This is an optimization exercise on Yosys and OpenROAD, whose aim is small area and a short achievable clock period, not a production implementation.
In this exercise RTL edits were held to simulation tests only and were not proved equivalent to the original.
The series may have gaps, and a smaller design here may also do less where the tests do not look.
Power is estimated from default activity; no workload was simulated.

## design.v

```verilog
module ALU (
  input [3:0] ALUCtrl,  
  input sub,            
  input [31:0] in1,
  input [31:0] in2,
  output reg [31:0] ALUout,
  output [31:0] ADDERout,
  output reg branch
);
  function [31:0] flip32;
    input [31:0] x;
    integer k;
    for (k = 0; k < 32; k = k + 1) flip32[k] = x[31-k];
  endfunction
  wire [2:0] f = ALUCtrl[2:0];
  wire esp_fun = ALUCtrl[3];
  wire [4:0] shamt = in2[4:0];
  wire [31:0] shift_in = f[2] ? in1 : flip32(in1);
  wire [31:0] shift_out = $signed({esp_fun & in1[31], shift_in}) >>> shamt;
  wire [32:0] sum = {1'b0, in1} + {1'b0, in2 ^ {32{sub}}} + {32'b0, sub};
  assign ADDERout = sum[31:0];
  wire LTU = ~sum[32];
  wire LT  = (in1[31] ^ in2[31]) ? in1[31] : LTU;
  wire EQ  = (in1 == in2);
  always @(*)
    case (f)
      3'd0: ALUout = sum[31:0];
      3'd1: ALUout = flip32(shift_out);
      3'd2: ALUout = {31'b0, LT};
      3'd3: ALUout = {31'b0, LTU};
      3'd4: ALUout = in1 ^ in2;
      3'd5: ALUout = shift_out;
      3'd6: ALUout = in1 | in2;
      default: ALUout = in1 & in2;
    endcase
  always @(*)
    case (f)
      3'd0: branch = EQ;
      3'd1: branch = ~EQ;
      3'd4: branch = LT;
      3'd5: branch = ~LT;
      3'd6: branch = LTU;
      3'd7: branch = ~LTU;
      default: branch = 1'b0;
    endcase
endmodule
module registros (
  input clk,
  input rst,
  input wr_ena,
  input [4:0] readReg1,
  input [4:0] readReg2,
  output [31:0] reg1,
  output [31:0] reg2,
  input [4:0] wr_reg,
  input [31:0] wr_data
);
  wire [31:0] R [1:31];
  wire [30:0] sel1, sel2;
  wire [31:0] wd_r = rst ? 32'b0 : wr_data;
  genvar g, b;
  generate for (g = 1; g < 32; g = g + 1) begin : rf
    reg [31:0] q;
    always @(posedge clk)
      if (rst || (wr_ena && wr_reg == g)) q <= wd_r;
    assign R[g] = q;
    assign sel1[g-1] = (readReg1 == g);
    assign sel2[g-1] = (readReg2 == g);
  end endgenerate
  wire [31:0] m1, m2;
  generate for (b = 0; b < 32; b = b + 1) begin : rd
    wire [30:0] col;
    for (g = 1; g < 32; g = g + 1) begin : c
      assign col[g-1] = R[g][b];
    end
    rf_rdbit p1 (.d(col), .s(sel1), .o(m1[b]));
    rf_rdbit p2 (.d(col), .s(sel2), .o(m2[b]));
  end endgenerate
  wire byp1 = wr_ena && (wr_reg == readReg1);
  wire byp2 = wr_ena && (wr_reg == readReg2);
  assign reg1 = byp1 ? wr_data : m1;
  assign reg2 = byp2 ? wr_data : m2;
endmodule
module rf_rdbit (
  input [30:0] d,
  input [30:0] s,
  output o
);
  assign o = |(d & s);
endmodule
module StoretoMEM ( 
  input [1:0] addr_LSB,  
  input [31:0] data,  
  input memWrite,  
  input [1:0] data_width,  
  output [31:0] wr_datatoMem,
  output [3:0] mask_data
); 
  wire [3:0] mask;
  assign mask_data = {4{memWrite}} & mask; 
  wire [1:0] LSB = data_width[1]? 2'b0 : addr_LSB;  
  assign  wr_datatoMem[ 7: 0] = data[7:0];
  assign  wr_datatoMem[15: 8] = LSB[0] ? data[7:0]  : data[15: 8];
  assign  wr_datatoMem[23:16] = LSB[1] ? data[7:0]  : data[23:16];
  assign  wr_datatoMem[31:24] = LSB[0] ? data[7:0]  :
                                LSB[1] ? data[15:8] : data[31:24];
  assign mask = (data_width[1])? 4'b1111   
              : (data_width[0])?
                  (addr_LSB[1]? 4'b1100 : 4'b0011)
              :   (addr_LSB[1]? (addr_LSB[0] ? 4'b1000 : 4'b0100) 
                              : (addr_LSB[0] ? 4'b0010 : 4'b0001));
endmodule
module LoadfromMEM( 
  input [1:0] addr_LSB,  
  input [31:0] data_mem,  
  input [1:0] data_width,  
  input sin_signo,  
  output [31:0] data_readed  
); 
  wire  [7:0] data_byte;
  wire [15:0] data_half;
  assign data_half = addr_LSB[1] ? data_mem[31:16] : data_mem[15:0];
  assign data_byte = addr_LSB[0] ? data_half[15:8] : data_half[7:0]; 
  wire signo_byte,signo_half;
  assign signo_byte = (sin_signo) ? 0 :  data_byte[7];
  assign signo_half = (sin_signo) ? 0 : data_half[15];
  assign data_readed = (data_width[1])? data_mem
                     : (data_width[0])? {{16{signo_half}},data_half}
                     : {{24{signo_byte}},data_byte};
endmodule
`default_nettype none
module CoreLeon (
  input rst,
  input clk,
  output error,
  output end_prog,
  input  InstrWait,
  output InstrValid,
  output InstrStall,
  output [31:0] InstrAddr,
  input  [31:0] InstrData,
  input  [31:0] mem_in,
  output [31:0] mem_out,
  output [31:0] mem_address,
  output [ 3:0] mem_mask,
  output        mem_read,
  output        mem_write,
  output        memStall,
  input         memWait,
  input [15:0]  dbg_address,
  input [31:0]  dbg_indata,
  output [31:0] dbg_outdata,
  input dbg_rd,
  input dbg_wr,
  input dbg_isvalid,
  output dbg_ready,
  input  dbg_haltreq,
  input  dbg_resumereq,
  output dbg_halted
);
  localparam [31:0] INIT_ADDRESS = 32'h0000_0000;
  localparam I_NOP = 32'h0000_0013;
  reg [63:0] cycle, instret;
  wire [31:0] dcsr;
  wire Stall_F, Stall_D, Stall_E, Stall_M, Stall_W;
  wire Flush_D, Flush_E, Flush_M;
  reg [31:0] pc;
  reg [31:0] FD_pc;
  reg FD_nop;
  assign InstrAddr  = pc;
  assign InstrValid = ~(D_Jump | DE_Jump);
  assign InstrStall = Stall_D;
  wire [31:0] F_pcMas4 = pc + 32'd4;
  always @(posedge clk) begin
    if (rst) begin
      pc     <= INIT_ADDRESS;
      FD_nop <= 1'b1;
    end else begin
      if (!Stall_F)
        pc <= E_JumpOrBranch ? E_JumpAddr : F_pcMas4;
      if (!Stall_D) begin
        FD_pc  <= pc;
        FD_nop <= Flush_D;
      end
    end
  end
  wire [31:0] FD_instr = FD_nop ? I_NOP : InstrData;
  wire [6:0] D_opcode = FD_instr[6:0];
  wire [4:0] D_rd     = FD_instr[11:7];
  wire [2:0] D_funct3 = FD_instr[14:12];
  wire [4:0] D_rs1    = FD_instr[19:15];
  wire [4:0] D_rs2    = FD_instr[24:20];
  wire [6:0] D_funct7 = FD_instr[31:25];
  wire D_funct3ZERO = (D_funct3 == 3'b0);
  wire D_isLOAD   = (D_opcode[6:2] == 5'b00_000);
  wire D_isALUimm = (D_opcode[6:2] == 5'b00_100);
  wire D_isSTORE  = (D_opcode[6:2] == 5'b01_000);
  wire D_isALUreg = (D_opcode[6:2] == 5'b01_100);
  wire D_isAUIPC  = {D_opcode[5],D_opcode[2]} == 2'b0_1;
  wire D_isLUI    = {D_opcode[5:4],D_opcode[2]} == 3'b11_1;
  wire D_isBRANCH = {D_opcode[6],D_opcode[4],D_opcode[2]} == 3'b1_0_0;
  wire D_isJALR   = {D_opcode[6], D_opcode[3:2]} == 3'b1_01;
  wire D_isJAL    =  D_opcode[3];
  wire D_isEBREAK = D_opcode[6] & D_opcode[4] & D_funct3ZERO & FD_instr[20];
  wire D_isCSR    = D_opcode[6] & D_opcode[4] & ~D_funct3ZERO;
  wire D_ALUFun  = D_opcode[4] | D_opcode[6];
  wire D_Jump    = D_opcode[2] & D_opcode[6];
  wire D_isUpper = D_opcode[2] & D_opcode[4];
  wire [31:0] D_Iimm = {{21{FD_instr[31]}}, FD_instr[30:20]};
  wire [31:0] D_Simm = {{21{FD_instr[31]}}, FD_instr[30:25], FD_instr[11:7]};
  wire [31:0] D_Bimm = {{20{FD_instr[31]}}, FD_instr[7], FD_instr[30:25], FD_instr[11:8], 1'b0};
  wire [31:0] D_Jimm = {{12{FD_instr[31]}}, FD_instr[19:12], FD_instr[20], FD_instr[30:21], 1'b0};
  wire [31:0] D_Uimm = {FD_instr[31:12], 12'b0};
  reg [31:0] D_imm;
  always @(*) begin
    if      (D_isUpper)  D_imm = D_Uimm;
    else if (D_isBRANCH) D_imm = D_Bimm;
    else if (D_isSTORE)  D_imm = D_Simm;
    else if (D_isJAL)    D_imm = D_Jimm;
    else                 D_imm = D_Iimm;
  end
  wire D_rdNoZero = |D_rd;
  reg D_RegWrite, D_ALUSrc2, D_funQual, D_error, D_rs1Read, D_rs2Read;
  always @(*) begin
    D_error = (D_opcode[1:0] != 2'b11) | (
               (D_opcode[6]  & ~D_opcode[5]) |
               (D_opcode[3]  & ~D_opcode[2]) |
               ((D_opcode[4] ~^ D_opcode[6]) & D_opcode[2]) |
               (D_opcode[4]  &  D_opcode[3]));
    D_rs1Read  = 1'b1;
    D_rs2Read  = 1'b0;
    D_RegWrite = D_rdNoZero;
    D_ALUSrc2  = 1'b0;
    D_funQual  = 1'b0;
    if (D_isLOAD) begin
      D_ALUSrc2 = 1'b1;
    end else if (D_isALUimm) begin
      D_ALUSrc2 = 1'b1;
      D_funQual = (D_funct3[1:0] == 2'b01) ? D_funct7[5] : 1'b0;
    end else if (D_isAUIPC) begin
      D_rs1Read = 1'b0;
    end else if (D_isSTORE) begin
      D_ALUSrc2  = 1'b1;
      D_RegWrite = 1'b0;
      D_rs2Read  = 1'b1;
    end else if (D_isALUreg) begin
      D_funQual = D_funct7[5];
      D_rs2Read = 1'b1;
    end else if (D_isLUI) begin
      D_rs1Read = 1'b0;
    end else if (D_isBRANCH) begin
      D_RegWrite = 1'b0;
      D_rs2Read  = 1'b1;
    end else if (D_isJALR) begin
      D_ALUSrc2 = 1'b1;
    end else if (D_isJAL) begin
      D_rs1Read = 1'b0;
      D_ALUSrc2 = 1'b1;
    end else if (D_isEBREAK) begin
      D_RegWrite = 1'b0;
      D_rs2Read  = 1'b1;
    end else if (D_isCSR) begin
      D_rs2Read = 1'b1;
    end
  end
  wire [2:0] D_fun = D_ALUFun ? D_funct3 : 3'b0;
  wire D_sub = D_isBRANCH |
               (~D_isJALR & ((D_fun == 3'd2) | (D_fun == 3'd3) | ((D_fun == 3'd0) & D_funQual)));
  wire [4:0] D_selrs1 = dbg_sel_REG ? dbg_address[4:0] : D_rs1;
  wire [31:0] D_rs1Data, D_rs2Data, Wb_rdData;
  wire [4:0] Wb_rd;
  wire Wb_RegWrite;
  registros reg32(
    .clk(clk), .rst(rst),
    .wr_ena(Wb_RegWrite),
    .readReg1(D_selrs1), .readReg2(D_rs2),
    .reg1(D_rs1Data), .reg2(D_rs2Data),
    .wr_reg(Wb_rd), .wr_data(Wb_rdData));
  wire D_rs1_eq_DE_rd = (D_rs1 == DE_rd);
  wire D_rs2_eq_DE_rd = (D_rs2 == DE_rd);
  wire D_E_M_fwd_rs1 = DE_RegWrite && D_rs1_eq_DE_rd;
  wire D_E_M_fwd_rs2 = DE_RegWrite && D_rs2_eq_DE_rd;
  wire D_E_W_fwd_rs1 = EM_RegWrite && (D_rs1 == EM_rd);
  wire D_E_W_fwd_rs2 = EM_RegWrite && (D_rs2 == EM_rd);
  wire [31:0] D_target = FD_pc + D_imm;
  reg [31:0] DE_rs1Data, DE_rs2Data, DE_imm, DE_target;
  reg [4:0] DE_rd;
  reg [2:0] DE_funct3, DE_fun;
  reg DE_nop, DE_MemWrite, DE_RegWrite, DE_MemRead,
      DE_ALUSrc2, DE_isJALR, DE_Jump, DE_isBRANCH, DE_isEBREAK,
      DE_isCSR, DE_error, DE_LUI, DE_AUIPC, DE_funQual, DE_sub,
      DE_M_fwd_rs1, DE_M_fwd_rs2, DE_W_fwd_rs1, DE_W_fwd_rs2;
  wire DE_kill = Flush_E | FD_nop;
  always @(posedge clk) begin
    if (rst) begin
      DE_nop      <= 1'b1;
      DE_MemWrite <= 1'b0;
      DE_MemRead  <= 1'b0;
      DE_RegWrite <= 1'b0;
      DE_isJALR   <= 1'b0;
      DE_Jump     <= 1'b0;
      DE_isBRANCH <= 1'b0;
      DE_isCSR    <= 1'b0;
      DE_isEBREAK <= 1'b0;
      DE_error    <= 1'b0;
      DE_AUIPC    <= 1'b0;
      DE_LUI      <= 1'b0;
    end else if (!Stall_E) begin
      DE_rs1Data <= D_rs1Data;
      DE_rs2Data <= D_rs2Data;
      DE_imm     <= D_imm;
      DE_target  <= D_target;
      DE_rd      <= D_rd;
      DE_funct3  <= D_funct3;
      DE_fun     <= D_fun;
      DE_funQual <= D_funQual;
      DE_sub     <= D_sub;
      DE_ALUSrc2 <= D_ALUSrc2;
      DE_M_fwd_rs1 <= D_E_M_fwd_rs1;
      DE_M_fwd_rs2 <= D_E_M_fwd_rs2;
      DE_W_fwd_rs1 <= D_E_W_fwd_rs1;
      DE_W_fwd_rs2 <= D_E_W_fwd_rs2;
      DE_nop      <= DE_kill;
      DE_MemWrite <= ~DE_kill & D_isSTORE;
      DE_MemRead  <= ~DE_kill & D_isLOAD;
      DE_RegWrite <= ~DE_kill & D_RegWrite;
      DE_isJALR   <= ~DE_kill & D_isJALR;
      DE_Jump     <= ~DE_kill & D_Jump;
      DE_isBRANCH <= ~DE_kill & D_isBRANCH;
      DE_isCSR    <= ~DE_kill & D_isCSR;
      DE_isEBREAK <= ~DE_kill & D_isEBREAK;
      DE_error    <= ~DE_kill & D_error;
      DE_AUIPC    <= ~DE_kill & D_isAUIPC;
      DE_LUI      <= ~DE_kill & D_isLUI;
    end
  end
  wire [31:0] E_rs1Data = DE_M_fwd_rs1 ? EM_resultado :
                          DE_W_fwd_rs1 ? Wb_rdData    : DE_rs1Data;
  wire [31:0] E_rs2Data = DE_M_fwd_rs2 ? EM_resultado :
                          DE_W_fwd_rs2 ? Wb_rdData    : DE_rs2Data;
  wire [31:0] E_ALUin2 = DE_ALUSrc2 ? DE_imm : E_rs2Data;
  wire [31:0] E_ADDERout, E_ALUout;
  wire E_TakeBranch;
  ALU alu(
    .ALUCtrl({DE_funQual, DE_fun}),
    .sub(DE_sub),
    .in1(E_rs1Data),
    .in2(E_ALUin2),
    .ALUout(E_ALUout),
    .ADDERout(E_ADDERout),
    .branch(E_TakeBranch));
  wire [31:0] E_JumpAddr = DE_isJALR ? E_ADDERout : DE_target;
  wire E_JumpOrBranch = DE_Jump | (DE_isBRANCH & E_TakeBranch);
  assign end_prog = DE_isEBREAK;
  assign error = DE_error;
  reg [31:0] EM_resultado, EM_rs2Data;
  reg [11:0] EM_csr;
  reg [4:0]  EM_rd;
  reg [2:0]  EM_funct3;
  reg EM_nop, EM_MemRead, EM_MemWrite, EM_RegWrite, EM_isCSR;
  wire EM_kill = Flush_M | DE_nop;
  always @(posedge clk) begin
    if (rst) begin
      EM_nop      <= 1'b1;
      EM_MemRead  <= 1'b0;
      EM_MemWrite <= 1'b0;
      EM_isCSR    <= 1'b0;
      EM_RegWrite <= 1'b0;
    end else if (!Stall_M) begin
      EM_resultado <= DE_Jump  ? FD_pc     :
                      DE_AUIPC ? DE_target :
                      DE_LUI   ? DE_imm    :
                                 E_ALUout;
      EM_rs2Data  <= E_rs2Data;
      EM_csr      <= DE_imm[11:0];
      EM_rd       <= DE_rd;
      EM_funct3   <= DE_funct3;
      EM_nop      <= EM_kill;
      EM_MemRead  <= ~EM_kill & DE_MemRead;
      EM_MemWrite <= ~EM_kill & DE_MemWrite;
      EM_isCSR    <= ~EM_kill & DE_isCSR;
      EM_RegWrite <= ~EM_kill & DE_RegWrite;
    end
  end
  wire [11:0] M_csr = dbg_sel_PIPCSR ? dbg_address[11:0] : EM_csr;
  wire M_Ucsr   = (M_csr[11:8] == 4'hC);
  wire M_Dbgcsr = (M_csr[11:5] == 7'b0111101);
  wire M_lo01   = (M_csr[3:1] == 3'b000);
  wire M_lo2    = (M_csr[3:0] == 4'd2);
  wire M_selcycle    = M_Ucsr & ~M_csr[7] & M_lo01;
  wire M_selcycleh   = M_Ucsr &  M_csr[7] & M_lo01;
  wire M_selinstret  = M_Ucsr & ~M_csr[7] & M_lo2;
  wire M_selinstreth = M_Ucsr &  M_csr[7] & M_lo2;
  wire M_seldcsr     = M_Dbgcsr & M_csr[4] & (M_csr[3:0] == 4'd0);
  wire [31:0] M_CSRData = (M_selcycle    ? cycle[31:0]    : 32'b0) |
                          (M_selinstret  ? instret[31:0]  : 32'b0) |
                          (M_selcycleh   ? cycle[63:32]   : 32'b0) |
                          (M_selinstreth ? instret[63:32] : 32'b0) |
                          (M_seldcsr     ? dcsr           : 32'b0);
  wire [31:0] M_address = EM_resultado;
  StoretoMEM store (
    .addr_LSB(M_address[1:0]),
    .memWrite(EM_MemWrite),
    .data_width(EM_funct3[1:0]),
    .data(EM_rs2Data),
    .wr_datatoMem(mem_out),
    .mask_data(mem_mask));
  assign mem_address = {M_address[31:2], 2'b00};
  assign mem_read    = EM_MemRead;
  assign mem_write   = EM_MemWrite;
  assign memStall    = Stall_W;
  reg [31:0] MW_resultado;
  reg [ 4:0] MW_rd;
  reg [ 2:0] MW_funct3;
  reg [ 1:0] MW_address_LSB;
  reg MW_nop, MW_MemRead, MW_RegWrite;
  always @(posedge clk) begin
    if (rst) begin
      MW_nop      <= 1'b1;
      MW_MemRead  <= 1'b0;
      MW_RegWrite <= 1'b0;
    end else if (!Stall_W) begin
      MW_address_LSB <= M_address[1:0];
      MW_resultado   <= EM_isCSR ? M_CSRData : EM_resultado;
      MW_funct3      <= EM_funct3;
      MW_rd          <= EM_rd;
      MW_nop         <= EM_nop;
      MW_MemRead     <= ~EM_nop & EM_MemRead;
      MW_RegWrite    <= ~EM_nop & EM_RegWrite;
    end
  end
  wire [31:0] Wb_MemoryData;
  LoadfromMEM load (
    .addr_LSB(MW_address_LSB),
    .data_width(MW_funct3[1:0]),
    .sin_signo(MW_funct3[2]),
    .data_mem(mem_in),
    .data_readed(Wb_MemoryData));
  assign Wb_RegWrite = MW_RegWrite;
  assign Wb_rd = MW_rd;
  assign Wb_rdData = MW_MemRead ? Wb_MemoryData : MW_resultado;
  wire rs1Hazard  = D_rs1Read & D_rs1_eq_DE_rd;
  wire rs2Hazard  = D_rs2Read & D_rs2_eq_DE_rd;
  wire loadHazard = (DE_MemRead | DE_isCSR) & (rs1Hazard | rs2Hazard);
  wire Stall_CPU = InstrWait | memWait | dbg_mode;
  wire err_ebreak = (DE_isEBREAK & ~dbg_byOneStep) | DE_error;
  assign Flush_D = E_JumpOrBranch;
  assign Flush_E = E_JumpOrBranch | loadHazard;
  assign Flush_M = err_ebreak;
  assign Stall_F = Stall_CPU | err_ebreak | loadHazard;
  assign Stall_D = Stall_F;
  assign Stall_E = Stall_CPU | err_ebreak;
  assign Stall_M = Stall_CPU;
  assign Stall_W = Stall_CPU;
  always @(posedge clk) begin
    if (rst) begin
      cycle   <= 64'b0;
      instret <= 64'b0;
    end else begin
      if (~dbg_mode)
        cycle <= cycle + 64'd1;
      if (~(MW_nop | Stall_CPU))
        instret <= instret + 64'd1;
    end
  end
  assign dcsr = {4'b1111, 12'b0, dbg_ebreakm, 3'b0, 1'b0, 2'b11, dbg_cause, 3'b0, dbg_step, 2'b11};
  reg dbg_mode, dbg_resumeack;
  reg dbg_step, dbg_ebreakm;
  reg [2:0] dbg_cause;
  reg dbg_isvalid_q;
  wire dbg_byEbreak     = D_isEBREAK & dbg_ebreakm;
  wire dbg_byOneStep    = dbg_resumeack & dbg_step;
  wire dbg_Actdbgmode   = (dbg_haltreq | dbg_byEbreak | dbg_byOneStep) & ~(InstrWait | memWait);
  wire dbg_deActdbgmode = dbg_resumereq & dbg_mode;
  always @(posedge clk) begin
    if (rst) begin
      dbg_mode <= 1'b0;
      dbg_resumeack <= 1'b0;
    end else begin
      dbg_resumeack <= dbg_deActdbgmode;
      if (dbg_deActdbgmode)    dbg_mode <= 1'b0;
      else if (dbg_Actdbgmode) dbg_mode <= 1'b1;
    end
  end
  always @(posedge clk)
    dbg_isvalid_q <= dbg_isvalid & dbg_mode;
  wire dbg_hi0 = (dbg_address[15:13] == 3'b000);
  wire dbg_sel_CSR = dbg_isvalid_q & dbg_hi0 & ~dbg_address[12];
  wire dbg_sel_REG = dbg_isvalid_q & dbg_hi0 &  dbg_address[12];
  wire dbg_sel_PIP = dbg_isvalid_q & (dbg_address[15:12] == 4'hC);
  wire dbg_sel_PIPCSR = dbg_sel_CSR | dbg_sel_PIP;
  wire wr_dcsr = dbg_wr & dbg_isvalid_q & ~dbg_sel_PIP & M_seldcsr;
  assign dbg_outdata = dbg_hi0 ? (dbg_address[12] ? D_rs1Data : M_CSRData) : 32'h0;
  assign dbg_ready   = dbg_isvalid_q;
  assign dbg_halted  = dbg_mode;
  always @(posedge clk) begin
    if (rst) begin
      dbg_step <= 1'b0; dbg_ebreakm <= 1'b1; dbg_cause <= 3'd0;
    end else begin
      if (wr_dcsr) begin
        dbg_step    <= dbg_indata[2];
        dbg_ebreakm <= dbg_indata[15];
      end
      if (dbg_haltreq)        dbg_cause <= 3'd3;
      else if (dbg_byEbreak)  dbg_cause <= 3'd1;
      else if (dbg_byOneStep) dbg_cause <= 3'd4;
    end
  end
endmodule
`default_nettype wire
```

## run.sh

```bash
#!/bin/bash
# synth_recipe.tcl (not shown) runs the flow's synth.tcl, then flattens the netlist and writes it again
# the make line also repeats each setting of config.mk as NAME=value (left out here)
make -C /OpenROAD-flow-scripts/flow DESIGN_CONFIG=/design/flow/config.mk WORK_HOME=/design/flow/orfs CLKGATE_MAP_FILE= SYNTH_SCRIPT=/design/flow/synth_recipe.tcl finish
```

## constraint.sdc

```tcl
create_clock -name core_clock -period 13.0 [get_ports {clk}]
set_input_delay 2.6000 -clock core_clock [delete_from_list [all_inputs] [get_ports {clk}]]
set_output_delay 2.6000 -clock core_clock [all_outputs]
set_load 0.01 [all_outputs]
```

## config.mk

```make
export PLATFORM = sky130hd
export DESIGN_NAME = CoreLeon
export DESIGN_NICKNAME = CoreLeon
export VERILOG_FILES = /design/flow/design.v
export SDC_FILE = /design/flow/constraint.sdc
export NUM_CORES = 4
export LEC_CHECK = 0
export CAP_MARGIN = 20
export CORE_MARGIN = 2
export CORE_UTILIZATION = 40
export SETUP_SLACK_MARGIN = 0.5
export SLEW_MARGIN = 20
export SYNTH_HIERARCHICAL = 1
```

Figure 1. Pin placement (run 1).
Drawn at 1 px/µm. Pins as bars across the die edge, other pins in grey.
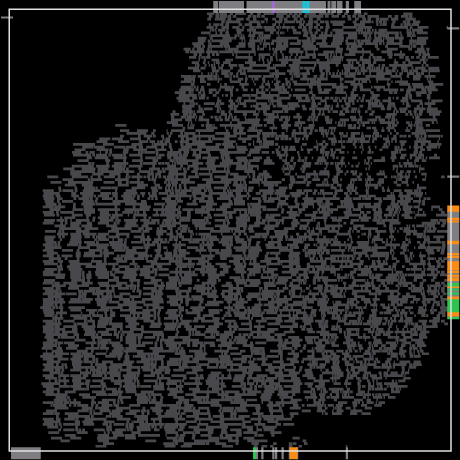
- cyan: mem_mask (pins 4; direction output; edge north)
- purple: end_prog (pins 1; direction output; edge north)
- orange: dbg_outdata (pins 32; direction output; edge 26 east, 6 south)
- green: dbg_address (pins 16; direction input; edge 14 east, 2 south)
- all pins by edge: 129 north, 85 east, 47 south, 1 west
I/O Buffers: 228
Die Width: 440.3 µm
Die Y: 440.3 µm

Figure 2. Routing congestion (run 1).
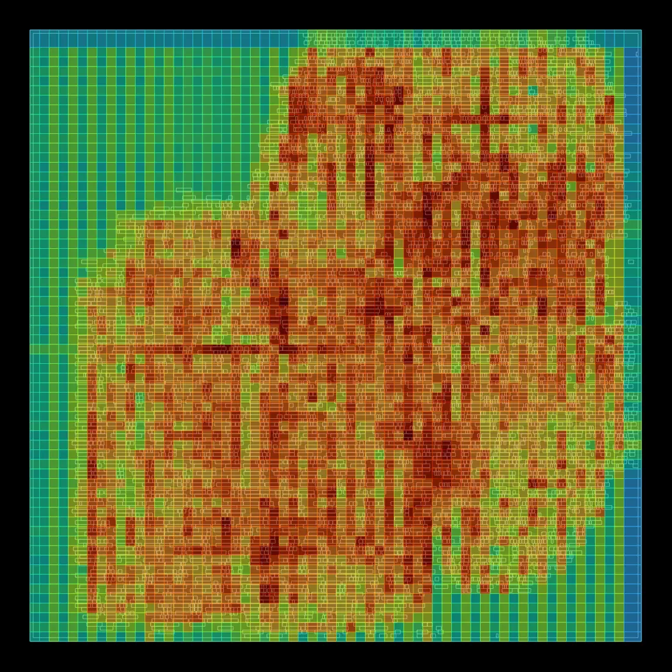
WL/cell: 32.69 µm
Finished Core Util: 0.4624
M3 GR Usage: 0.07387
met2 Track Usage GR: 0.4535
Most Used Layer, Global Route: met2

Figure 3. Cell area per tile (run 1).
22 x 22 tiles, from white (low) to dark blue (high), 0 to 100% covered.
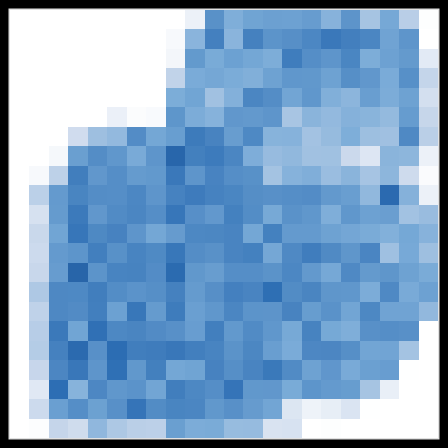
- mean over tiles: 44%
- emptiest ninth of the die: north-west
- nearly empty tiles: 18%
- tiles over 75% full: 1.2%
- fullest tile: 79%
core area: 0.1896 mm²
Initial Util: 0.4017

==> impl_results.md, run 1 <==
- Mapped Cells: 6,395
- Max-cap viol count: 0
- GPL Wtd Cong: 1.028
- Top cell type's share of synthesized area: 0.5111
- Final min period: 11.57 ns
- Clk cell area share: 0.05963
- Critical-path maximum fanout: 19
- Status: no timing/DRC/antenna violations
- Tap Count: 2,511
- Root Driver: clkbuf_16
- Pins Over Slew Limit: 0
- Leakage: 0.03086 µW
- Synth Warn #: 9
- CP delay by family, top: simple AND/OR/NAND/NOR gates
- Critical Path, Cell by Cell: clkdlybuf4s50_1, nor3_1, buf_4, and3_1, nand2_1, o21ai_1, nand2_1, nor3_4, buf_4, a22oi_1, nand3_1, or4_1, mux2_4, nor2_1, a211oi_1, clkdlybuf4s50_1
- Clk slew on worst S/H paths: 0.06 ns
- Seq/Total Area, Yosys: 0.5608
- IO Pins: 262
- CLK BUF: 192
- Routed WL: 305,900 µm
- Multi-input combinational area share: 0.3643
- GR Overflow Total: 0
- Setup violators final: 0
- Seq cells: 1,485
- Fin Clk Skew: 0.06611 ns
- Mux share of post-synthesis cell area: 0.05790
- Mean number of vias per cell: 6.565
- Multi-input logic area: 0.03193 mm²
- Int Power: 8271 µW
- Relative slew slack: 0.1369
- Comb_multi_in: 4,444
- Max incr delay on CP: 0.94 ns
- Sequential share of cell area: 0.4872
- Row count: 160
- Dominant cells by area after synthesis: edfxtp_1 51%, a22oi_1 7.7%, dfxtp_1 5.0%
- CTS tree: done
- Arrival time worst endpoint: 8.97 ns
- CP Capture Type: output port
- DPL Wire Length: 208,400 µm
- Critical path class: in2out
- Vias in the first global route: 56.24k
- Adder-cell area share of the yosys netlist: 0.02205
- Most area-hungry cell type in the Yosys netlist: edfxtp_1
- Die area: 0.1939 mm²
- Combinational family with the most area after synthesis: compound AO/OA/AOI/OAI gates
- Total GRT Usage: 0.3053
- Setup tns final: 0 ns
- Sum of buffers and inverters on the critical path: 4
- Final antenna-violating net count: 0
- Post-synth EDFFs: 1,296
- Final #Nets: 6,953
- Clock power frac: 0.411
- Layout cell share with drive strength beyond 1: 0.1262
- Reg-to-reg slack, setup: 4.16 ns
- Fin. Hold Viols: 0
- Count of cell types in the netlist: 111
- Flop pwr share: 0.496
- Nonclk buf count: 452
- Post-CTS Setup Bufs: 0
- Fraction of registers with async set/reset: 0
- H-tree levels: 4
- DR iter-0 viols: 10.18k
- Largest net degree at the start of global routing: 92
- Syn avg cell area: 11.91 µm²
- Via total after detailed routing: 61.43k
- Area-dominant class: flip-flops and latches
- Least-Margin Pin Slew: 1.286 ns
- Post-CTS Resized: 0
- # fillers: 17.05k
- Switching share of total power: 0.2589
- CP Launch Type: input pin
- Area Overhead vs Synth: 15.12%
- # hold bufs at CTS: 0
- Most frequent cells in the layout: 1,296 x edfxtp_1, 784 x a22oi_1, 467 x nand2_1, 397 x nor2_1, 284 x o21ai_0
- FF+latch area: 0.04271 mm²
- Initial antenna violation count: 29
- Fmax: 86.41 MHz
- Residual DRC: 0
- Worst Hold Class: reg2reg
- Sw Pwr: 2890 µW
- Router iterations before antenna repair: 9
- Post-Syn Area: 0.07615 mm²
- Logic pwr share: 0.093
- Simple-Gate Fraction of Synth Area: 0.1171
- Period utilization: 0.8902
- Fraction of cell area in non-clock buffers: 0.04579
- First-pass GRT wire length: 424,400 µm
- Xor/xnor cell area share of the yosys netlist: 0.02506
- PwrDens: 127.3 mW/mm²
- Clock Tree Buf Depth: 3
- Yosys reg bits: 1,485
- TritonCTS buffer count: 158
- Maximum vdd drop: 0.1495 mV
- Commonest non-fill, non-tap cell in the layout: edfxtp_1
- Compound-gate portion of the synthesized area: 0.1880
- Clock latency (worst-skew pair): 0.85 ns
- Ant. Diodes: 17
- Unrepaired setup endpoints after global routing: no
- WP data required: 10.40 ns
- Main flop type after synthesis: edfxtp_1
- Signal inverters: 158
- Clk sink count: 1,485
- Slowest-stage cell, CP: nor3_4
[run 1: metal layers]
layer / routed length, µm / global-route usage / share of wire
met3: 36830 / 0.07387 / 0.12
met5: 142 / 0 / 0.00046
met2: 132500 / 0.4535 / 0.43
met4: 18890 / 0.1666 / 0.062
met1: 117500 / 0.4100 / 0.38
[run 1: state kept, by name, indices dropped and copies added, names as in the netlist, 32 cells and up]
register and count:
DE_imm 32, DE_rs1Data 32, DE_rs2Data 32, DE_target 32, EM_resultado 32, EM_rs2Data 32
FD_pc 32, MW_resultado 32, cycle 64, instret 64, pc 32, reg32.rf.q 992
[run 1: metrics by stage]
| stage | worst slack (ns) | power, µW | instances | area (µm²) | hold WS [ns] |
|---|---|---|---|---|---|
| 6_report | 1.427 | 11160 | 9358 | 87660 | 0.4226 |
| 5_1_grt | 1.405 | 11420 | 9344 | 87630 | 0.4311 |
| 4_1_cts | 1.503 | 11150 | 9339 | 87530 | 0.4235 |
| 3_5_place_dp | 1.547 | 6630 | 9048 | 82300 | 0.4093 |
| 3_3_place_gp | 1.671 | 6611 | 9048 | 82270 | 0.4059 |
| 2_1_floorplan | 1.082 | 6143 | 6396 | 76150 | 0.4003 |
[run 1: power by group through the flow]
stage	Clock, µW	Combinational [µW]	Sequential (µW)
finish	4590	1040	5530
global route	4800	1080	5550
CTS	4620	1010	5530
detailed placement	0	1000	5630
global placement	0	993	5620
floorplan	0	548	5600
[run 1: synth_stat cells, types with 137 or more instances]
master / instances
nand2_1: 467
nand4_1: 170
edfxtp_1: 1296
a21oi_1: 228
nor2_1: 451
inv_1: 150
dfxtp_1: 189
xor2_1: 137
o21ai_0: 296
mux2i_1: 144
a22oi_1: 784
nand3_1: 203
clkbuf_1: 169
[run 1: worst paths after layout]
check,startpoint,to,depth (start not counted)
worst max-delay path,dbg_address[14],dbg_outdata[23],16
worst min register to register,EM_funct3[2]$_DFFE_PP_,MW_funct3[2]$_DFFE_PP_,0
worst max register to register,MW_address_LSB[1]$_DFFE_PP_,pc[10]$_SDFFE_PP0N_,23
worst min-delay path,EM_funct3[2]$_DFFE_PP_,MW_funct3[2]$_DFFE_PP_,0
[run 1: modules after synthesis, one instance, submodules excluded]
module,area (µm²),flops+latches,cells inside,times used
CoreLeon,25790,493,2648,1
ALU,7207,0,985,1
LoadfromMEM,852.1,0,141,1
StoretoMEM,504.2,0,69,1
rf_rdbit,153.9,0,20,64
registros,31940,992,1272,1
Figure 4. Placed standard cells (run 1).
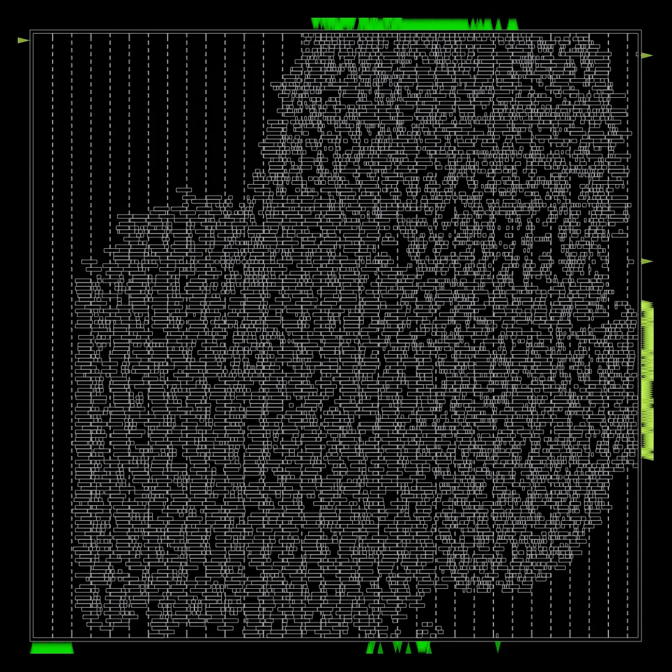

--- run 2 (diff from run 1) ---
--- a/design.v
+++ b/design.v
@@ -284,4 +284,6 @@
   wire D_E_W_fwd_rs2 = EM_RegWrite && (D_rs2 == EM_rd);
-  wire [31:0] D_target = FD_pc + D_imm;
-  reg [31:0] DE_rs1Data, DE_rs2Data, DE_imm, DE_target;
+  wire [31:0] D_target = (D_isLUI ? 32'b0 : FD_pc) + D_imm;
+  wire [11:0] D_imm12 = D_imm[11:0];
+  reg [31:0] DE_rs1Data, DE_rs2Data, DE_target;
+  reg [11:0] DE_imm;
   reg [4:0] DE_rd;
@@ -310,3 +312,3 @@
       DE_rs2Data <= D_rs2Data;
-      DE_imm     <= D_imm;
+      DE_imm     <= D_imm12;
       DE_target  <= D_target;
@@ -340,3 +342,3 @@
                           DE_W_fwd_rs2 ? Wb_rdData    : DE_rs2Data;
-  wire [31:0] E_ALUin2 = DE_ALUSrc2 ? DE_imm : E_rs2Data;
+  wire [31:0] E_ALUin2 = DE_ALUSrc2 ? {{20{DE_imm[11]}}, DE_imm} : E_rs2Data;
   wire [31:0] E_ADDERout, E_ALUout;
@@ -356,3 +358,3 @@
   reg [31:0] EM_resultado, EM_rs2Data;
-  reg [11:0] EM_csr;
+  reg [4:0] EM_csrsel;
   reg [4:0]  EM_rd;
@@ -370,7 +372,6 @@
       EM_resultado <= DE_Jump  ? FD_pc     :
-                      DE_AUIPC ? DE_target :
-                      DE_LUI   ? DE_imm    :
+                      (DE_AUIPC | DE_LUI) ? DE_target :
                                  E_ALUout;
       EM_rs2Data  <= E_rs2Data;
-      EM_csr      <= DE_imm[11:0];
+      EM_csrsel   <= csr_dec(DE_imm);
       EM_rd       <= DE_rd;
@@ -384,12 +385,19 @@
   end
-  wire [11:0] M_csr = dbg_sel_PIPCSR ? dbg_address[11:0] : EM_csr;
-  wire M_Ucsr   = (M_csr[11:8] == 4'hC);
-  wire M_Dbgcsr = (M_csr[11:5] == 7'b0111101);
-  wire M_lo01   = (M_csr[3:1] == 3'b000);
-  wire M_lo2    = (M_csr[3:0] == 4'd2);
-  wire M_selcycle    = M_Ucsr & ~M_csr[7] & M_lo01;
-  wire M_selcycleh   = M_Ucsr &  M_csr[7] & M_lo01;
-  wire M_selinstret  = M_Ucsr & ~M_csr[7] & M_lo2;
-  wire M_selinstreth = M_Ucsr &  M_csr[7] & M_lo2;
-  wire M_seldcsr     = M_Dbgcsr & M_csr[4] & (M_csr[3:0] == 4'd0);
+  function [4:0] csr_dec;
+    input [11:0] a;
+    reg u, lo01, lo2;
+    begin
+      u    = (a[11:8] == 4'hC);
+      lo01 = (a[3:1] == 3'b000);
+      lo2  = (a[3:0] == 4'd2);
+      csr_dec = {(a[11:5] == 7'b0111101) & a[4] & (a[3:0] == 4'd0),
+                 u & a[7] & lo2, u & a[7] & lo01, u & ~a[7] & lo2, u & ~a[7] & lo01};
+    end
+  endfunction
+  wire [4:0] M_sel = dbg_sel_PIPCSR ? csr_dec(dbg_address[11:0]) : EM_csrsel;
+  wire M_selcycle    = M_sel[0];
+  wire M_selinstret  = M_sel[1];
+  wire M_selcycleh   = M_sel[2];
+  wire M_selinstreth = M_sel[3];
+  wire M_seldcsr     = M_sel[4];
   wire [31:0] M_CSRData = (M_selcycle    ? cycle[31:0]    : 32'b0) |
--- a/config.mk
+++ b/config.mk
@@ -10,3 +10,3 @@
 export CORE_UTILIZATION = 40
-export SETUP_SLACK_MARGIN = 0.5
+export SETUP_SLACK_MARGIN = 5
 export SLEW_MARGIN = 20
Figure 5. Placed standard cells (run 2).
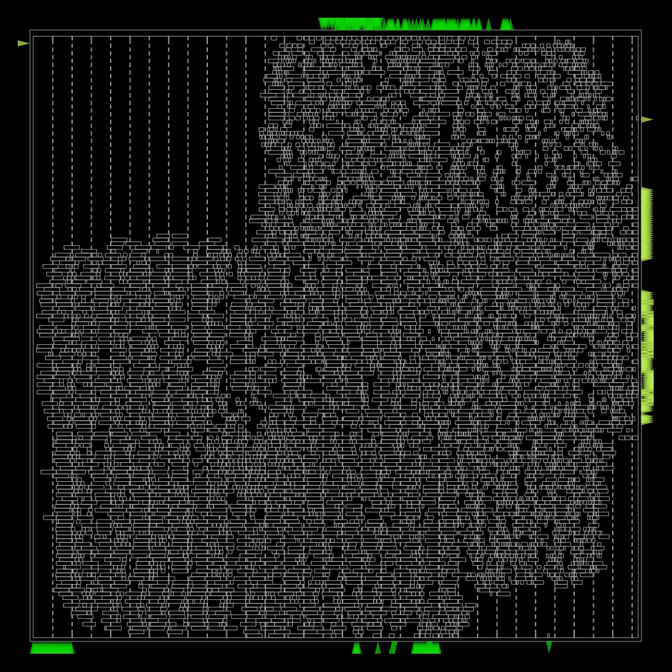
Seq cells: 1,458
Finished Core Util: 0.4853

Figure 6. Pin placement (run 2).
Drawn at 1 px/µm. Pins as bars across the die edge, other pins in grey.
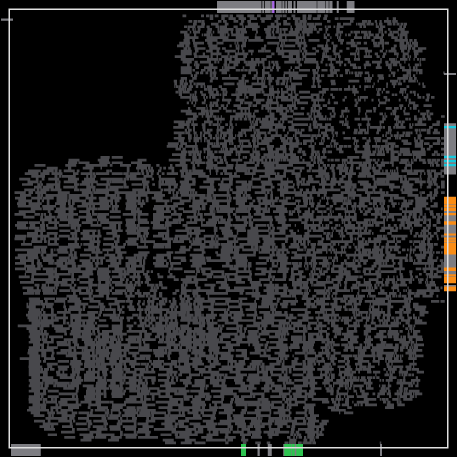
- orange: dbg_outdata (pins 32; direction output; edge east)
- cyan: mem_mask (pins 4; direction output; edge east)
- green: dbg_address (pins 16; direction input; edge south)
- purple: end_prog (pins 1; direction output; edge north)
Die Y: 437.0 µm
Die Width: 437.0 µm

==> impl_results.md, run 2 <==
- Leakage: 0.03203 µW
- Final Non-Filler Cells: 9,471
- First-pass GRT wire length: 445,200 µm
- Count leader, synth: edfxtp_1
- Initial antenna violation count: 43
- WP data required: 10.40 ns
- Core area: 0.1858 mm²
- Residual DRC: 0
- Mapped Cells: 6,370
- Via total after detailed routing: 62.69k
- Post-route cell area: 0.09018 mm²
- Post-Syn Area: 0.07499 mm²
- Xor/xnor cell area share of the yosys netlist: 0.02545
- WL met1: 122,300 µm
- IO Pins: 262
- Setup tns final: 0 ns
- GPL Wtd Cong: 1.018
- CP Launch Type: input pin
- Mux share of post-synthesis cell area: 0.05156
- CTS tree: done
- Met2 Track Usage GR: 0.4797
- Maximum vdd drop: 0.1206 mV
- Fin Clk Skew: 0.03653 ns
- Relative slew slack: 0.1873
- Critical path class: in2out
- Top cell type's share of synthesized area: 0.5082
- Clock Tree Buf Depth: 3
- Largest net degree at the start of global routing: 81
- Int Power: 8202 µW
- Layout cell share with drive strength beyond 1: 0.1855
- Largest register FFs: 992
- Register name with the most flops: reg32.rf.q
- FF+latch area: 0.04190 mm²
- Mean number of vias per cell: 6.619
- Top flop regs: reg32.rf.q: 992 flops, cycle: 64 flops, instret: 64 flops
- Simple-Gate Fraction of Synth Area: 0.1168
- Die area: 0.1909 mm²
- Fraction of registers with async set/reset: 0
- Comb power: 1260 µW
- Max Used Layer: met5
- Commonest non-fill, non-tap cell in the layout: edfxtp_1
- # hold bufs at CTS: 0
- CP Capture Type: output port
- DPL Wire Length: 216,600 µm
- Critical-path maximum fanout: 5
- I/O Buffers: 228
- Syn avg cell area: 11.77 µm²
- DR iter-0 viols: 10.25k
- Seq/Total Area, Yosys: 0.5586
- Synth Warn #: 9
- Routed WL: 328,300 µm
- Flop pwr share: 0.487
- Post-synth EDFFs: 1,269
- Root Driver: clkbuf_16
- Final antenna-violating net count: 0
- M3 GR Usage: 0.09583
- Met3 wire len: 42,010 µm
- Setup violators final: 0
- Initial Util: 0.4035
- Most frequent cells after synthesis: 1,269 x edfxtp_1, 801 x a22oi_1, 487 x nand2_1, 400 x nor2_1, 335 x o21ai_0
- WL/cell: 34.66 µm
- # fillers: 16.44k
- Arrival time worst endpoint: 6.78 ns
- Global routing usage on met1: 0.4271
- PwrDens: 123.7 mW/mm²
- Placed Area: 0.08120 mm²
- Adder-cell area share of the yosys netlist: 0.02239
- Most area-hungry cell type in the Yosys netlist: edfxtp_1
- Main flop type after synthesis: edfxtp_1
- Pins Over Slew Limit: 0
- Clk slew on worst S/H paths: 0.06 ns
- Final #Nets: 7,089
- H-tree levels: 4
- Final min period: 9.385 ns
- GR Overflow Total: 0
- Compound-gate portion of the synthesized area: 0.1950
- Pwr top: registers
- Area Overhead vs Synth: 20.26%
- Dominant cells by area after synthesis: edfxtp_1 51%, a22oi_1 8.0%, dfxtp_1 5.0%
- Total GRT Usage: 0.3282
- Clock latency (worst-skew pair): 0.83 ns
- Status: no timing/DRC/antenna violations
- Most frequent cells in the layout: 1,269 x edfxtp_1, 746 x a22oi_1, 455 x nand2_1, 340 x nor2_1, 302 x o21ai_0
- Clock power frac: 0.399
- Sw Pwr: 2955 µW
- Row count: 158
- TritonCTS buffer count: 159
- Most Used Layer, Global Route: met2
- Period utilization: 0.7219
- Power Clock: 4450 µW
- Fmax: 106.6 MHz
- Least-Margin Pin Slew: 1.202 ns
- Multi-input logic area: 0.03344 mm²
- Switching share of total power: 0.2648
- Unrepaired setup endpoints after global routing: yes
- Logic pwr share: 0.113
- Router iterations before antenna repair: 10
- Fin. Hold Viols: 0
- Inst Count DP: 8,982
- Combinational family with the most area after synthesis: compound AO/OA/AOI/OAI gates
- Yosys reg bits: 1,458
- Worst Hold Class: reg2reg
-- run 2: cell count changes after synthesis, sizes merged, moves of 17 or more --
cell and delta:
a21o +19, a22o -18, a22oi +17, and2 +17, buf -17, clkbuf +21
edfxtp -27, mux2 -42, nand2 +20, nor2 -50, o21a +25, o21ai +20
-- run 2: path summary, 6_finish.rpt --
check                                                 start                          to  slack, ns  depth (start not counted)
worst max-delay path                        dbg_address[14]             dbg_outdata[31]       3.62                         20
worst min-delay path                 DE_funct3[0]$_DFFE_PP_      EM_funct3[0]$_DFFE_PP_       0.42                          0
worst min register to register       DE_funct3[0]$_DFFE_PP_      EM_funct3[0]$_DFFE_PP_       0.42                          0
worst max register to register  MW_address_LSB[1]$_DFFE_PP_  EM_resultado[22]$_DFFE_PP_       6.19                         19
-- run 2: per-stage QoR --
stage / total power, µW / hold slack, ns / util / setup slack (ns)
CTS: 11080 / 0.4217 / 0.4778 / 3.691
finish: 11160 / 0.4191 / 0.4853 / 3.615
floorplan: 6088 / 0.4003 / - / 4.767
global route: 11390 / 0.4396 / 0.4850 / 3.679
detailed placement: 6639 / 0.4065 / 0.4370 / 1.980
global placement: 6623 / 0.4051 / 0.4368 / 2.019
-- run 2: layout make-up --
cell class	count	area share
diodes	22	0.0006105
clock buffers	209	0.04801
clock inverters	86	0.007950
inverters	167	0.007035
multi-input cells	4443	0.3708
flip-flops and latches	1458	0.4646
well taps	2480	0.03441
repair buffers	606	0.06654
-- run 2: critical path, cell delays in order --
cell and delay (ns):
buf_8 0.10, or3_4 0.39, buf_12 0.14, nor2_4 0.12
buf_12 0.13, buf_16 0.12, mux2_4 0.34, nand3b_1 0.20
nor2_4 0.11, clkbuf_16 0.18, buf_12 0.13, buf_12 0.13
buf_4 0.13, a22oi_2 0.11, nand4_1 0.49, or4_4 0.64
mux2_4 0.33, nor2_2 0.10, a211oi_2 0.06, buf_2 0.19
-- run 2: modules after synthesis, one instance, submodules excluded --
module	cell area, µm²	times used
registros	31940	1
CoreLeon	24630	1
ALU	7207	1
LoadfromMEM	852.1	1
StoretoMEM	504.2	1
rf_rdbit	153.9	64
-- run 2: repair_timing --
item,4_1_cts,5_1_grt
pin swaps,108,123
gates cloned,18,8
setup endpoints to repair,101,88
gates resized for setup,494,158
buffers inserted,95,51
Figure 7. Wiring heat map (run 2).
22 x 22 tiles, from white (low) to dark blue (high), scaled to the fullest tile. Values are wire area over tile area, all layers added.
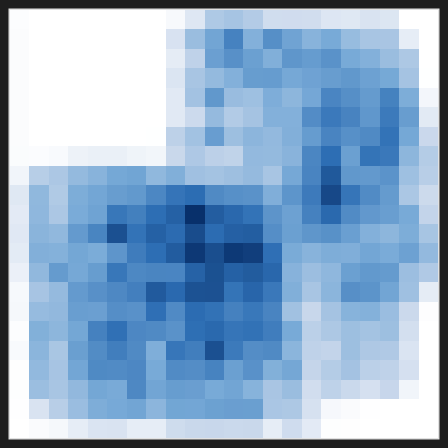

--- run 3 (diff from run 2) ---
--- a/design.v
+++ b/design.v
@@ -51,2 +51,4 @@
   input [4:0] readReg1,
+  input [4:0] dbgReg,
+  input useDbg,
   input [4:0] readReg2,
@@ -58,4 +60,6 @@
   wire [31:0] R [1:31];
-  wire [30:0] sel1, sel2;
+  wire [31:0] sel1, sel2;
   wire [31:0] wd_r = rst ? 32'b0 : wr_data;
+  assign sel1[0] = wr_ena & (useDbg ? (wr_reg == dbgReg) : (wr_reg == readReg1));
+  assign sel2[0] = wr_ena & (wr_reg == readReg2);
   genvar g, b;
@@ -63,25 +67,22 @@
     reg [31:0] q;
+    wire wr = wr_ena && wr_reg == g;
     always @(posedge clk)
-      if (rst || (wr_ena && wr_reg == g)) q <= wd_r;
+      if (rst || wr) q <= wd_r;
     assign R[g] = q;
-    assign sel1[g-1] = (readReg1 == g);
-    assign sel2[g-1] = (readReg2 == g);
+    assign sel1[g] = (useDbg ? (dbgReg == g) : (readReg1 == g)) & ~wr;
+    assign sel2[g] = (readReg2 == g) & ~wr;
   end endgenerate
-  wire [31:0] m1, m2;
   generate for (b = 0; b < 32; b = b + 1) begin : rd
-    wire [30:0] col;
+    wire [31:0] col;
+    assign col[0] = wr_data[b];
     for (g = 1; g < 32; g = g + 1) begin : c
-      assign col[g-1] = R[g][b];
+      assign col[g] = R[g][b];
     end
-    rf_rdbit p1 (.d(col), .s(sel1), .o(m1[b]));
-    rf_rdbit p2 (.d(col), .s(sel2), .o(m2[b]));
+    rf_rdbit p1 (.d(col), .s(sel1), .o(reg1[b]));
+    rf_rdbit p2 (.d(col), .s(sel2), .o(reg2[b]));
   end endgenerate
-  wire byp1 = wr_ena && (wr_reg == readReg1);
-  wire byp2 = wr_ena && (wr_reg == readReg2);
-  assign reg1 = byp1 ? wr_data : m1;
-  assign reg2 = byp2 ? wr_data : m2;
 endmodule
 module rf_rdbit (
-  input [30:0] d,
-  input [30:0] s,
+  input [31:0] d,
+  input [31:0] s,
   output o
@@ -268,3 +269,2 @@
                (~D_isJALR & ((D_fun == 3'd2) | (D_fun == 3'd3) | ((D_fun == 3'd0) & D_funQual)));
-  wire [4:0] D_selrs1 = dbg_sel_REG ? dbg_address[4:0] : D_rs1;
   wire [31:0] D_rs1Data, D_rs2Data, Wb_rdData;
@@ -275,3 +275,4 @@
     .wr_ena(Wb_RegWrite),
-    .readReg1(D_selrs1), .readReg2(D_rs2),
+    .readReg1(D_rs1), .dbgReg(dbg_address[4:0]), .useDbg(dbg_sel_REG),
+    .readReg2(D_rs2),
     .reg1(D_rs1Data), .reg2(D_rs2Data),
@@ -500,3 +501,4 @@
   wire wr_dcsr = dbg_wr & dbg_isvalid_q & ~dbg_sel_PIP & M_seldcsr;
-  assign dbg_outdata = dbg_hi0 ? (dbg_address[12] ? D_rs1Data : M_CSRData) : 32'h0;
+  assign dbg_outdata = ({32{dbg_hi0 & dbg_address[12]}} & D_rs1Data) |
+                       ({32{dbg_hi0 & ~dbg_address[12]}} & M_CSRData);
   assign dbg_ready   = dbg_isvalid_q;
Figure 8. Wiring heat map (run 3).
22 x 22 tiles, from white (low) to dark blue (high), scaled to the fullest tile. Values are wire area over tile area, all layers added.
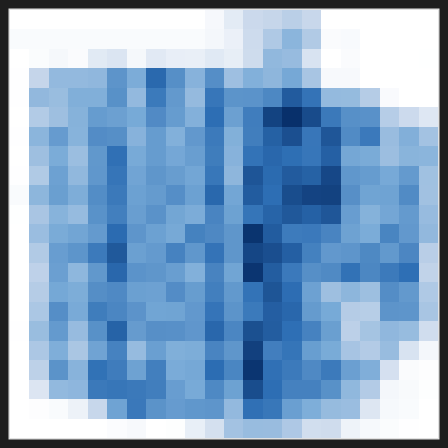
- mean over tiles: 0.28
- tiles over half the peak: 51%
- densest ninth of the die: centre
Total GRT Usage: 0.3130
via total after detailed routing: 61.90k
Routed WL: 309,200 µm
WL/cell: 32.92 µm

Figure 9. Routing congestion (run 3).
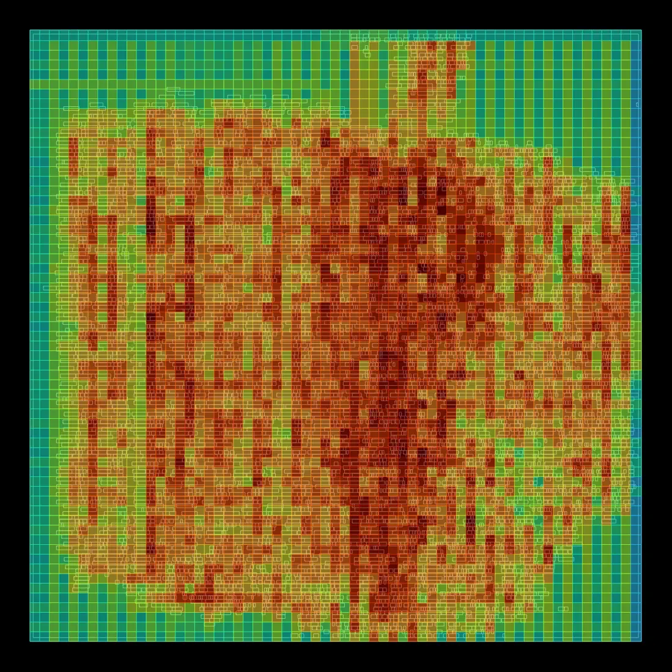
Finished Core Util: 0.4831
global routing usage on met1: 0.3967
met2 Track Usage GR: 0.4929
M3 GR Usage: 0.06053

==> impl_results.md, run 3 <==
- Status: no timing/DRC/antenna violations
- Fraction of registers with async set/reset: 0
- PwrDens: 124.4 mW/mm²
- Final Non-Filler Cells: 9,390
- WHS: 0.4195 ns
- Post-synth EDFFs: 1,269
- Fin. Hold Viols: 0
- Top flop regs: reg32.rf.q: 992 flops, cycle: 64 flops, instret: 64 flops
- Area Overhead vs Synth: 20.21%
- Die area: 0.1896 mm²
- Post-Syn Area: 0.07444 mm²
- Clk slew on worst S/H paths: 0.06 ns
- Critical-path maximum fanout: 6
- CP Capture Type: output port
- Placed Area: 0.08043 mm²
- Root Driver: clkbuf_16
- Mapped Cells: 6,353
- Synth Warn #: 9
- Period utilization: 0.6749
- Initial antenna violation count: 23
- Simple-Gate Fraction of Synth Area: 0.1255
- Top cell type's share of synthesized area: 0.5119
- Clock power frac: 0.415
- FF-to-FF End: EM_resultado[23]$_DFFE_PP_
- Min-delay src: DE_funct3[0]$_DFFE_PP_
- Router iterations before antenna repair: 12
- Worst Hold Class: reg2reg
- Max-cap viol count: 0
- TritonCTS buffer count: 160
- RR Startpoint: MW_address_LSB[1]$_DFFE_PP_
- Post-CTS Setup Bufs: 69
- Place WS: 1.977 ns
- Path depth of the worst reg2reg path: 21
- Initial Util: 0.4019
- Final antenna-violating net count: 0
- Final #Nets: 7,023
- I/O Buffers: 228
- IO Pins: 262
- H-tree levels: 4
- CTS tree: done
- WP data required: 10.40 ns
- Commonest non-fill, non-tap cell in the layout: edfxtp_1
- Clk sink count: 1,458
- Core area: 0.1852 mm²
- Largest net degree at the start of global routing: 128
- Largest register FFs: 992
- Dominant cells by area after synthesis: edfxtp_1 51%, a22oi_1 10%, dfxtp_1 5.1%
- Adder-cell area share of the yosys netlist: 0.02256
- Maximum vdd drop: 0.1366 mV
- Switching share of total power: 0.2568
- Clock Tree Buf Depth: 3
- Setup violators final: 0
- Row count: 158
- Pins Over Slew Limit: 0
- Final WS setup: 4.226 ns
- Xor/xnor cell area share of the yosys netlist: 0.02541
[run 3: cell count changes after synthesis, sizes merged, moves of 19 or more]
cell / delta
clkbuf: -31
a21oi: -19
a21o: -33
mux2: -51
a22oi: +268
nor2: -25
a222oi: -70
o21ai: -19
a22o: -30
or2: +32
a221oi: -65
nor3: +32
nand3: -127
nand4: +129
[run 3: layer usage]
layer	vias up	routed length (µm)	global-route usage
met2	4021	141900	0.4929
met1	30840	114200	0.3967
met5	-	22	0
met3	838	29730	0.06053
li1	26200	-	-
met4	4	23290	0.1967
[run 3: power groups by stage]
stage	Combinational, µW	Sequential (µW)	Clock [µW]
after detailed placement	946	5530	0
final	1070	5440	4620
after floorplan	529	5490	0
after CTS	1010	5440	4650
after global placement	940	5520	0
after global routing	1100	5460	4850
[run 3: cell type report]
type                    instances  share of cell area
clock inverters                92             0.01176
flip-flops and latches       1458              0.4682
diodes                         13           0.0003636
well taps                    2480             0.03468
inverters                     173            0.007551
multi-input cells            4432              0.3654
clock buffers                 198             0.04737
repair buffers                544             0.06466
[run 3: worst max-delay path, cell delays in order]
cell       delay (ns)
buf_8            0.10
nor4b_4          0.34
clkbuf_16        0.20
and2_4           0.19
nand2b_4         0.15
and2_4           0.21
buf_12           0.12
buf_12           0.11
nor4_4           0.05
clkbuf_16        0.18
buf_12           0.14
buf_8            0.13
a22oi_2          0.16
nand4_1          0.36
or4_4            0.66
a22o_4           0.30
buf_6            0.12
[run 3: how the worst max path moves through the flow]
stage                    start                  to  slack (ns)  cells after the start
6_report       dbg_address[14]     dbg_outdata[22]        4.23                     17
5_1_grt        dbg_address[14]     dbg_outdata[22]        4.23                     17
4_1_cts        dbg_address[13]     dbg_outdata[31]        4.40                     16
3_5_place_dp   dbg_address[14]     dbg_outdata[31]        1.98                     14
3_3_place_gp   dbg_address[14]     dbg_outdata[31]        2.04                     14
2_1_floorplan          memWait  FD_pc[0]$_DFFE_PP_        4.38                      4
[run 3: modules after synthesis, one instance, submodules excluded]
module | area (µm²) | flip-flops and latches | copies in the design
ALU | 7207 | 0 | 1
CoreLeon | 24500 | 466 | 1
LoadfromMEM | 852.1 | 0 | 1
StoretoMEM | 504.2 | 0 | 1
registros | 31290 | 992 | 1
rf_rdbit | 157.7 | 0 | 64
Figure 10. Cell sizes after repair (run 3).
Drawn at 1.5 px/µm.
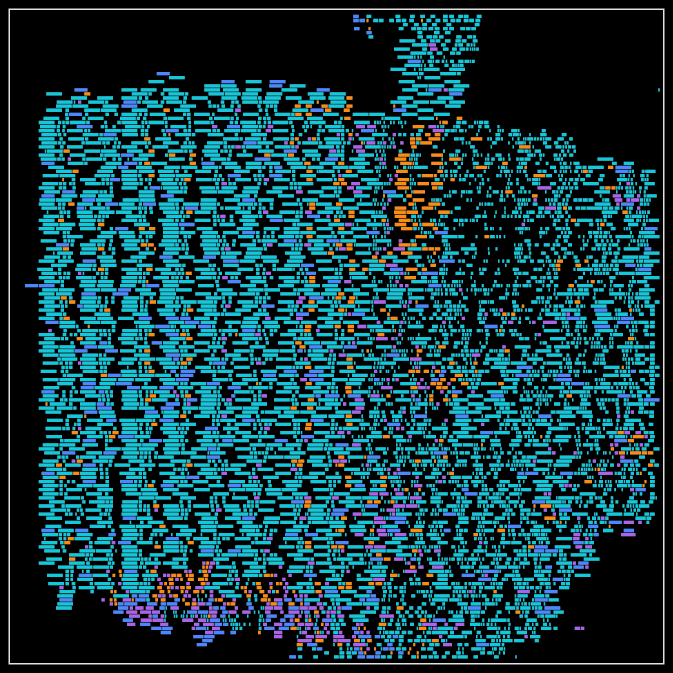

--- run 4 (diff from run 3) ---
--- a/design.v
+++ b/design.v
@@ -60,6 +60,6 @@
   wire [31:0] R [1:31];
-  wire [31:0] sel1, sel2;
+  wire [31:0] sel1;
+  wire [31:1] sel2;
   wire [31:0] wd_r = rst ? 32'b0 : wr_data;
   assign sel1[0] = wr_ena & (useDbg ? (wr_reg == dbgReg) : (wr_reg == readReg1));
-  assign sel2[0] = wr_ena & (wr_reg == readReg2);
   genvar g, b;
@@ -72,3 +72,3 @@
     assign sel1[g] = (useDbg ? (dbgReg == g) : (readReg1 == g)) & ~wr;
-    assign sel2[g] = (readReg2 == g) & ~wr;
+    assign sel2[g] = (readReg2 == g);
   end endgenerate
@@ -81,3 +81,3 @@
     rf_rdbit p1 (.d(col), .s(sel1), .o(reg1[b]));
-    rf_rdbit p2 (.d(col), .s(sel2), .o(reg2[b]));
+    rf_rdbit2 p2 (.d(col[31:1]), .s(sel2), .o(reg2[b]));
   end endgenerate
@@ -91,2 +91,9 @@
 endmodule
+module rf_rdbit2 (
+  input [31:1] d,
+  input [31:1] s,
+  output o
+);
+  assign o = |(d & s);
+endmodule
 module StoretoMEM ( 
@@ -269,3 +276,3 @@
                (~D_isJALR & ((D_fun == 3'd2) | (D_fun == 3'd3) | ((D_fun == 3'd0) & D_funQual)));
-  wire [31:0] D_rs1Data, D_rs2Data, Wb_rdData;
+  wire [31:0] D_rs1Data, E_rfrs2, Wb_rdData;
   wire [4:0] Wb_rd;
@@ -276,4 +283,4 @@
     .readReg1(D_rs1), .dbgReg(dbg_address[4:0]), .useDbg(dbg_sel_REG),
-    .readReg2(D_rs2),
-    .reg1(D_rs1Data), .reg2(D_rs2Data),
+    .readReg2(DE_rs2),
+    .reg1(D_rs1Data), .reg2(E_rfrs2),
     .wr_reg(Wb_rd), .wr_data(Wb_rdData));
@@ -287,3 +294,4 @@
   wire [11:0] D_imm12 = D_imm[11:0];
-  reg [31:0] DE_rs1Data, DE_rs2Data, DE_target;
+  reg [31:0] DE_rs1Data, DE_target;
+  reg [4:0] DE_rs2;
   reg [11:0] DE_imm;
@@ -312,3 +320,3 @@
       DE_rs1Data <= D_rs1Data;
-      DE_rs2Data <= D_rs2Data;
+      DE_rs2     <= D_rs2;
       DE_imm     <= D_imm12;
@@ -342,3 +350,3 @@
   wire [31:0] E_rs2Data = DE_M_fwd_rs2 ? EM_resultado :
-                          DE_W_fwd_rs2 ? Wb_rdData    : DE_rs2Data;
+                          DE_W_fwd_rs2 ? Wb_rdData    : E_rfrs2;
   wire [31:0] E_ALUin2 = DE_ALUSrc2 ? {{20{DE_imm[11]}}, DE_imm} : E_rs2Data;
--- a/config.mk
+++ b/config.mk
@@ -9,3 +9,5 @@
 export CORE_MARGIN = 2
-export CORE_UTILIZATION = 40
+export CORE_UTILIZATION = 55
+export CTS_BUF_LIST = sky130_fd_sc_hd__clkbuf_8
+export CTS_CLUSTER_SIZE = 30
 export SETUP_SLACK_MARGIN = 5
Figure 11. Cell sizes after repair (run 4).
Drawn at 2 px/µm.
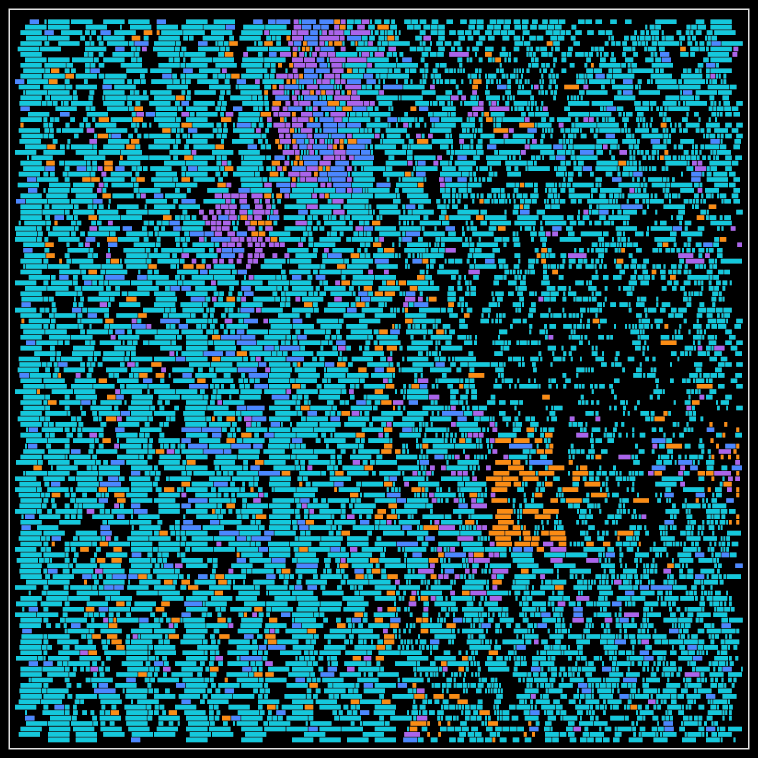
- orange: drive 2 (cells 448)
- cyan: drive 1 or less (cells 5,744)
- purple: drive 3 to 4 (cells 462)
- blue: drive 6 and up (cells 404)

Figure 12. Placed standard cells (run 4).
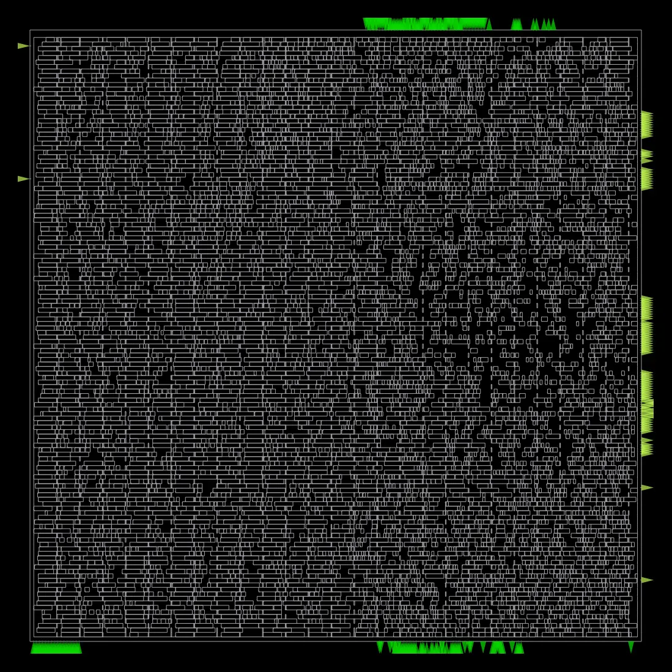
core area: 0.1318 mm²
sequential share of cell area: 0.4688
Seq cells: 1,431

==> impl_results.md, run 4 <==
- H-tree levels: 4
- Count leader, synth: edfxtp_1
- Final WS setup: 3.870 ns
- Unrepaired setup endpoints after global routing: yes
- CP Launch Type: input pin
- Via total after detailed routing: 67.02k
- Critical Path, Cell by Cell: clkdlybuf4s50_1, inv_2, nor2_4, buf_4, nand2_1, o21ai_2, nand2_4, buf_4, buf_4, nor3_4, clkbuf_16, a22oi_1, nand4_1, or4_4, a22o_1, buf_2
- Placed Area: 0.07885 mm²
- Finished Core Util: 0.6650
- Seq/Total Area, Yosys: 0.5606
- Area Overhead vs Synth: 19.61%
- Routed WL: 357,200 µm
- Least-Margin Pin Slew: 1.305 ns
- Most area-hungry cell type in the Yosys netlist: edfxtp_1
- PnR Total Power: 10,370 µW
- Worst Hold Class: reg2reg
- Arrival time worst endpoint: 6.53 ns
- Die Y: 369.0 µm
- Period utilization: 0.7023
- WP data required: 10.40 ns
- Max-cap viol count: 0
- Clock power frac: 0.368
- Most frequent cells after synthesis: 1,242 x edfxtp_1, 885 x a22oi_1, 503 x nand2_1, 404 x nor2_1, 328 x o21ai_0
- Fin Clk Skew: 0.1227 ns
- Initial antenna violation count: 44
- # hold bufs at CTS: 0
- Die area: 0.1362 mm²
- Leakage: 0.03174 µW
- FF+latch area: 0.04108 mm²
- Die Width: 369.0 µm
- Pins Over Slew Limit: 0
- Row count: 133
- WHS: 0.4280 ns
- Critical-path maximum fanout: 16
- DPL Wire Length: 215,500 µm
- Router iterations before antenna repair: 11
- Syn avg cell area: 11.69 µm²
- Final antenna-violating net count: 0
- Place WS: 2.475 ns
- CP Depth: 16
- Commonest non-fill, non-tap cell in the layout: edfxtp_1
- Yosys reg bits: 1,431
- Sw Pwr: 2943 µW
- Path depth of the worst reg2reg path: 26
- Top flop regs: reg32.rf.q: 992 flops, cycle: 64 flops, instret: 64 flops
- Mean number of vias per cell: 7.569
- Dominant cells by area after synthesis: edfxtp_1 51%, a22oi_1 9.1%, dfxtp_1 5.2%
- Largest net degree at the start of global routing: 75
- Initial Util: 0.5559
- Int Power: 7427 µW
- GR Overflow Total: 0
- Main flop type after synthesis: edfxtp_1
- # fillers: 9,928
- Hold depth: 0
- TritonCTS buffer count: 225
- Critical path class: in2out
- First-pass GRT wire length: 472,900 µm
- IO Pins: 262
- Post-synth EDFFs: 1,242
- Root Driver: clkbuf_8
- Residual DRC: 0
- Crit path top cell by count: buf_4
- Final #Nets: 7,125
- Status: no timing/DRC/antenna violations
- Maximum vdd drop: 0.1171 mV
- Clk slew on worst S/H paths: 0.06 ns
- Max incr delay on CP: 0.60 ns
- Clock Tree Buf Depth: 3
- CTS tree: done
- Count of cell types in the netlist: 111
- Final Non-Filler Cells: 8,854
- I/O Buffers: 228
- Layout cell share with drive strength beyond 1: 0.1862
- Vias in the first global route: 61.05k
- Most frequent cells in the layout: 1,242 x edfxtp_1, 771 x a22oi_1, 495 x nand2_1, 373 x nor2_1, 301 x o21ai_0
==> run 4: cell types whose count changed after synthesis, moves of 17 or more <==
| cell | before | now |
|---|---|---|
| a21oi_1 | 215 | 191 |
| a221o_1 | 7 | 24 |
| a221oi_2 | 1 | 33 |
| a222oi_1 | 13 | 56 |
| a22o_1 | 40 | 70 |
| a22oi_1 | 1005 | 885 |
| a22oi_2 | 64 | 32 |
| and3_1 | 40 | 59 |
| edfxtp_1 | 1269 | 1242 |
| nand2_1 | 479 | 503 |
| nand3_1 | 83 | 140 |
| nand4_1 | 298 | 232 |
| nor2_1 | 375 | 404 |
==> run 4: power by group through the flow <==
stage	clock, µW	sequential, µW	combinational (µW)
detailed placement	0	5440	1030
floorplan	0	5390	549
global route	3980	5380	1190
finish	3820	5370	1180
CTS	3790	5350	1080
global placement	0	5440	1030
==> run 4: final cells by class <==
class,instances,area share
antenna,41,0.001171
clock buffer,241,0.03785
clock inverter,173,0.01238
inverter,164,0.007067
multi-input combinational,4392,0.3683
sequential,1431,0.4688
tap,1755,0.02506
timing repair buffer,657,0.07939
==> run 4: final timing paths <==
kind,start,end
max,InstrData[17],dbg_outdata[20]
min,DE_funct3[0]$_DFFE_PP_,EM_funct3[0]$_DFFE_PP_
max reg2reg,DE_rs2[2]$_DFFE_PP_,pc[11]$_SDFFE_PP0N_
min reg2reg,DE_funct3[0]$_DFFE_PP_,EM_funct3[0]$_DFFE_PP_
==> run 4: cell families (layout without fill, tap and decap cells) <==
kind of cell,count (synthesis),count (layout),share of synthesized area
muxes,248,250,0.04291
other,1,43,0.00005118
buffers and inverters,453,1235,0.02790
AOI/OAI and AO/OA,1983,1984,0.1960
adders and majority gates,133,133,0.02292
and+or+nand+nor,1814,1816,0.1249
xor gates and xnor gates,207,207,0.02474
DFF,1431,1431,0.5606
==> run 4: per-layer routing <==
metal  up-vias  track usage  wire, µm
li1      26340            -         -
met1     31880       0.5836    115200
met5         -     0.003561       490
met3      2027       0.2408     58870
met2      6733       0.7006    144800
met4        43       0.4098     37780
==> run 4: repair_timing <==
| action | 4_1_cts | 5_1_grt |
|---|---|---|
| cloned | 25 | 11 |
| pin swaps | 125 | 127 |
| setup endpoints to repair | 97 | 76 |
| buffers inserted | 96 | 60 |
| gates resized for setup | 495 | 138 |
| endpoints found under the hold margin | 0 | 0 |
Figure 13. Cell area per tile (run 4).
Drawn at 1 px/µm. 37 x 37 tiles, from white (low) to dark blue (high), 0 to 100% covered.
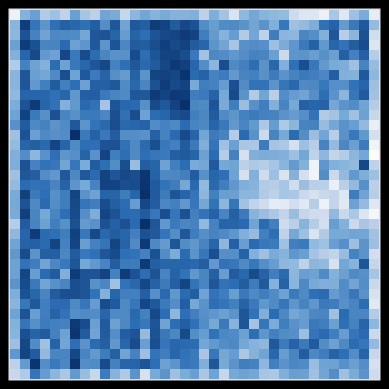

--- run 5 (diff from run 4) ---
--- a/design.v
+++ b/design.v
@@ -71,3 +71,3 @@
     assign R[g] = q;
-    assign sel1[g] = (useDbg ? (dbgReg == g) : (readReg1 == g)) & ~wr;
+    rf_sel s1 (.a(dbgReg == g), .b(readReg1 == g), .useA(useDbg), .off(wr), .s(sel1[g]));
     assign sel2[g] = (readReg2 == g);
@@ -98,2 +98,11 @@
 endmodule
+module rf_sel (
+  input a,
+  input b,
+  input useA,
+  input off,
+  output s
+);
+  assign s = ~off & (useA ? a : b);
+endmodule
 module StoretoMEM ( 
--- a/config.mk
+++ b/config.mk
@@ -9,5 +9,3 @@
 export CORE_MARGIN = 2
-export CORE_UTILIZATION = 55
-export CTS_BUF_LIST = sky130_fd_sc_hd__clkbuf_8
-export CTS_CLUSTER_SIZE = 30
+export CORE_UTILIZATION = 40
 export SETUP_SLACK_MARGIN = 5
Figure 14. Cell area per tile (run 5).
22 x 22 tiles, from white (low) to dark blue (high), 0 to 100% covered.
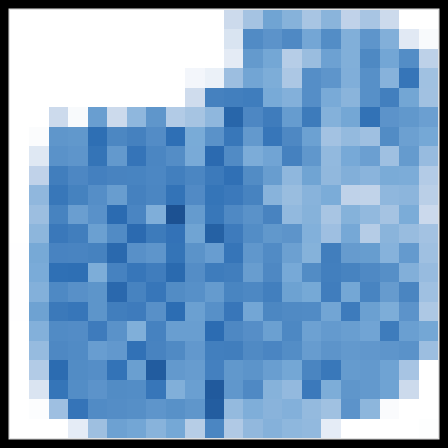
- emptiest ninth of the die: north-west
- densest ninth of the die: centre
- nearly empty tiles: 17%
- fullest tile: 87%
Initial Util: 0.4032
Finished Core Util: 0.4817

==> impl_results.md, run 5 <==
- Arrival time worst endpoint: 6.00 ns
- Clk slew on worst S/H paths: 0.06 ns
- Reg-to-reg slack, setup: 4.66 ns
- Synth Warn #: 9
- Xor/xnor cell area share of the yosys netlist: 0.02441
- Clock latency (worst-skew pair): 0.86 ns
- Least-Margin Pin Slew: 1.263 ns
- Largest register FFs: 992
- DPL Wire Length: 221,500 µm
- Initial antenna violation count: 18
- GR Overflow Total: 0
- Final Non-Filler Cells: 9,432
- Critical-path maximum fanout: 8
- Area Overhead vs Synth: 19.45%
- Most frequent cells after synthesis: 1,242 x edfxtp_1, 915 x a22oi_1, 479 x nand2_1, 448 x nor2_1, 326 x o21ai_0
- Status: no timing/DRC/antenna violations
- Final antenna-violating net count: 0
- Relative slew slack: 0.1493
- RR Startpoint: DE_rs2[0]$_DFFE_PP_
- Residual DRC: 0
- Pins Over Slew Limit: 0
- Adder-cell area share of the yosys netlist: 0.02272
- Inst Count DP: 9,038
- Most Used Layer, Global Route: met2
- H-tree levels: 4
- Post-synth EDFFs: 1,242
- Crit. Startpoint: dbg_address[14]
- Count of cell types in the netlist: 114
- Final WS setup: 4.404 ns
- WHS Endpoint: MW_funct3[2]$_DFFE_PP_
- Global routing usage on met1: 0.4322
- CP Capture Type: output port
- Main flop type after synthesis: edfxtp_1
- Yosys reg bits: 1,431
- Fin. Hold Viols: 0
- Fmax: 116.3 MHz
- Compound-gate portion of the synthesized area: 0.1932
- Router iterations before antenna repair: 9
- Top cell type's share of synthesized area: 0.5047
- Clock Tree Buf Depth: 3
- IO Pins: 262
- Register name with the most flops: reg32.rf.q
- FF-to-FF End: pc[18]$_SDFFE_PP0N_
- Vias in the first global route: 60.66k
- DR iter-0 viols: 12.40k
- Unrepaired setup endpoints after global routing: yes
- Critical path class: in2out
- Root Driver: clkbuf_16
- Setup tns final: 0 ns
- Die Width: 433.8 µm
- # hold bufs at CTS: 0
- Mapped Cells: 6,372
- Max-cap viol count: 0
- Min-delay src: EM_funct3[2]$_DFFE_PP_
- Mean number of vias per cell: 6.926
- Final min period: 8.596 ns
- Dominant cells by area after synthesis: edfxtp_1 50%, a22oi_1 9.3%, dfxtp_1 5.1%
- Via total after detailed routing: 65.33k
- Simple-Gate Fraction of Synth Area: 0.1301
- I/O Buffers: 228
- Mux share of post-synthesis cell area: 0.04600
- Met2 WL post-DR: 150,800 µm
- Syn avg cell area: 11.60 µm²
- Place WS: 1.945 ns
- Final #Nets: 7,089
- Row count: 157
- Combinational family with the most area after synthesis: compound AO/OA/AOI/OAI gates
- Most area-hungry cell type in the Yosys netlist: edfxtp_1
- Total GRT Usage: 0.3655
- Path depth of the worst reg2reg path: 24
- TritonCTS buffer count: 155
- Met3 wire len: 50,240 µm
- CTS tree: done
- Routed WL: 355,600 µm
- Post-Syn Area: 0.07390 mm²
- Most frequent cells in the layout: 1,242 x edfxtp_1, 841 x a22oi_1, 479 x nand2_1, 389 x nor2_1, 300 x o21ai_0
- Layout cell share with drive strength beyond 1: 0.1669
- Commonest non-fill, non-tap cell in the layout: edfxtp_1
- Clk sink count: 1,431
- Met2 Track Usage GR: 0.5340
- Die area: 0.1882 mm²
- Max Used Layer: met5
- Top flop regs: reg32.rf.q: 992 flops, cycle: 64 flops, instret: 64 flops
- WL met1: 120,500 µm
- M3 GR Usage: 0.1376
- Fin Clk Skew: 0.06063 ns
- Die Y: 433.8 µm
- WL/cell: 37.71 µm
- Setup violators final: 0
- First-pass GRT wire length: 476,600 µm
- Count leader, synth: edfxtp_1
- Maximum vdd drop: 0.1654 mV
- Leakage: 0.03099 µW
- Largest net degree at the start of global routing: 99
- WP data required: 10.40 ns
- Hold depth: 0
- Period utilization: 0.6612
- GPL Wtd Cong: 1.017
- Seq/Total Area, Yosys: 0.5559
- PwrDens: 123.8 mW/mm²
- Core area: 0.1833 mm²
- Fraction of registers with async set/reset: 0
- CP Launch Type: input pin
Figure 15. Pin placement (run 5).
Drawn at 1 px/µm. Pins as bars across the die edge, other pins in grey.
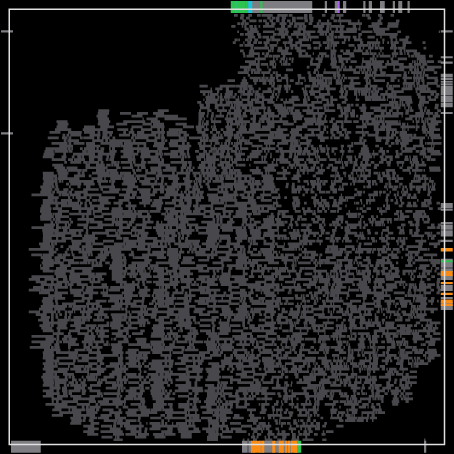
- orange: dbg_outdata (pins 32; direction output; edge 22 south, 10 east)
- cyan: mem_mask (pins 4; direction output; edge north)
- green: dbg_address (pins 16; direction input; edge 12 north, 3 south, 1 east)
- purple: end_prog (pins 1; direction output; edge north)
- all pins by edge: 103 north, 92 south, 65 east, 2 west

run 5: power by group:
group / internal, µW / total [µW] / switching [µW]
Sequential: 5220 / 5360 / 147
Clock: 2460 / 4430 / 1970
Combinational: 330 / 1130 / 805
Total: 8010 / 10900 / 2920
run 5: area by class of cell:
class                   count  area [µm²]
well taps                2464        3083
repair inverters            2       10.01
diodes                     10       25.02
flip-flops and latches   1431       41090
multi-input cells        4490       32660
fillers                 16300       95000
inverters                 164       635.6
clock inverters            82       827.0
repair buffers            591        5799
clock buffers             198        4153
run 5: per-module statistics from Yosys (local to each module, per instance):
module	times used	cells	flops+latches
rf_rdbit2	32	20	0
LoadfromMEM	1	141	0
ALU	1	985	0
StoretoMEM	1	69	0
registros	1	1279	992
rf_sel	31	2	0
rf_rdbit	32	21	0
CoreLeon	1	2524	439
run 5: repair_timing:
action                                 CTS  global route
pin swaps                              102            65
buffers inserted                        65            19
gates cloned                            13             6
resized for setup                      494           105
setup endpoints to repair              103            90
endpoints found under the hold margin    0             0
run 5: logic make-up after synthesis:
kind of cell,after synthesis
compound gates,1979
simple gates,1893
flops,1431
buf+inv,455
mux,274
xor+xnor,206
fa+ha+maj,133
other cells,1
run 5: how the worst max path moves through the flow:
stage                                to  slack [ns]  cells after the start
2_1_floorplan           dbg_outdata[10]        4.77                     12
3_3_place_gp   DE_RegWrite$_SDFFE_PP0N_        1.98                     24
3_5_place_dp   DE_RegWrite$_SDFFE_PP0N_        1.95                     24
4_1_cts                 dbg_outdata[20]        4.50                     17
5_1_grt                  dbg_outdata[6]        4.38                     12
6_report                dbg_outdata[11]        4.40                     17
run 5: worst max-delay path, stage by stage:
cell and delay, ns:
buf_12 0.12, nor4b_4 0.28, buf_4 0.16, and2_4 0.16
buf_12 0.15, buf_16 0.14, buf_12 0.11, buf_12 0.09
mux2i_4 0.27, nor2_4 0.15, clkbuf_16 0.23, buf_12 0.15
a22oi_2 0.15, nand4_1 0.13, or4_4 0.60, a22o_4 0.32
buf_2 0.15
run 5: metrics by stage:
stage                     hold WS (ns)  area, µm²  total power (µW)  utilization
after floorplan                 0.4003      73950              5916            -
after global placement          0.4022      80340              6454       0.4384
after detailed placement        0.4056      80350              6463       0.4384
after CTS                       0.4201      87650             10840       0.4783
after global routing            0.4251      88270             11130       0.4816
final                           0.4233      88280             10930       0.4817
Figure 16. Routing congestion (run 5).
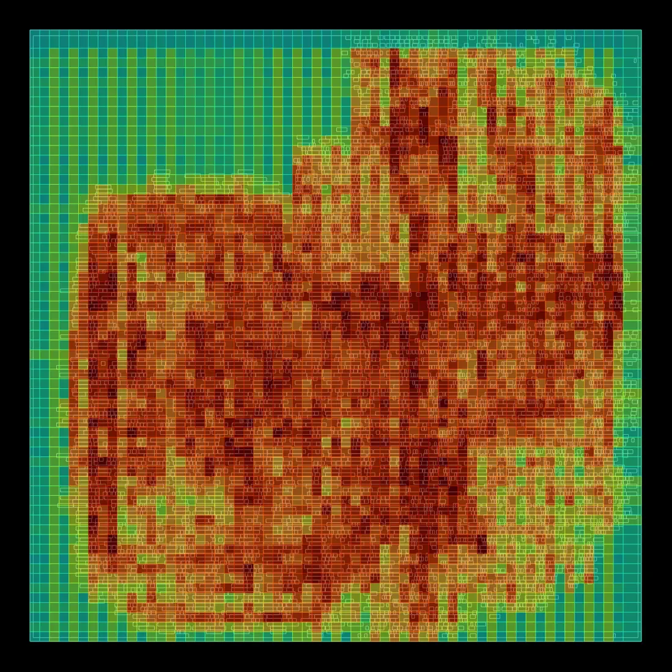

--- run 6 (diff from run 5) ---
--- a/config.mk
+++ b/config.mk
@@ -10,2 +10,5 @@
 export CORE_UTILIZATION = 40
+export CTS_BUF_LIST = sky130_fd_sc_hd__clkbuf_16
+export CTS_CLUSTER_DIAMETER = 80
+export CTS_CLUSTER_SIZE = 20
 export SETUP_SLACK_MARGIN = 5
Figure 17. Routing congestion (run 6).
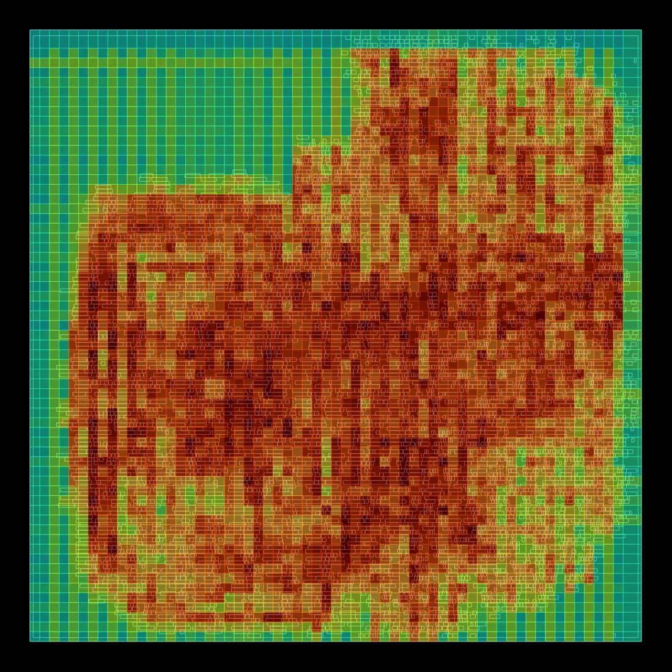
Finished Core Util: 0.4717
global routing usage on met1: 0.4290

Figure 18. Cell sizes after repair (run 6).
Drawn at 1.5 px/µm.
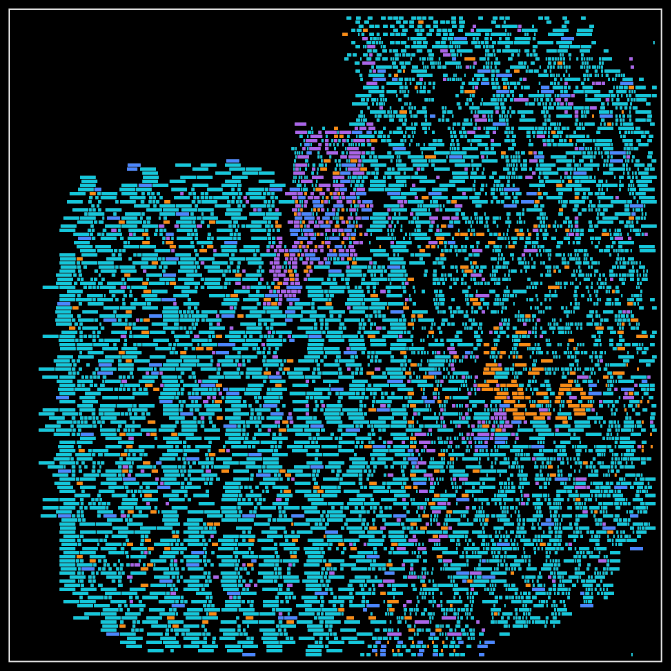
- blue: drive 6 and up (cells 210)
- purple: drive 3 to 4 (cells 506)
- cyan: drive 1 or less (cells 5,744)
- orange: drive 2 (cells 382)
Final WS setup: 4.349 ns
post-route cell area: 0.08644 mm²
nonclk buf count: 614

==> impl_results.md, run 6 <==
- Vias in the first global route: 60.09k
- Critical Path, Cell by Cell: buf_12, nor4b_4, buf_4, buf_4, and2_4, buf_4, mux2i_4, nor2_4, buf_8, a22oi_1, nand4_1, or4_4, a22o_4, buf_6
- Final #Nets: 7,050
- Total GRT Usage: 0.3626
- GR Overflow Total: 0
- # hold bufs at CTS: 0
- Count of cell types in the netlist: 114
- Reg-to-reg slack, setup: 4.68 ns
- Commonest non-fill, non-tap cell in the layout: edfxtp_1
- Routed WL: 352,800 µm
- WP data required: 10.40 ns
- Hold depth: 0
- Router iterations before antenna repair: 10
- Layout cell share with drive strength beyond 1: 0.1605
- Die Y: 433.8 µm
- Final Non-Filler Cells: 9,326
- Yosys reg bits: 1,431
- Met2 Track Usage GR: 0.5352
- Mean number of vias per cell: 6.982
- Largest register FFs: 992
- RR Startpoint: DE_rs2[3]$_DFFE_PP_
- Least-Margin Pin Slew: 1.181 ns
- First-pass GRT wire length: 473,600 µm
- Post-Syn Area: 0.07390 mm²
- Die Width: 433.8 µm
- Residual DRC: 0
- Register name with the most flops: reg32.rf.q
- Fmax: 115.6 MHz
- Slowest-stage cell, CP: or4_4
- Min-delay src: DE_funct3[2]$_DFFE_PP_
- H-tree levels: 3
- CTS tree: done
- IO Pins: 262
- Clk slew on worst S/H paths: 0.10 ns
- Fraction of registers with async set/reset: 0
- Core area: 0.1833 mm²
- I/O Buffers: 228
- PwrDens: 111.6 mW/mm²
- Seq/Total Area, Yosys: 0.5559
- Unrepaired setup endpoints after global routing: yes
- Post-synth EDFFs: 1,242
- Status: no timing/DRC/antenna violations
- Max incr delay on CP: 0.74 ns
- DR iter-0 viols: 11.93k
- Crit path top cell by count: buf_4
- Initial Util: 0.4032
- CP delay by family, top: simple AND/OR/NAND/NOR gates
- Setup violators final: 0
- Fin. Hold Viols: 0
- Clock latency (worst-skew pair): 0.82 ns
- Critical-path maximum fanout: 32
- Root Driver: clkbuf_16
- Most frequent cells after synthesis: 1,242 x edfxtp_1, 915 x a22oi_1, 479 x nand2_1, 448 x nor2_1, 326 x o21ai_0
- Arrival time worst endpoint: 6.05 ns
- Main flop type after synthesis: edfxtp_1
- Fin Clk Skew: 0.09761 ns
- Mapped Cells: 6,372
- CP Capture Type: output port
- CP Launch Type: input pin
- Most Used Layer, Global Route: met2
- Relative slew slack: 0.2044
- Die area: 0.1882 mm²
- Leakage: 0.03013 µW
- Setup tns final: 0 ns
- Synth Warn #: 9
- Top flop regs: reg32.rf.q: 992 flops, cycle: 64 flops, instret: 64 flops
-- run 6: cell counts after synthesis --
No cell type changed its count.
-- run 6: cell type report --
cell class / count / area (µm²)
Fill cell: 16410 / 96830
Timing Repair Buffer: 614 / 5876
Antenna cell: 20 / 50.05
Clock buffer: 93 / 2327
Timing Repair inverter: 2 / 10.01
Multi-Input combinational cell: 4490 / 32810
Inverter: 164 / 628.1
Clock inverter: 48 / 571.8
Tap cell: 2464 / 3083
Sequential cell: 1431 / 41090
-- run 6: routing by layer --
layer,vias up,part of all wire
li1,26160,-
met1,31690,0.34
met2,5697,0.42
met3,1543,0.14
met4,26,0.096
met5,-,0.0011
-- run 6: logic make-up after synthesis --
| group | synth area share |
|---|---|
| compound gates | 0.1932 |
| simple gates | 0.1301 |
| flops | 0.5559 |
| buf+inv | 0.02768 |
| mux | 0.04600 |
| xor+xnor | 0.02441 |
| fa+ha+maj | 0.02272 |
| other cells | 0.00005074 |
-- run 6: report_power, final --
part           internal, µW  switching, µW  total, µW
Combinational           335            807       1140
Sequential             5210            145       5350
Clock                  1420           1730       3150
-- run 6: through the flow --
stage | total power [µW] | hold slack (ns) | worst slack (ns) | area (µm²) | utilization
floorplan | 5916 | 0.4003 | 4.771 | 73950 | -
global placement | 6454 | 0.4022 | 1.981 | 80340 | 0.4384
detailed placement | 6463 | 0.4056 | 1.945 | 80350 | 0.4384
CTS | 9548 | 0.4081 | 4.492 | 85530 | 0.4667
global route | 9827 | 0.4258 | 4.357 | 86410 | 0.4715
finish | 9645 | 0.4157 | 4.349 | 86440 | 0.4717
-- run 6: timing repair --
action,4_1_cts,5_1_grt
gates cloned,13,3
setup endpoints to repair,107,92
endpoints found under the hold margin,0,0
setup buffers,74,37
pin swaps,114,95
gates resized for setup,500,149
-- run 6: how the worst max path moves through the flow --
| stage | startpoint | endpoint | slack [ns] | cells after the start |
|---|---|---|---|---|
| final | dbg_address[15] | dbg_outdata[16] | 4.35 | 14 |
| after global routing | dbg_address[15] | dbg_outdata[23] | 4.36 | 18 |
| after CTS | dbg_address[14] | dbg_outdata[20] | 4.49 | 17 |
| after detailed placement | mem_in[28] | DE_RegWrite$_SDFFE_PP0N_ | 1.95 | 24 |
| after global placement | mem_in[28] | DE_RegWrite$_SDFFE_PP0N_ | 1.98 | 24 |
| after floorplan | dbg_address[15] | dbg_outdata[10] | 4.77 | 12 |
Figure 19. Pin placement (run 6).
Drawn at 1 px/µm. Pins as bars across the die edge, other pins in grey.
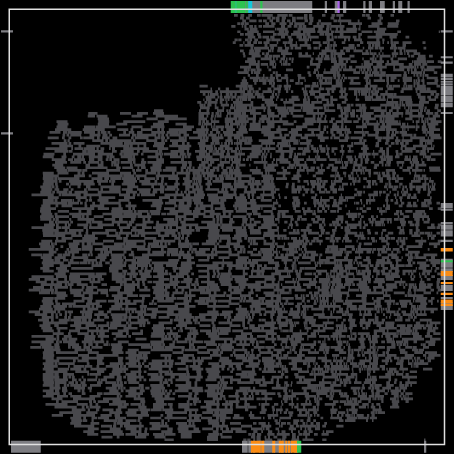

--- run 7 (diff from run 6) ---
==> flow/run.sh (new file) <==
#!/bin/bash
set -euo pipefail
bash standard.sh SETUP_SLACK_MARGIN=6.5 "BUFFER_PORTS_ARGS=-buffer_cell sky130_fd_sc_hd__buf_2" finish > standard_flow.log 2>&1
==> standard.sh (new file) <==
#!/bin/bash
# synth_recipe.tcl (not shown) runs the flow's synth.tcl, then flattens the netlist and writes it again
# the make line also repeats each setting of config.mk as NAME=value (left out here)
make -C /OpenROAD-flow-scripts/flow DESIGN_CONFIG=/design/flow/config.mk WORK_HOME=/design/flow/orfs CLKGATE_MAP_FILE= SYNTH_SCRIPT=/design/flow/synth_recipe.tcl "${@:-finish}"
--- a/config.mk
+++ b/config.mk
@@ -9,6 +9,5 @@
 export CORE_MARGIN = 2
-export CORE_UTILIZATION = 40
-export CTS_BUF_LIST = sky130_fd_sc_hd__clkbuf_16
-export CTS_CLUSTER_DIAMETER = 80
-export CTS_CLUSTER_SIZE = 20
+export CORE_UTILIZATION = 55
+export CTS_BUF_LIST = sky130_fd_sc_hd__clkbuf_8
+export CTS_CLUSTER_SIZE = 30
 export SETUP_SLACK_MARGIN = 5
removed: run.sh
Figure 20. Pin placement (run 7).
Drawn at 1 px/µm. Pins as bars across the die edge, other pins in grey.
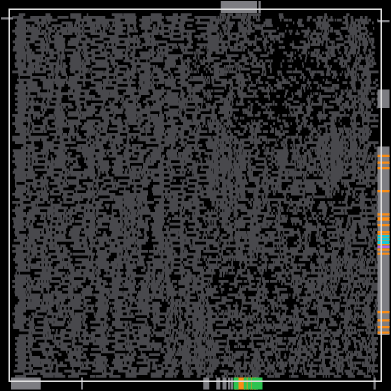
- purple: end_prog (pins 1; direction output; edge east)
- cyan: mem_mask (pins 4; direction output; edge east)
- orange: dbg_outdata (pins 32; direction output; edge 19 east, 13 south)
- green: dbg_address (pins 16; direction input; edge south)
- all pins by edge: 152 east, 73 south, 36 north, 1 west

==> impl_results.md, run 7 <==
- Status: no timing/DRC/antenna violations
- PnR Total Power: 10,500 µW
- Multi-input logic area: 0.03449 mm²
- TritonCTS buffer count: 228
- Most area-hungry cell type in the Yosys netlist: edfxtp_1
- CTS tree: done
- Die Width: 370.6 µm
- Initial Util: 0.5538
- Commonest non-fill, non-tap cell in the layout: edfxtp_1
- Mean number of vias per cell: 7.636
- Fin. Hold Viols: 0
- Unrepaired setup endpoints after global routing: yes
- Critical-path maximum fanout: 32
- Relative slew slack: 0.1348
- WHS: 0.4258 ns
- Critical Path, Cell by Cell: buf_8, nor4b_4, buf_12, and2_4, buf_12, mux2i_2, nor2_4, buf_6, a22oi_2, nand4_1, or4_4, a22o_4, buf_6
- CP Depth: 13
- Area Overhead vs Synth: 21.51%
- Most frequent cells in the layout: 1,242 x edfxtp_1, 825 x a22oi_1, 465 x nand2_1, 378 x nor2_1, 347 x buf_4
- Count leader, synth: edfxtp_1
- Syn avg cell area: 11.60 µm²
- Largest register FFs: 992
- Slowest-stage cell, CP: or4_4
- Max incr delay on CP: 0.73 ns
- DPL Wire Length: 218,100 µm
- Arrival time worst endpoint: 5.94 ns
- Root Driver: clkbuf_8
- Setup tns final: 0 ns
- Core area: 0.1335 mm²
- Clk slew on worst S/H paths: 0.06 ns
- Maximum vdd drop: 0.1429 mV
- First-pass GRT wire length: 484,300 µm
- Residual DRC: 0
- Pins Over Slew Limit: 0
- Row count: 134
- Synth Warn #: 9
- Fraction of registers with async set/reset: 0
- Fin Clk Skew: 0.09874 ns
- Mapped Cells: 6,372
- Setup violators final: 0
- DR iter-0 viols: 14.05k
- Yosys reg bits: 1,431
- Post-Syn Area: 0.07390 mm²
- FF+latch area: 0.04109 mm²
- Die Y: 370.6 µm
- CP Capture Type: output port
- Router iterations before antenna repair: 13
- Worst Hold Class: reg2reg
- H-tree levels: 4
- Hold depth: 0
- Placed Area: 0.07834 mm²
- Seq/Total Area, Yosys: 0.5559
- Max-cap viol count: 0
- Path depth of the worst reg2reg path: 31
- Period utilization: 0.6571
- Finished Core Util: 0.6729
- Critical path class: in2out
- Leakage: 0.03258 µW
- Final #Nets: 7,319
- Final min period: 8.543 ns
- Dominant cells by area after synthesis: edfxtp_1 50%, a22oi_1 9.3%, dfxtp_1 5.1%
- Inst Count DP: 8,310
- Clock Tree Buf Depth: 3
- # fillers: 10.13k
- CP delay by family, top: simple AND/OR/NAND/NOR gates
- WP data required: 10.40 ns
- IO Pins: 262
- Die area: 0.1373 mm²
- Sum of buffers and inverters on the critical path: 5
- Fmax: 117.1 MHz
- Top cell type's share of synthesized area: 0.5047
- Clock latency (worst-skew pair): 1.01 ns
- # hold bufs at CTS: 0
- PwrDens: 116.9 mW/mm²
- Final Non-Filler Cells: 9,048
- CP Launch Type: input pin
- Layout cell share with drive strength beyond 1: 0.2520
- I/O Buffers: 228
- GR Overflow Total: 0
- Post-route cell area: 0.08980 mm²
- Least-Margin Pin Slew: 1.296 ns
- Post-synth EDFFs: 1,242
- Vias in the first global route: 62.81k
- Final WS setup: 4.457 ns
- Most frequent cells after synthesis: 1,242 x edfxtp_1, 915 x a22oi_1, 479 x nand2_1, 448 x nor2_1, 326 x o21ai_0
- Final antenna-violating net count: 0
- Top flop regs: reg32.rf.q: 992 flops, cycle: 64 flops, instret: 64 flops
- Count of cell types in the netlist: 114
- Largest net degree at the start of global routing: 83
- GPL Wtd Cong: 1.038
- Main flop type after synthesis: edfxtp_1
- Initial antenna violation count: 21
- Clk sink count: 1,431
- Register name with the most flops: reg32.rf.q
- Place WS: 3.262 ns
Figure 21. Wiring heat map (run 7).
Drawn at 1 px/µm. 37 x 37 tiles, from white (low) to dark blue (high), scaled to the fullest tile. Values are wire area over tile area, all layers added.
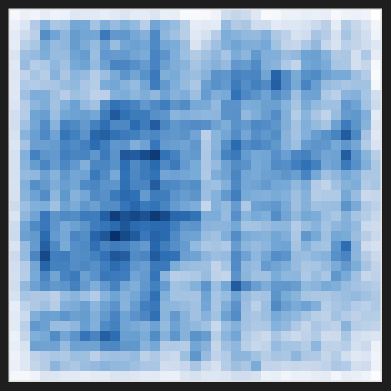
- fullest tile: 1.1
- nearly empty tiles: 0.10%
- tiles over half the peak: 42%
- mean over tiles: 0.51
WL/cell: 40.64 µm
Total GRT Usage: 0.5129
via total after detailed routing: 69.09k
Routed WL: 367,700 µm

==> run 7: logic make-up (layout without fill, tap and decap cells) <==
family                   Yosys count  after routing  synth area share
adder cells (fa/ha/maj)          133            133           0.02272
AND/OR/NAND/NOR                 1893           1898            0.1301
other                              1             24        0.00005074
XOR/XNOR                         206            206           0.02441
AO/OA/AOI/OAI                   1979           1980            0.1932
multiplexers                     274            278           0.04600
flip-flops                      1431           1431            0.5559
buffers and inverters            455           1330           0.02768
==> run 7: layer usage <==
metal / up-vias / wire, µm / GRT usage
li1: 26830 / - / -
met1: 33110 / 118100 / 0.6045
met2: 7095 / 147100 / 0.7094
met3: 2042 / 63100 / 0.2426
met4: 16 / 38900 / 0.4163
met5: - / 440 / 0.02063
==> run 7: timing repair <==
| item | in CTS | in global routing |
|---|---|---|
| gates resized for setup | 494 | 403 |
| setup endpoints to repair | 110 | 113 |
| pin swaps | 136 | 184 |
| gates cloned | 30 | 9 |
| buffers inserted | 170 | 84 |
==> run 7: report_power, final <==
part / internal (µW) / leakage (µW) / switching (µW)
sequential: 5220 / 0.0140 / 154
clock: 1910 / 0.00254 / 1970
combinational: 393 / 0.0161 / 858
total: 7520 / 0.0326 / 2980
==> run 7: modules after synthesis, one instance, submodules excluded <==
module       flops+latches  area (µm²)  cells inside
LoadfromMEM              0       852.1           141
rf_sel                   0       13.76             2
StoretoMEM               0       504.2            69
ALU                      0        7207           985
registros              992       31250          1279
CoreLeon               439       23690          2524
rf_rdbit2                0       153.9            20
rf_rdbit                 0       157.7            21
==> run 7: cell type report <==
class                   instances  area share
repair inverters                1  0.00005573
flip-flops and latches       1431      0.4575
clock buffers                 235     0.03602
clock inverters               188     0.01403
diodes                         22   0.0006130
multi-input cells            4497      0.3840
inverters                     164    0.007022
repair buffers                742     0.07609
well taps                    1768     0.02463
==> run 7: final timing paths <==
path                           from                     end  slack [ns]
max                 dbg_address[14]         dbg_outdata[16]        4.46
min          EM_funct3[2]$_DFFE_PP_  MW_funct3[2]$_DFFE_PP_        0.43
max reg2reg     DE_rs2[4]$_DFFE_PP_     pc[21]$_SDFFE_PP0N_        5.60
min reg2reg  EM_funct3[2]$_DFFE_PP_  MW_funct3[2]$_DFFE_PP_        0.43
Figure 22. Placed standard cells (run 7).
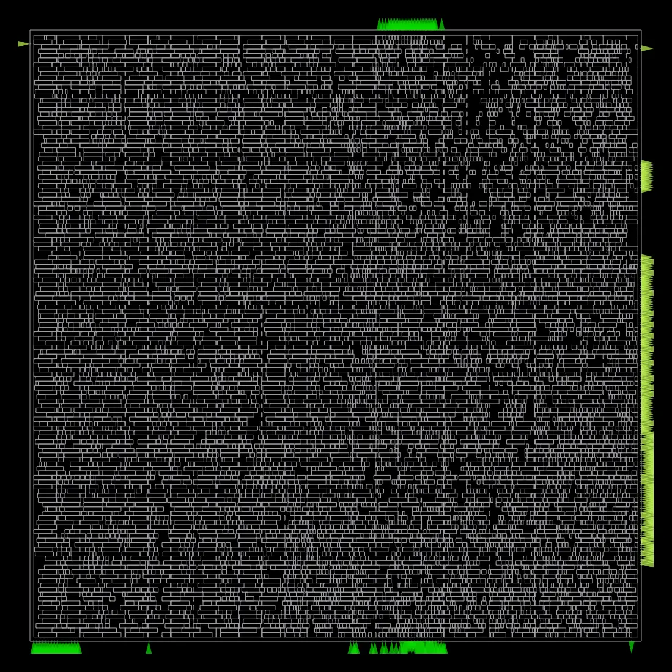

--- run 8 (diff from run 7) ---
--- a/design.v
+++ b/design.v
@@ -52,3 +52,4 @@
   input [4:0] dbgReg,
-  input useDbg,
+  input dbgValid,
+  input [3:0] dbgHi,
   input [4:0] readReg2,
@@ -63,2 +64,3 @@
   wire [31:0] wd_r = rst ? 32'b0 : wr_data;
+  wire useDbg = dbgValid & (dbgHi == 4'h1);
   assign sel1[0] = wr_ena & (useDbg ? (wr_reg == dbgReg) : (wr_reg == readReg1));
@@ -71,3 +73,3 @@
     assign R[g] = q;
-    rf_sel s1 (.a(dbgReg == g), .b(readReg1 == g), .useA(useDbg), .off(wr), .s(sel1[g]));
+    rf_sel s1 (.a(dbgReg == g), .b(readReg1 == g), .aValid(dbgValid), .aHi(dbgHi), .off(wr), .s(sel1[g]));
     assign sel2[g] = (readReg2 == g);
@@ -101,3 +103,4 @@
   input b,
-  input useA,
+  input aValid,
+  input [3:0] aHi,
   input off,
@@ -105,2 +108,3 @@
 );
+  wire useA = aValid & (aHi == 4'h1);
   assign s = ~off & (useA ? a : b);
@@ -291,3 +295,3 @@
     .wr_ena(Wb_RegWrite),
-    .readReg1(D_rs1), .dbgReg(dbg_address[4:0]), .useDbg(dbg_sel_REG),
+    .readReg1(D_rs1), .dbgReg(dbg_address[4:0]), .dbgValid(dbg_isvalid_q), .dbgHi(dbg_address[15:12]),
     .readReg2(DE_rs2),
==> run.sh (new file) <==
#!/bin/bash
# synth_recipe.tcl (not shown) runs the flow's synth.tcl, then flattens the netlist and writes it again
# the make line also repeats each setting of config.mk as NAME=value (left out here)
make -C /OpenROAD-flow-scripts/flow DESIGN_CONFIG=/design/flow/config.mk WORK_HOME=/design/flow/orfs CLKGATE_MAP_FILE= SYNTH_SCRIPT=/design/flow/synth_recipe.tcl finish
--- a/config.mk
+++ b/config.mk
@@ -9,5 +9,3 @@
 export CORE_MARGIN = 2
-export CORE_UTILIZATION = 55
-export CTS_BUF_LIST = sky130_fd_sc_hd__clkbuf_8
-export CTS_CLUSTER_SIZE = 30
+export CORE_UTILIZATION = 40
 export SETUP_SLACK_MARGIN = 5
removed: flow/run.sh
removed: standard.sh
Figure 23. Placed standard cells (run 8).
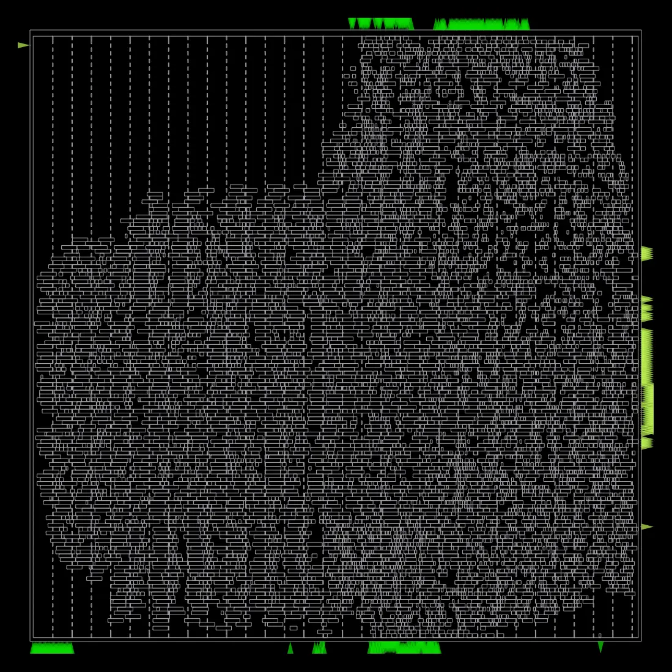
# fillers: 16.44k
Finished Core Util: 0.4928
Tap Count: 2,480
core area: 0.1858 mm²
sequential share of cell area: 0.4487

==> impl_results.md, run 8 <==
- Path depth of the worst reg2reg path: 21
- CLK BUF: 205
- Register name with the most flops: reg32.rf.q
- Least-Margin Pin Slew: 1.310 ns
- Critical path class: in2out
- GPL Wtd Cong: 1.058
- Mux share of post-synthesis cell area: 0.04633
- Fin. Hold Viols: 0
- Post-synth EDFFs: 1,242
- Fmax: 122.2 MHz
- WHS Endpoint: EM_funct3[2]$_DFFE_PP_
- Routed WL: 370,100 µm
- Combinational family with the most area after synthesis: compound AO/OA/AOI/OAI gates
- Setup violators final: 0
- Clk slew on worst S/H paths: 0.06 ns
- Yosys reg bits: 1,431
- Area-dominant class: flip-flops and latches
- GR Overflow Total: 0
- WP data required: 10.40 ns
- Most frequent cells after synthesis: 1,242 x edfxtp_1, 886 x a22oi_1, 501 x nand2_1, 416 x nor2_1, 327 x o21ai_0
- Fraction of cell area in non-clock buffers: 0.08151
- Setup tns final: 0 ns
- Reg-to-reg slack, setup: 4.90 ns
- Clk sink count: 1,431
- Pins Over Slew Limit: 0
- Multi-input combinational area share: 0.3722
- Seq/Total Area, Yosys: 0.5479
- Count leader, synth: edfxtp_1
- Mapped Cells: 6,469
- Initial Util: 0.4035
- Router iterations before antenna repair: 12
- Count of cell types in the netlist: 107
- # hold bufs at CTS: 0
- PwrDens: 121.8 mW/mm²
- Top flop regs: reg32.rf.q: 992 flops, cycle: 64 flops, instret: 64 flops
- CP Capture Type: output port
- Fraction of registers with async set/reset: 0
- Maximum vdd drop: 0.1085 mV
- Most frequent cells in the layout: 1,242 x edfxtp_1, 738 x a22oi_1, 497 x nand2_1, 389 x nor2_1, 305 x o21ai_0
- Ant. Diodes: 17
- Clock Tree Buf Depth: 3
- Root Driver: clkbuf_16
- Compound-gate portion of the synthesized area: 0.1904
- Status: no timing/DRC/antenna violations
- RR Startpoint: DE_rs2[3]$_DFFE_PP_
- Seq cells: 1,431
- Die Y: 436.9 µm
- First-pass GRT wire length: 495,200 µm
- Comb_multi_in: 4,572
- Syn avg cell area: 11.59 µm²
- Hold depth: 0
- Multi-input logic area: 0.03408 mm²
- Initial antenna violation count: 24
- Leakage: 0.03228 µW
- Synth Warn #: 9
- Signal inverters: 170
- FF+latch area: 0.04109 mm²
- DPL Wire Length: 225,200 µm
- CTS tree: done
- Relative slew slack: 0.1173
- Vias in the first global route: 62.77k
- WL/cell: 38.41 µm
Figure 24. Cell sizes after repair (run 8).
Drawn at 1.5 px/µm.
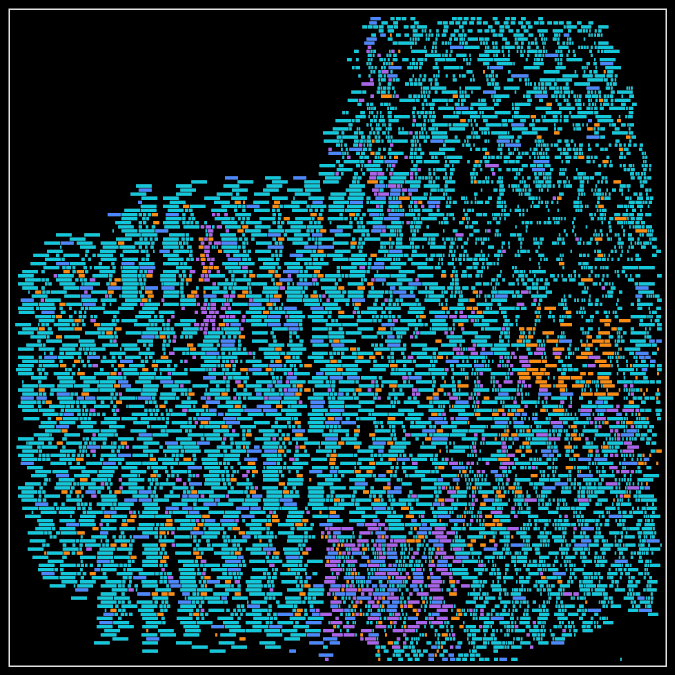
- orange: drive 2 (cells 497)
- cyan: drive 1 or less (cells 5,766)
- blue: drive 6 and up (cells 376)
- purple: drive 3 to 4 (cells 499)
Area Overhead vs Synth: 22.13%
post-route cell area: 0.09157 mm²
Final WS setup: 4.813 ns

[run 8: layer usage]
metal	track usage	share of wire	vias to the layer above
li1	-	-	26840
met1	0.4388	0.34	32950
met2	0.5406	0.42	5931
met3	0.1439	0.15	1524
met4	0.2767	0.093	20
met5	0.007813	0.0010	-
[run 8: per-stage QoR]
stage / hold slack (ns) / setup WS, ns
2_1_floorplan: 0.4003 / 5.005
3_3_place_gp: 0.4057 / 2.196
3_5_place_dp: 0.4110 / 2.156
4_1_cts: 0.4208 / 4.729
5_1_grt: 0.4287 / 4.797
6_report: 0.4224 / 4.813
[run 8: per-module statistics from Yosys (local to each module, per instance)]
module,flip-flops and latches,cell area (µm²)
rf_rdbit,0,157.7
ALU,0,7207
StoretoMEM,0,504.2
rf_rdbit2,0,153.9
LoadfromMEM,0,852.1
rf_sel,0,47.55
registros,992,31300
CoreLeon,439,23670
[run 8: what timing repair did]
action / in CTS / in global routing
resized for setup: 617 / 217
pin swaps: 106 / 130
setup endpoints to repair: 103 / 91
gates cloned: 22 / 9
setup buffers: 152 / 47
[run 8: worst max path at each step]
| stage | start | to | slack (ns) | depth (start not counted) |
|---|---|---|---|---|
| after floorplan | InstrWait | FD_pc[0]$_DFFE_PP_ | 5.00 | 6 |
| after global placement | InstrData[18] | dbg_outdata[6] | 2.20 | 12 |
| after detailed placement | InstrData[18] | dbg_outdata[6] | 2.16 | 12 |
| after CTS | mem_in[30] | dbg_outdata[6] | 4.73 | 12 |
| after global routing | mem_in[27] | dbg_outdata[3] | 4.80 | 11 |
| final | InstrData[15] | dbg_outdata[3] | 4.81 | 15 |
[run 8: logic make-up (layout without fill, tap and decap cells)]
kind of cell	after synthesis	in the layout
compound gates	1983	1983
buf+inv	470	1135
flops	1431	1431
fa+ha+maj	133	133
simple gates	1961	1961
xor+xnor	210	210
other cells	1	19
mux	280	283
[run 8: worst max-delay path, stage by stage]
cell,delay [ns]
buf_12,0.11
nor2b_4,0.15
buf_12,0.18
buf_16,0.13
buf_6,0.12
nand2b_4,0.11
nor3_2,0.06
nand2b_1,0.11
mux2i_4,0.20
buf_12,0.25
a22oi_1,0.18
nand4_1,0.17
or4_4,0.69
a22o_4,0.34
buf_2,0.15
[run 8: power breakdown]
part,leakage (µW),switching (µW),internal [µW]
logic,0.0159,885,384
clock network,0.00247,2020,2500
registers,0.0140,146,5220
Figure 25. Routing congestion (run 8).
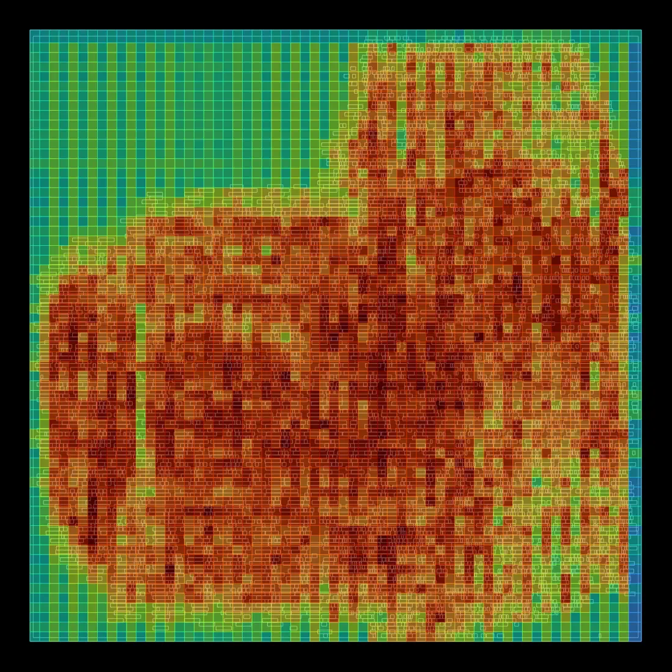

--- run 9 (diff from run 8) ---
--- a/config.mk
+++ b/config.mk
@@ -10,2 +10,5 @@
 export CORE_UTILIZATION = 40
+export CTS_BUF_LIST = sky130_fd_sc_hd__clkbuf_16
+export CTS_CLUSTER_DIAMETER = 80
+export CTS_CLUSTER_SIZE = 20
 export SETUP_SLACK_MARGIN = 5
Figure 26. Routing congestion (run 9).
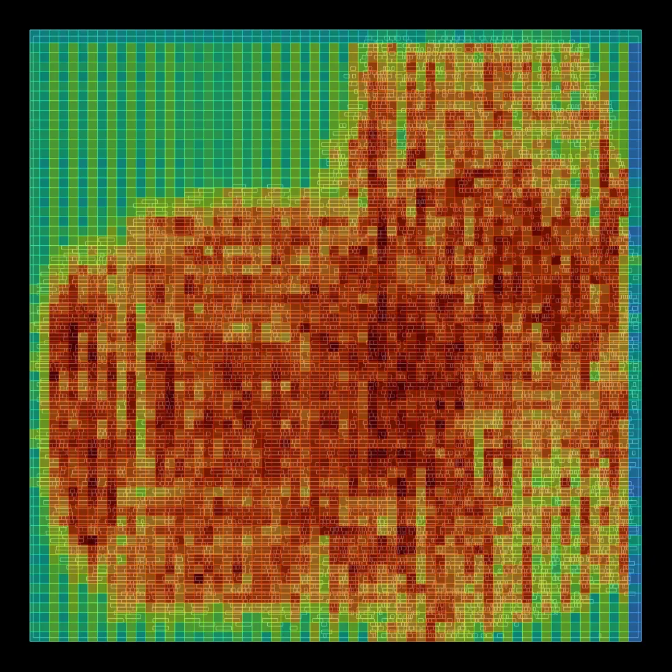
Total GRT Usage: 0.3646
WL/cell: 38.39 µm
global routing usage on met1: 0.4365
Finished Core Util: 0.4769
met2 Track Usage GR: 0.5365

==> impl_results.md, run 9 <==
- Yosys reg bits: 1,431
- Reg-to-reg slack, setup: 4.94 ns
- Path depth of the worst reg2reg path: 21
- Root Driver: clkbuf_16
- Leakage: 0.03103 µW
- WHS Endpoint: MW_funct3[2]$_DFFE_PP_
- WHS: 0.4299 ns
- Area Overhead vs Synth: 18.19%
- TritonCTS buffer count: 91
- Vias in the first global route: 61.59k
- Mapped Cells: 6,469
- Routed WL: 363,800 µm
- Die area: 0.1909 mm²
- Core area: 0.1858 mm²
- GPL Wtd Cong: 1.058
- DR iter-0 viols: 11.89k
- Router iterations before antenna repair: 13
- Int Power: 6943 µW
- I/O Buffers: 228
- Final Non-Filler Cells: 9,478
- Main flop type after synthesis: edfxtp_1
- Post-synth EDFFs: 1,242
- CP Launch Type: input pin
- Row count: 158
- Largest net degree at the start of global routing: 84
- Layout cell share with drive strength beyond 1: 0.1749
- Pins Over Slew Limit: 0
- Relative slew slack: 0.1749
- Final WS setup: 4.698 ns
- Mean number of vias per cell: 6.989
- Arrival time worst endpoint: 5.70 ns
- Final #Nets: 7,194
- Clk sink count: 1,431
- Status: no timing/DRC/antenna violations
- Inst Count DP: 9,102
- Sw Pwr: 2706 µW
- Post-Syn Area: 0.07497 mm²
- Maximum vdd drop: 0.1112 mV
- Die Y: 436.9 µm
- Fin. Hold Viols: 0
- Clock latency (worst-skew pair): 0.80 ns
- Logic pwr share: 0.128
- Largest register FFs: 992
- Switching share of total power: 0.2805
- Seq/Total Area, Yosys: 0.5479
- Register name with the most flops: reg32.rf.q
- WP data required: 10.40 ns
Figure 27. Cell area per tile (run 9).
22 x 22 tiles, from white (low) to dark blue (high), 0 to 100% covered.
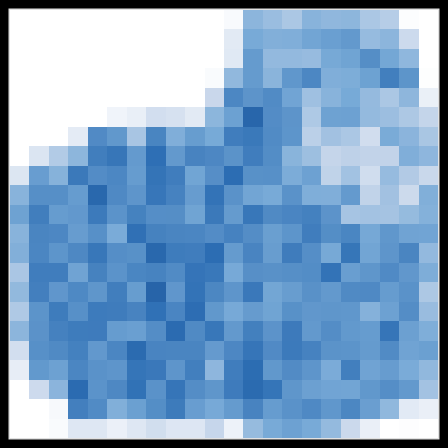
- nearly empty tiles: 16%
- emptiest ninth of the die: north-west
- tiles over 75% full: 2.5%
Initial Util: 0.4035

-- run 9: cell counts after synthesis --
No cell type changed its count.
-- run 9: final cells by class --
cell class	instances	area (µm²)	area share
tap	2480	3103	0.03502
sequential	1431	41090	0.4637
multi-input combinational	4572	33790	0.3814
inverter	170	658.1	0.007427
timing repair buffer	674	7144	0.08062
antenna	12	30.03	0.0003389
clock inverter	46	471.7	0.005323
clock buffer	93	2327	0.02626
-- run 9: repair_timing --
item	4_1_cts	5_1_grt
resized for setup	611	138
pin swaps	117	84
cloned	19	5
endpoints found under the setup margin	103	91
setup buffers	145	54
-- run 9: worst max path at each step --
stage	startpoint	cells past startpoint	slack (ns)	end
3_3_place_gp	InstrData[18]	12	2.20	dbg_outdata[6]
3_5_place_dp	InstrData[18]	12	2.16	dbg_outdata[6]
6_report	InstrData[16]	19	4.70	dbg_outdata[13]
5_1_grt	InstrData[16]	19	4.67	dbg_outdata[13]
4_1_cts	mem_in[30]	12	4.78	dbg_outdata[6]
2_1_floorplan	InstrWait	6	5.00	FD_pc[0]$_DFFE_PP_
-- run 9: cell families (layout without fill, tap and decap cells) --
group | Yosys count | after routing | synth area share
simple gates | 1961 | 1961 | 0.1400
fa+ha+maj | 133 | 133 | 0.02240
buf+inv | 470 | 983 | 0.02815
compound gates | 1983 | 1983 | 0.1904
xor+xnor | 210 | 210 | 0.02473
mux | 280 | 283 | 0.04633
flops | 1431 | 1431 | 0.5479
other cells | 1 | 14 | 0.00005002
-- run 9: worst max-delay path, stage by stage --
cell and delay, ns:
buf_12 0.11, nor2b_4 0.13, buf_12 0.17, buf_12 0.13
buf_6 0.11, nand3b_1 0.11, buf_4 0.14, buf_6 0.10
nor2_2 0.03, nand2b_1 0.10, mux2i_4 0.13, buf_6 0.17
clkbuf_16 0.16, buf_6 0.12, a22oi_2 0.12, nand4_1 0.12
or4_4 0.67, a22o_4 0.32, buf_6 0.13
-- run 9: metal layers --
metal,global-route usage,part of all wire,up-vias
met5,0.0007560,0.00028,-
met4,0.2566,0.089,14
met3,0.1413,0.14,1381
met2,0.5365,0.42,5587
met1,0.4365,0.35,32690
li1,-,-,26570
-- run 9: power by group through the flow --
stage | Combinational (µW) | Sequential, µW | Clock, µW
floorplan | 571 | 5380 | 0
global placement | 1090 | 5430 | 0
detailed placement | 1090 | 5440 | 0
CTS | 1160 | 5340 | 3060
global route | 1260 | 5360 | 3210
finish | 1240 | 5350 | 3060
Figure 28. Placed standard cells (run 9).
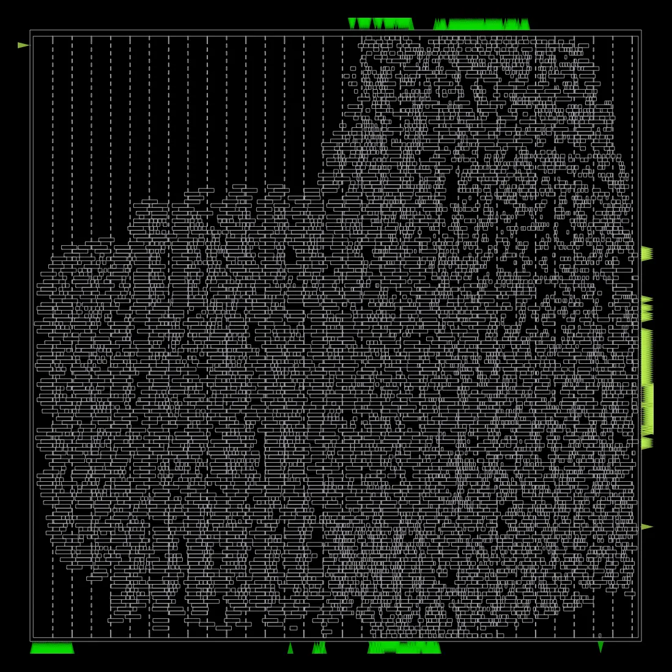

--- run 10 (diff from run 9) ---
==> flow/run.sh (new file) <==
#!/bin/bash
set -euo pipefail
bash standard.sh "BUFFER_PORTS_ARGS=-buffer_cell sky130_fd_sc_hd__buf_2" finish > standard_flow.log 2>&1
==> standard.sh (new file) <==
#!/bin/bash
# synth_recipe.tcl (not shown) runs the flow's synth.tcl, then flattens the netlist and writes it again
# the make line also repeats each setting of config.mk as NAME=value (left out here)
make -C /OpenROAD-flow-scripts/flow DESIGN_CONFIG=/design/flow/config.mk WORK_HOME=/design/flow/orfs CLKGATE_MAP_FILE= SYNTH_SCRIPT=/design/flow/synth_recipe.tcl "${@:-finish}"
removed: run.sh
Figure 29. Placed standard cells (run 10).
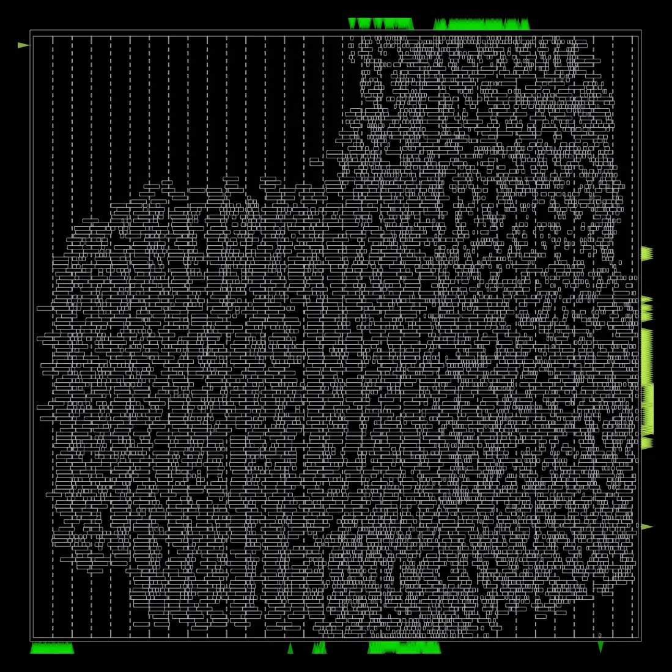
Final Non-Filler Cells: 9,382
# fillers: 16.99k
Finished Core Util: 0.4634

==> impl_results.md, run 10 <==
- Status: no timing/DRC/antenna violations
- Residual DRC: 0
- WL met1: 122,300 µm
- Sequential share of cell area: 0.4772
- Clock Tree Buf Depth: 3
- Post-synth EDFFs: 1,242
- Most frequent cells after synthesis: 1,242 x edfxtp_1, 886 x a22oi_1, 501 x nand2_1, 416 x nor2_1, 327 x o21ai_0
- Syn avg cell area: 11.59 µm²
- Leakage: 0.03033 µW
- Die area: 0.1909 mm²
- Fin. Hold Viols: 0
- GPL Wtd Cong: 1.026
- WHS: 0.4277 ns
- Ant. Diodes: 23
- DPL Wire Length: 224,200 µm
- Clk sink count: 1,431
- Most area-hungry cell type in the Yosys netlist: edfxtp_1
- WL/cell: 37.82 µm
- Worst Hold Class: reg2reg
- WP data required: 10.40 ns
- Area-dominant class: flip-flops and latches
- Nonclk buf count: 567
- I/O Buffers: 228
- Fraction of registers with async set/reset: 0
- Post-Syn Area: 0.07497 mm²
- CLK BUF: 97
- Register name with the most flops: reg32.rf.q
- PwrDens: 112.9 mW/mm²
- Initial Util: 0.4035
- Combinational family with the most area after synthesis: compound AO/OA/AOI/OAI gates
- Routed WL: 354,800 µm
- Fin Clk Skew: 0.05414 ns
- Die Y: 436.9 µm
- CTS tree: done
- M3 GR Usage: 0.1430
- Count leader, synth: edfxtp_1
- Die Width: 436.9 µm
- Main flop type after synthesis: edfxtp_1
- GR Overflow Total: 0
- Vias in the first global route: 60.77k
- Simple-Gate Fraction of Synth Area: 0.1400
- TritonCTS buffer count: 94
- Initial antenna violation count: 39
- Mean number of vias per cell: 6.894
- Most frequent cells in the layout: 1,242 x edfxtp_1, 816 x a22oi_1, 496 x nand2_1, 388 x nor2_1, 301 x o21ai_0
- Core area: 0.1858 mm²
- Max Used Layer: met5
- Root Driver: clkbuf_16
- Via total after detailed routing: 64.68k
- Clock latency (worst-skew pair): 0.80 ns
Figure 30. Cell area per tile (run 10).
22 x 22 tiles, from white (low) to dark blue (high), 0 to 100% covered.
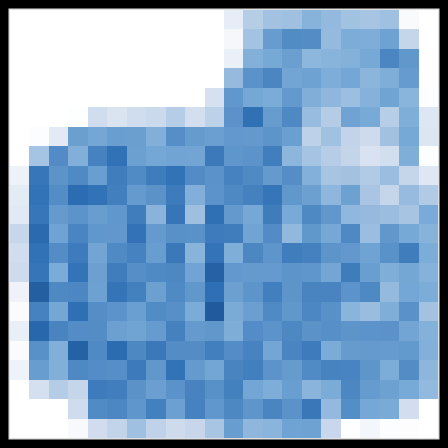
- mean over tiles: 43%
- nearly empty tiles: 16%
- tiles over 75% full: 1.7%
- fullest tile: 83%

[run 10: cell types whose count changed in the layout (fill, tap and decap cells not counted), moves of 11 or more]
cell,delta
buf_12,-30
a22oi_2,-36
buf_2,+188
buf_6,-27
diode_2,+11
clkdlybuf4s50_1,-157
dlygate4sd2_1,-11
buf_4,-41
a22oi_1,+36
[run 10: what timing repair did]
action | 4_1_cts | 5_1_grt
hold buffers | 0 | 0
endpoints found under the setup margin | 94 | 84
pin swaps | 69 | 72
buffers inserted | 77 | 17
gates resized for setup | 296 | 136
cloned | 9 | 3
[run 10: how the worst min path moves through the flow]
stage | from | to | slack (ns) | cells after the start
2_1_floorplan | DE_funct3[0]$_DFFE_PP_ | EM_funct3[0]$_DFFE_PP_ | 0.40 | 0
3_3_place_gp | DE_funct3[1]$_DFFE_PP_ | EM_funct3[1]$_DFFE_PP_ | 0.41 | 0
3_5_place_dp | EM_funct3[2]$_DFFE_PP_ | MW_funct3[2]$_DFFE_PP_ | 0.41 | 0
4_1_cts | EM_funct3[2]$_DFFE_PP_ | MW_funct3[2]$_DFFE_PP_ | 0.43 | 0
5_1_grt | EM_funct3[2]$_DFFE_PP_ | MW_funct3[2]$_DFFE_PP_ | 0.44 | 0
6_report | EM_funct3[2]$_DFFE_PP_ | MW_funct3[2]$_DFFE_PP_ | 0.43 | 0
[run 10: critical path, cell delays in order]
cell and delay (ns):
buf_12 0.11, mux4_2 0.48, nand2_4 0.14, nand4_1 0.22, mux2i_4 0.36, clkinvlp_4 0.39, a22oi_2 0.26, nand4_1 0.12
or4_4 0.67, a22o_4 0.34, buf_6 0.13
[run 10: per-stage QoR]
| step | std cells | setup WS (ns) |
|---|---|---|
| final | 9382 | 4.555 |
| after global routing | 9366 | 4.584 |
| after CTS | 9339 | 4.776 |
| after detailed placement | 9111 | 3.180 |
| after global placement | 9111 | 3.262 |
| after floorplan | 6470 | 5.005 |
[run 10: power breakdown]
part	total, µW	internal [µW]	switching, µW	leakage (µW)
Combinational	1200	336	861	0.0149
Sequential	5350	5210	140	0.0140
Clock	3170	1450	1720	0.00148

==> layout pictures side by side <==
Cell area per tile.
panel A
22 x 22 tiles, from white (low) to dark blue (high), 0 to 100% covered.
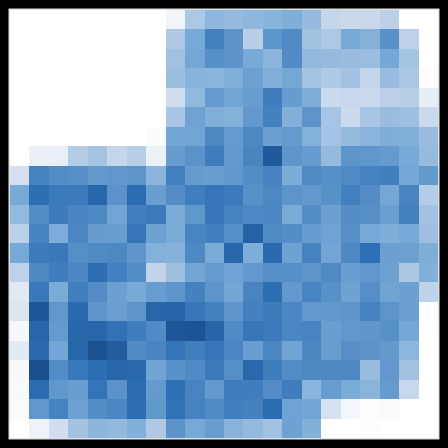
panel B
Drawn at 1 px/µm. 37 x 37 tiles, from white (low) to dark blue (high), 0 to 100% covered.
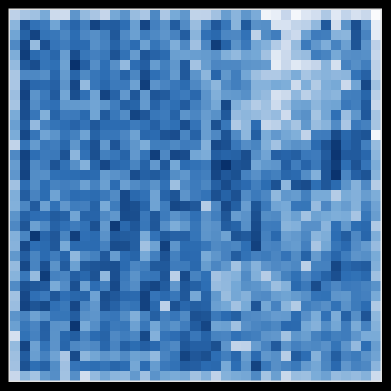
panel C
22 x 22 tiles, from white (low) to dark blue (high), 0 to 100% covered.
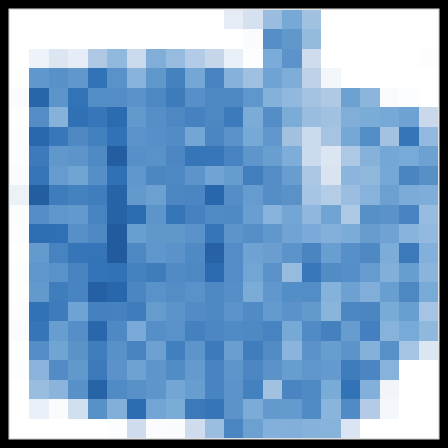
panel D
22 x 22 tiles, from white (low) to dark blue (high), 0 to 100% covered.
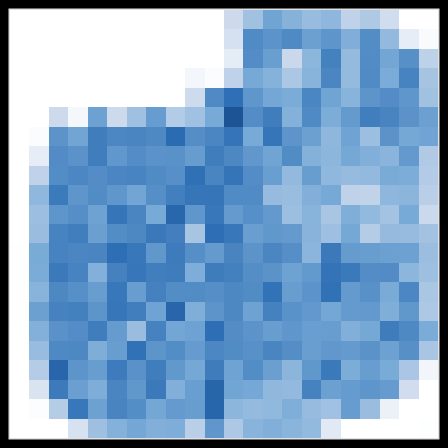
- highest utilization: panel B
Run 3 is panel C.
Run 2 is panel A.
Run 7 is panel B.
Run 6 is panel D.

Key to panel B:
- tiles over 75% full: 29%
- fullest tile: 100%
- emptiest ninth of the die: north-east
- mean over tiles: 64%

-- re-timing with driven ports --
In the flow no input, the clock included, has a driving cell. The finished layouts below were timed again as built, in two steps. Step 1 assumes that a clkbuf_16 drives the clock port and a buf_2 every other input. Step 2 times the ports against the registers' clock, not the clock port: input delays grow and output delays shrink by t, the midpoint of the rising clock arrivals with the driver on. a / b / c = ideal ports / drivers / drivers and shift; a / b = the first two.
run | t, ns | setup slack, ns | worst setup path at the end | worst data-port slew with drivers (ns) | pins driven straight from the clock port
run 1 | 0.910 | 1.427 / 1.404 / 1.404 | input to output | 0.12 | 1
run 2 | 0.893 | 3.615 / 3.574 / 3.574 | input to output | 0.12 | 1
run 3 | 0.907 | 4.226 / 4.188 / 3.910 | input to register | 0.36 | 1
run 4 | 1.056 | 3.870 / 3.812 / 3.812 | input to output | 0.06 | 1
run 5 | 0.920 | 4.404 / 4.339 / 3.941 | input to register | 0.09 | 1
run 6 | 0.859 | 4.349 / 4.291 / 4.060 | input to register | 0.09 | 1
run 7 | 1.042 | 4.457 / 4.414 / 4.414 | input to output | 0.16 | 1
run 8 | 0.922 | 4.813 / 4.750 / 4.095 | input to register | 0.19 | 1
run 9 | 0.857 | 4.698 / 4.651 / 4.257 | input to register | 0.19 | 1
run 10 | 0.863 | 4.555 / 4.446 / 4.239 | input to register | 0.19 | 1
After both steps every run listed still meets setup and hold. The setup slack of run 8, which loses most, moves by -0.063 ns with the drivers and by -0.718 ns with both steps.
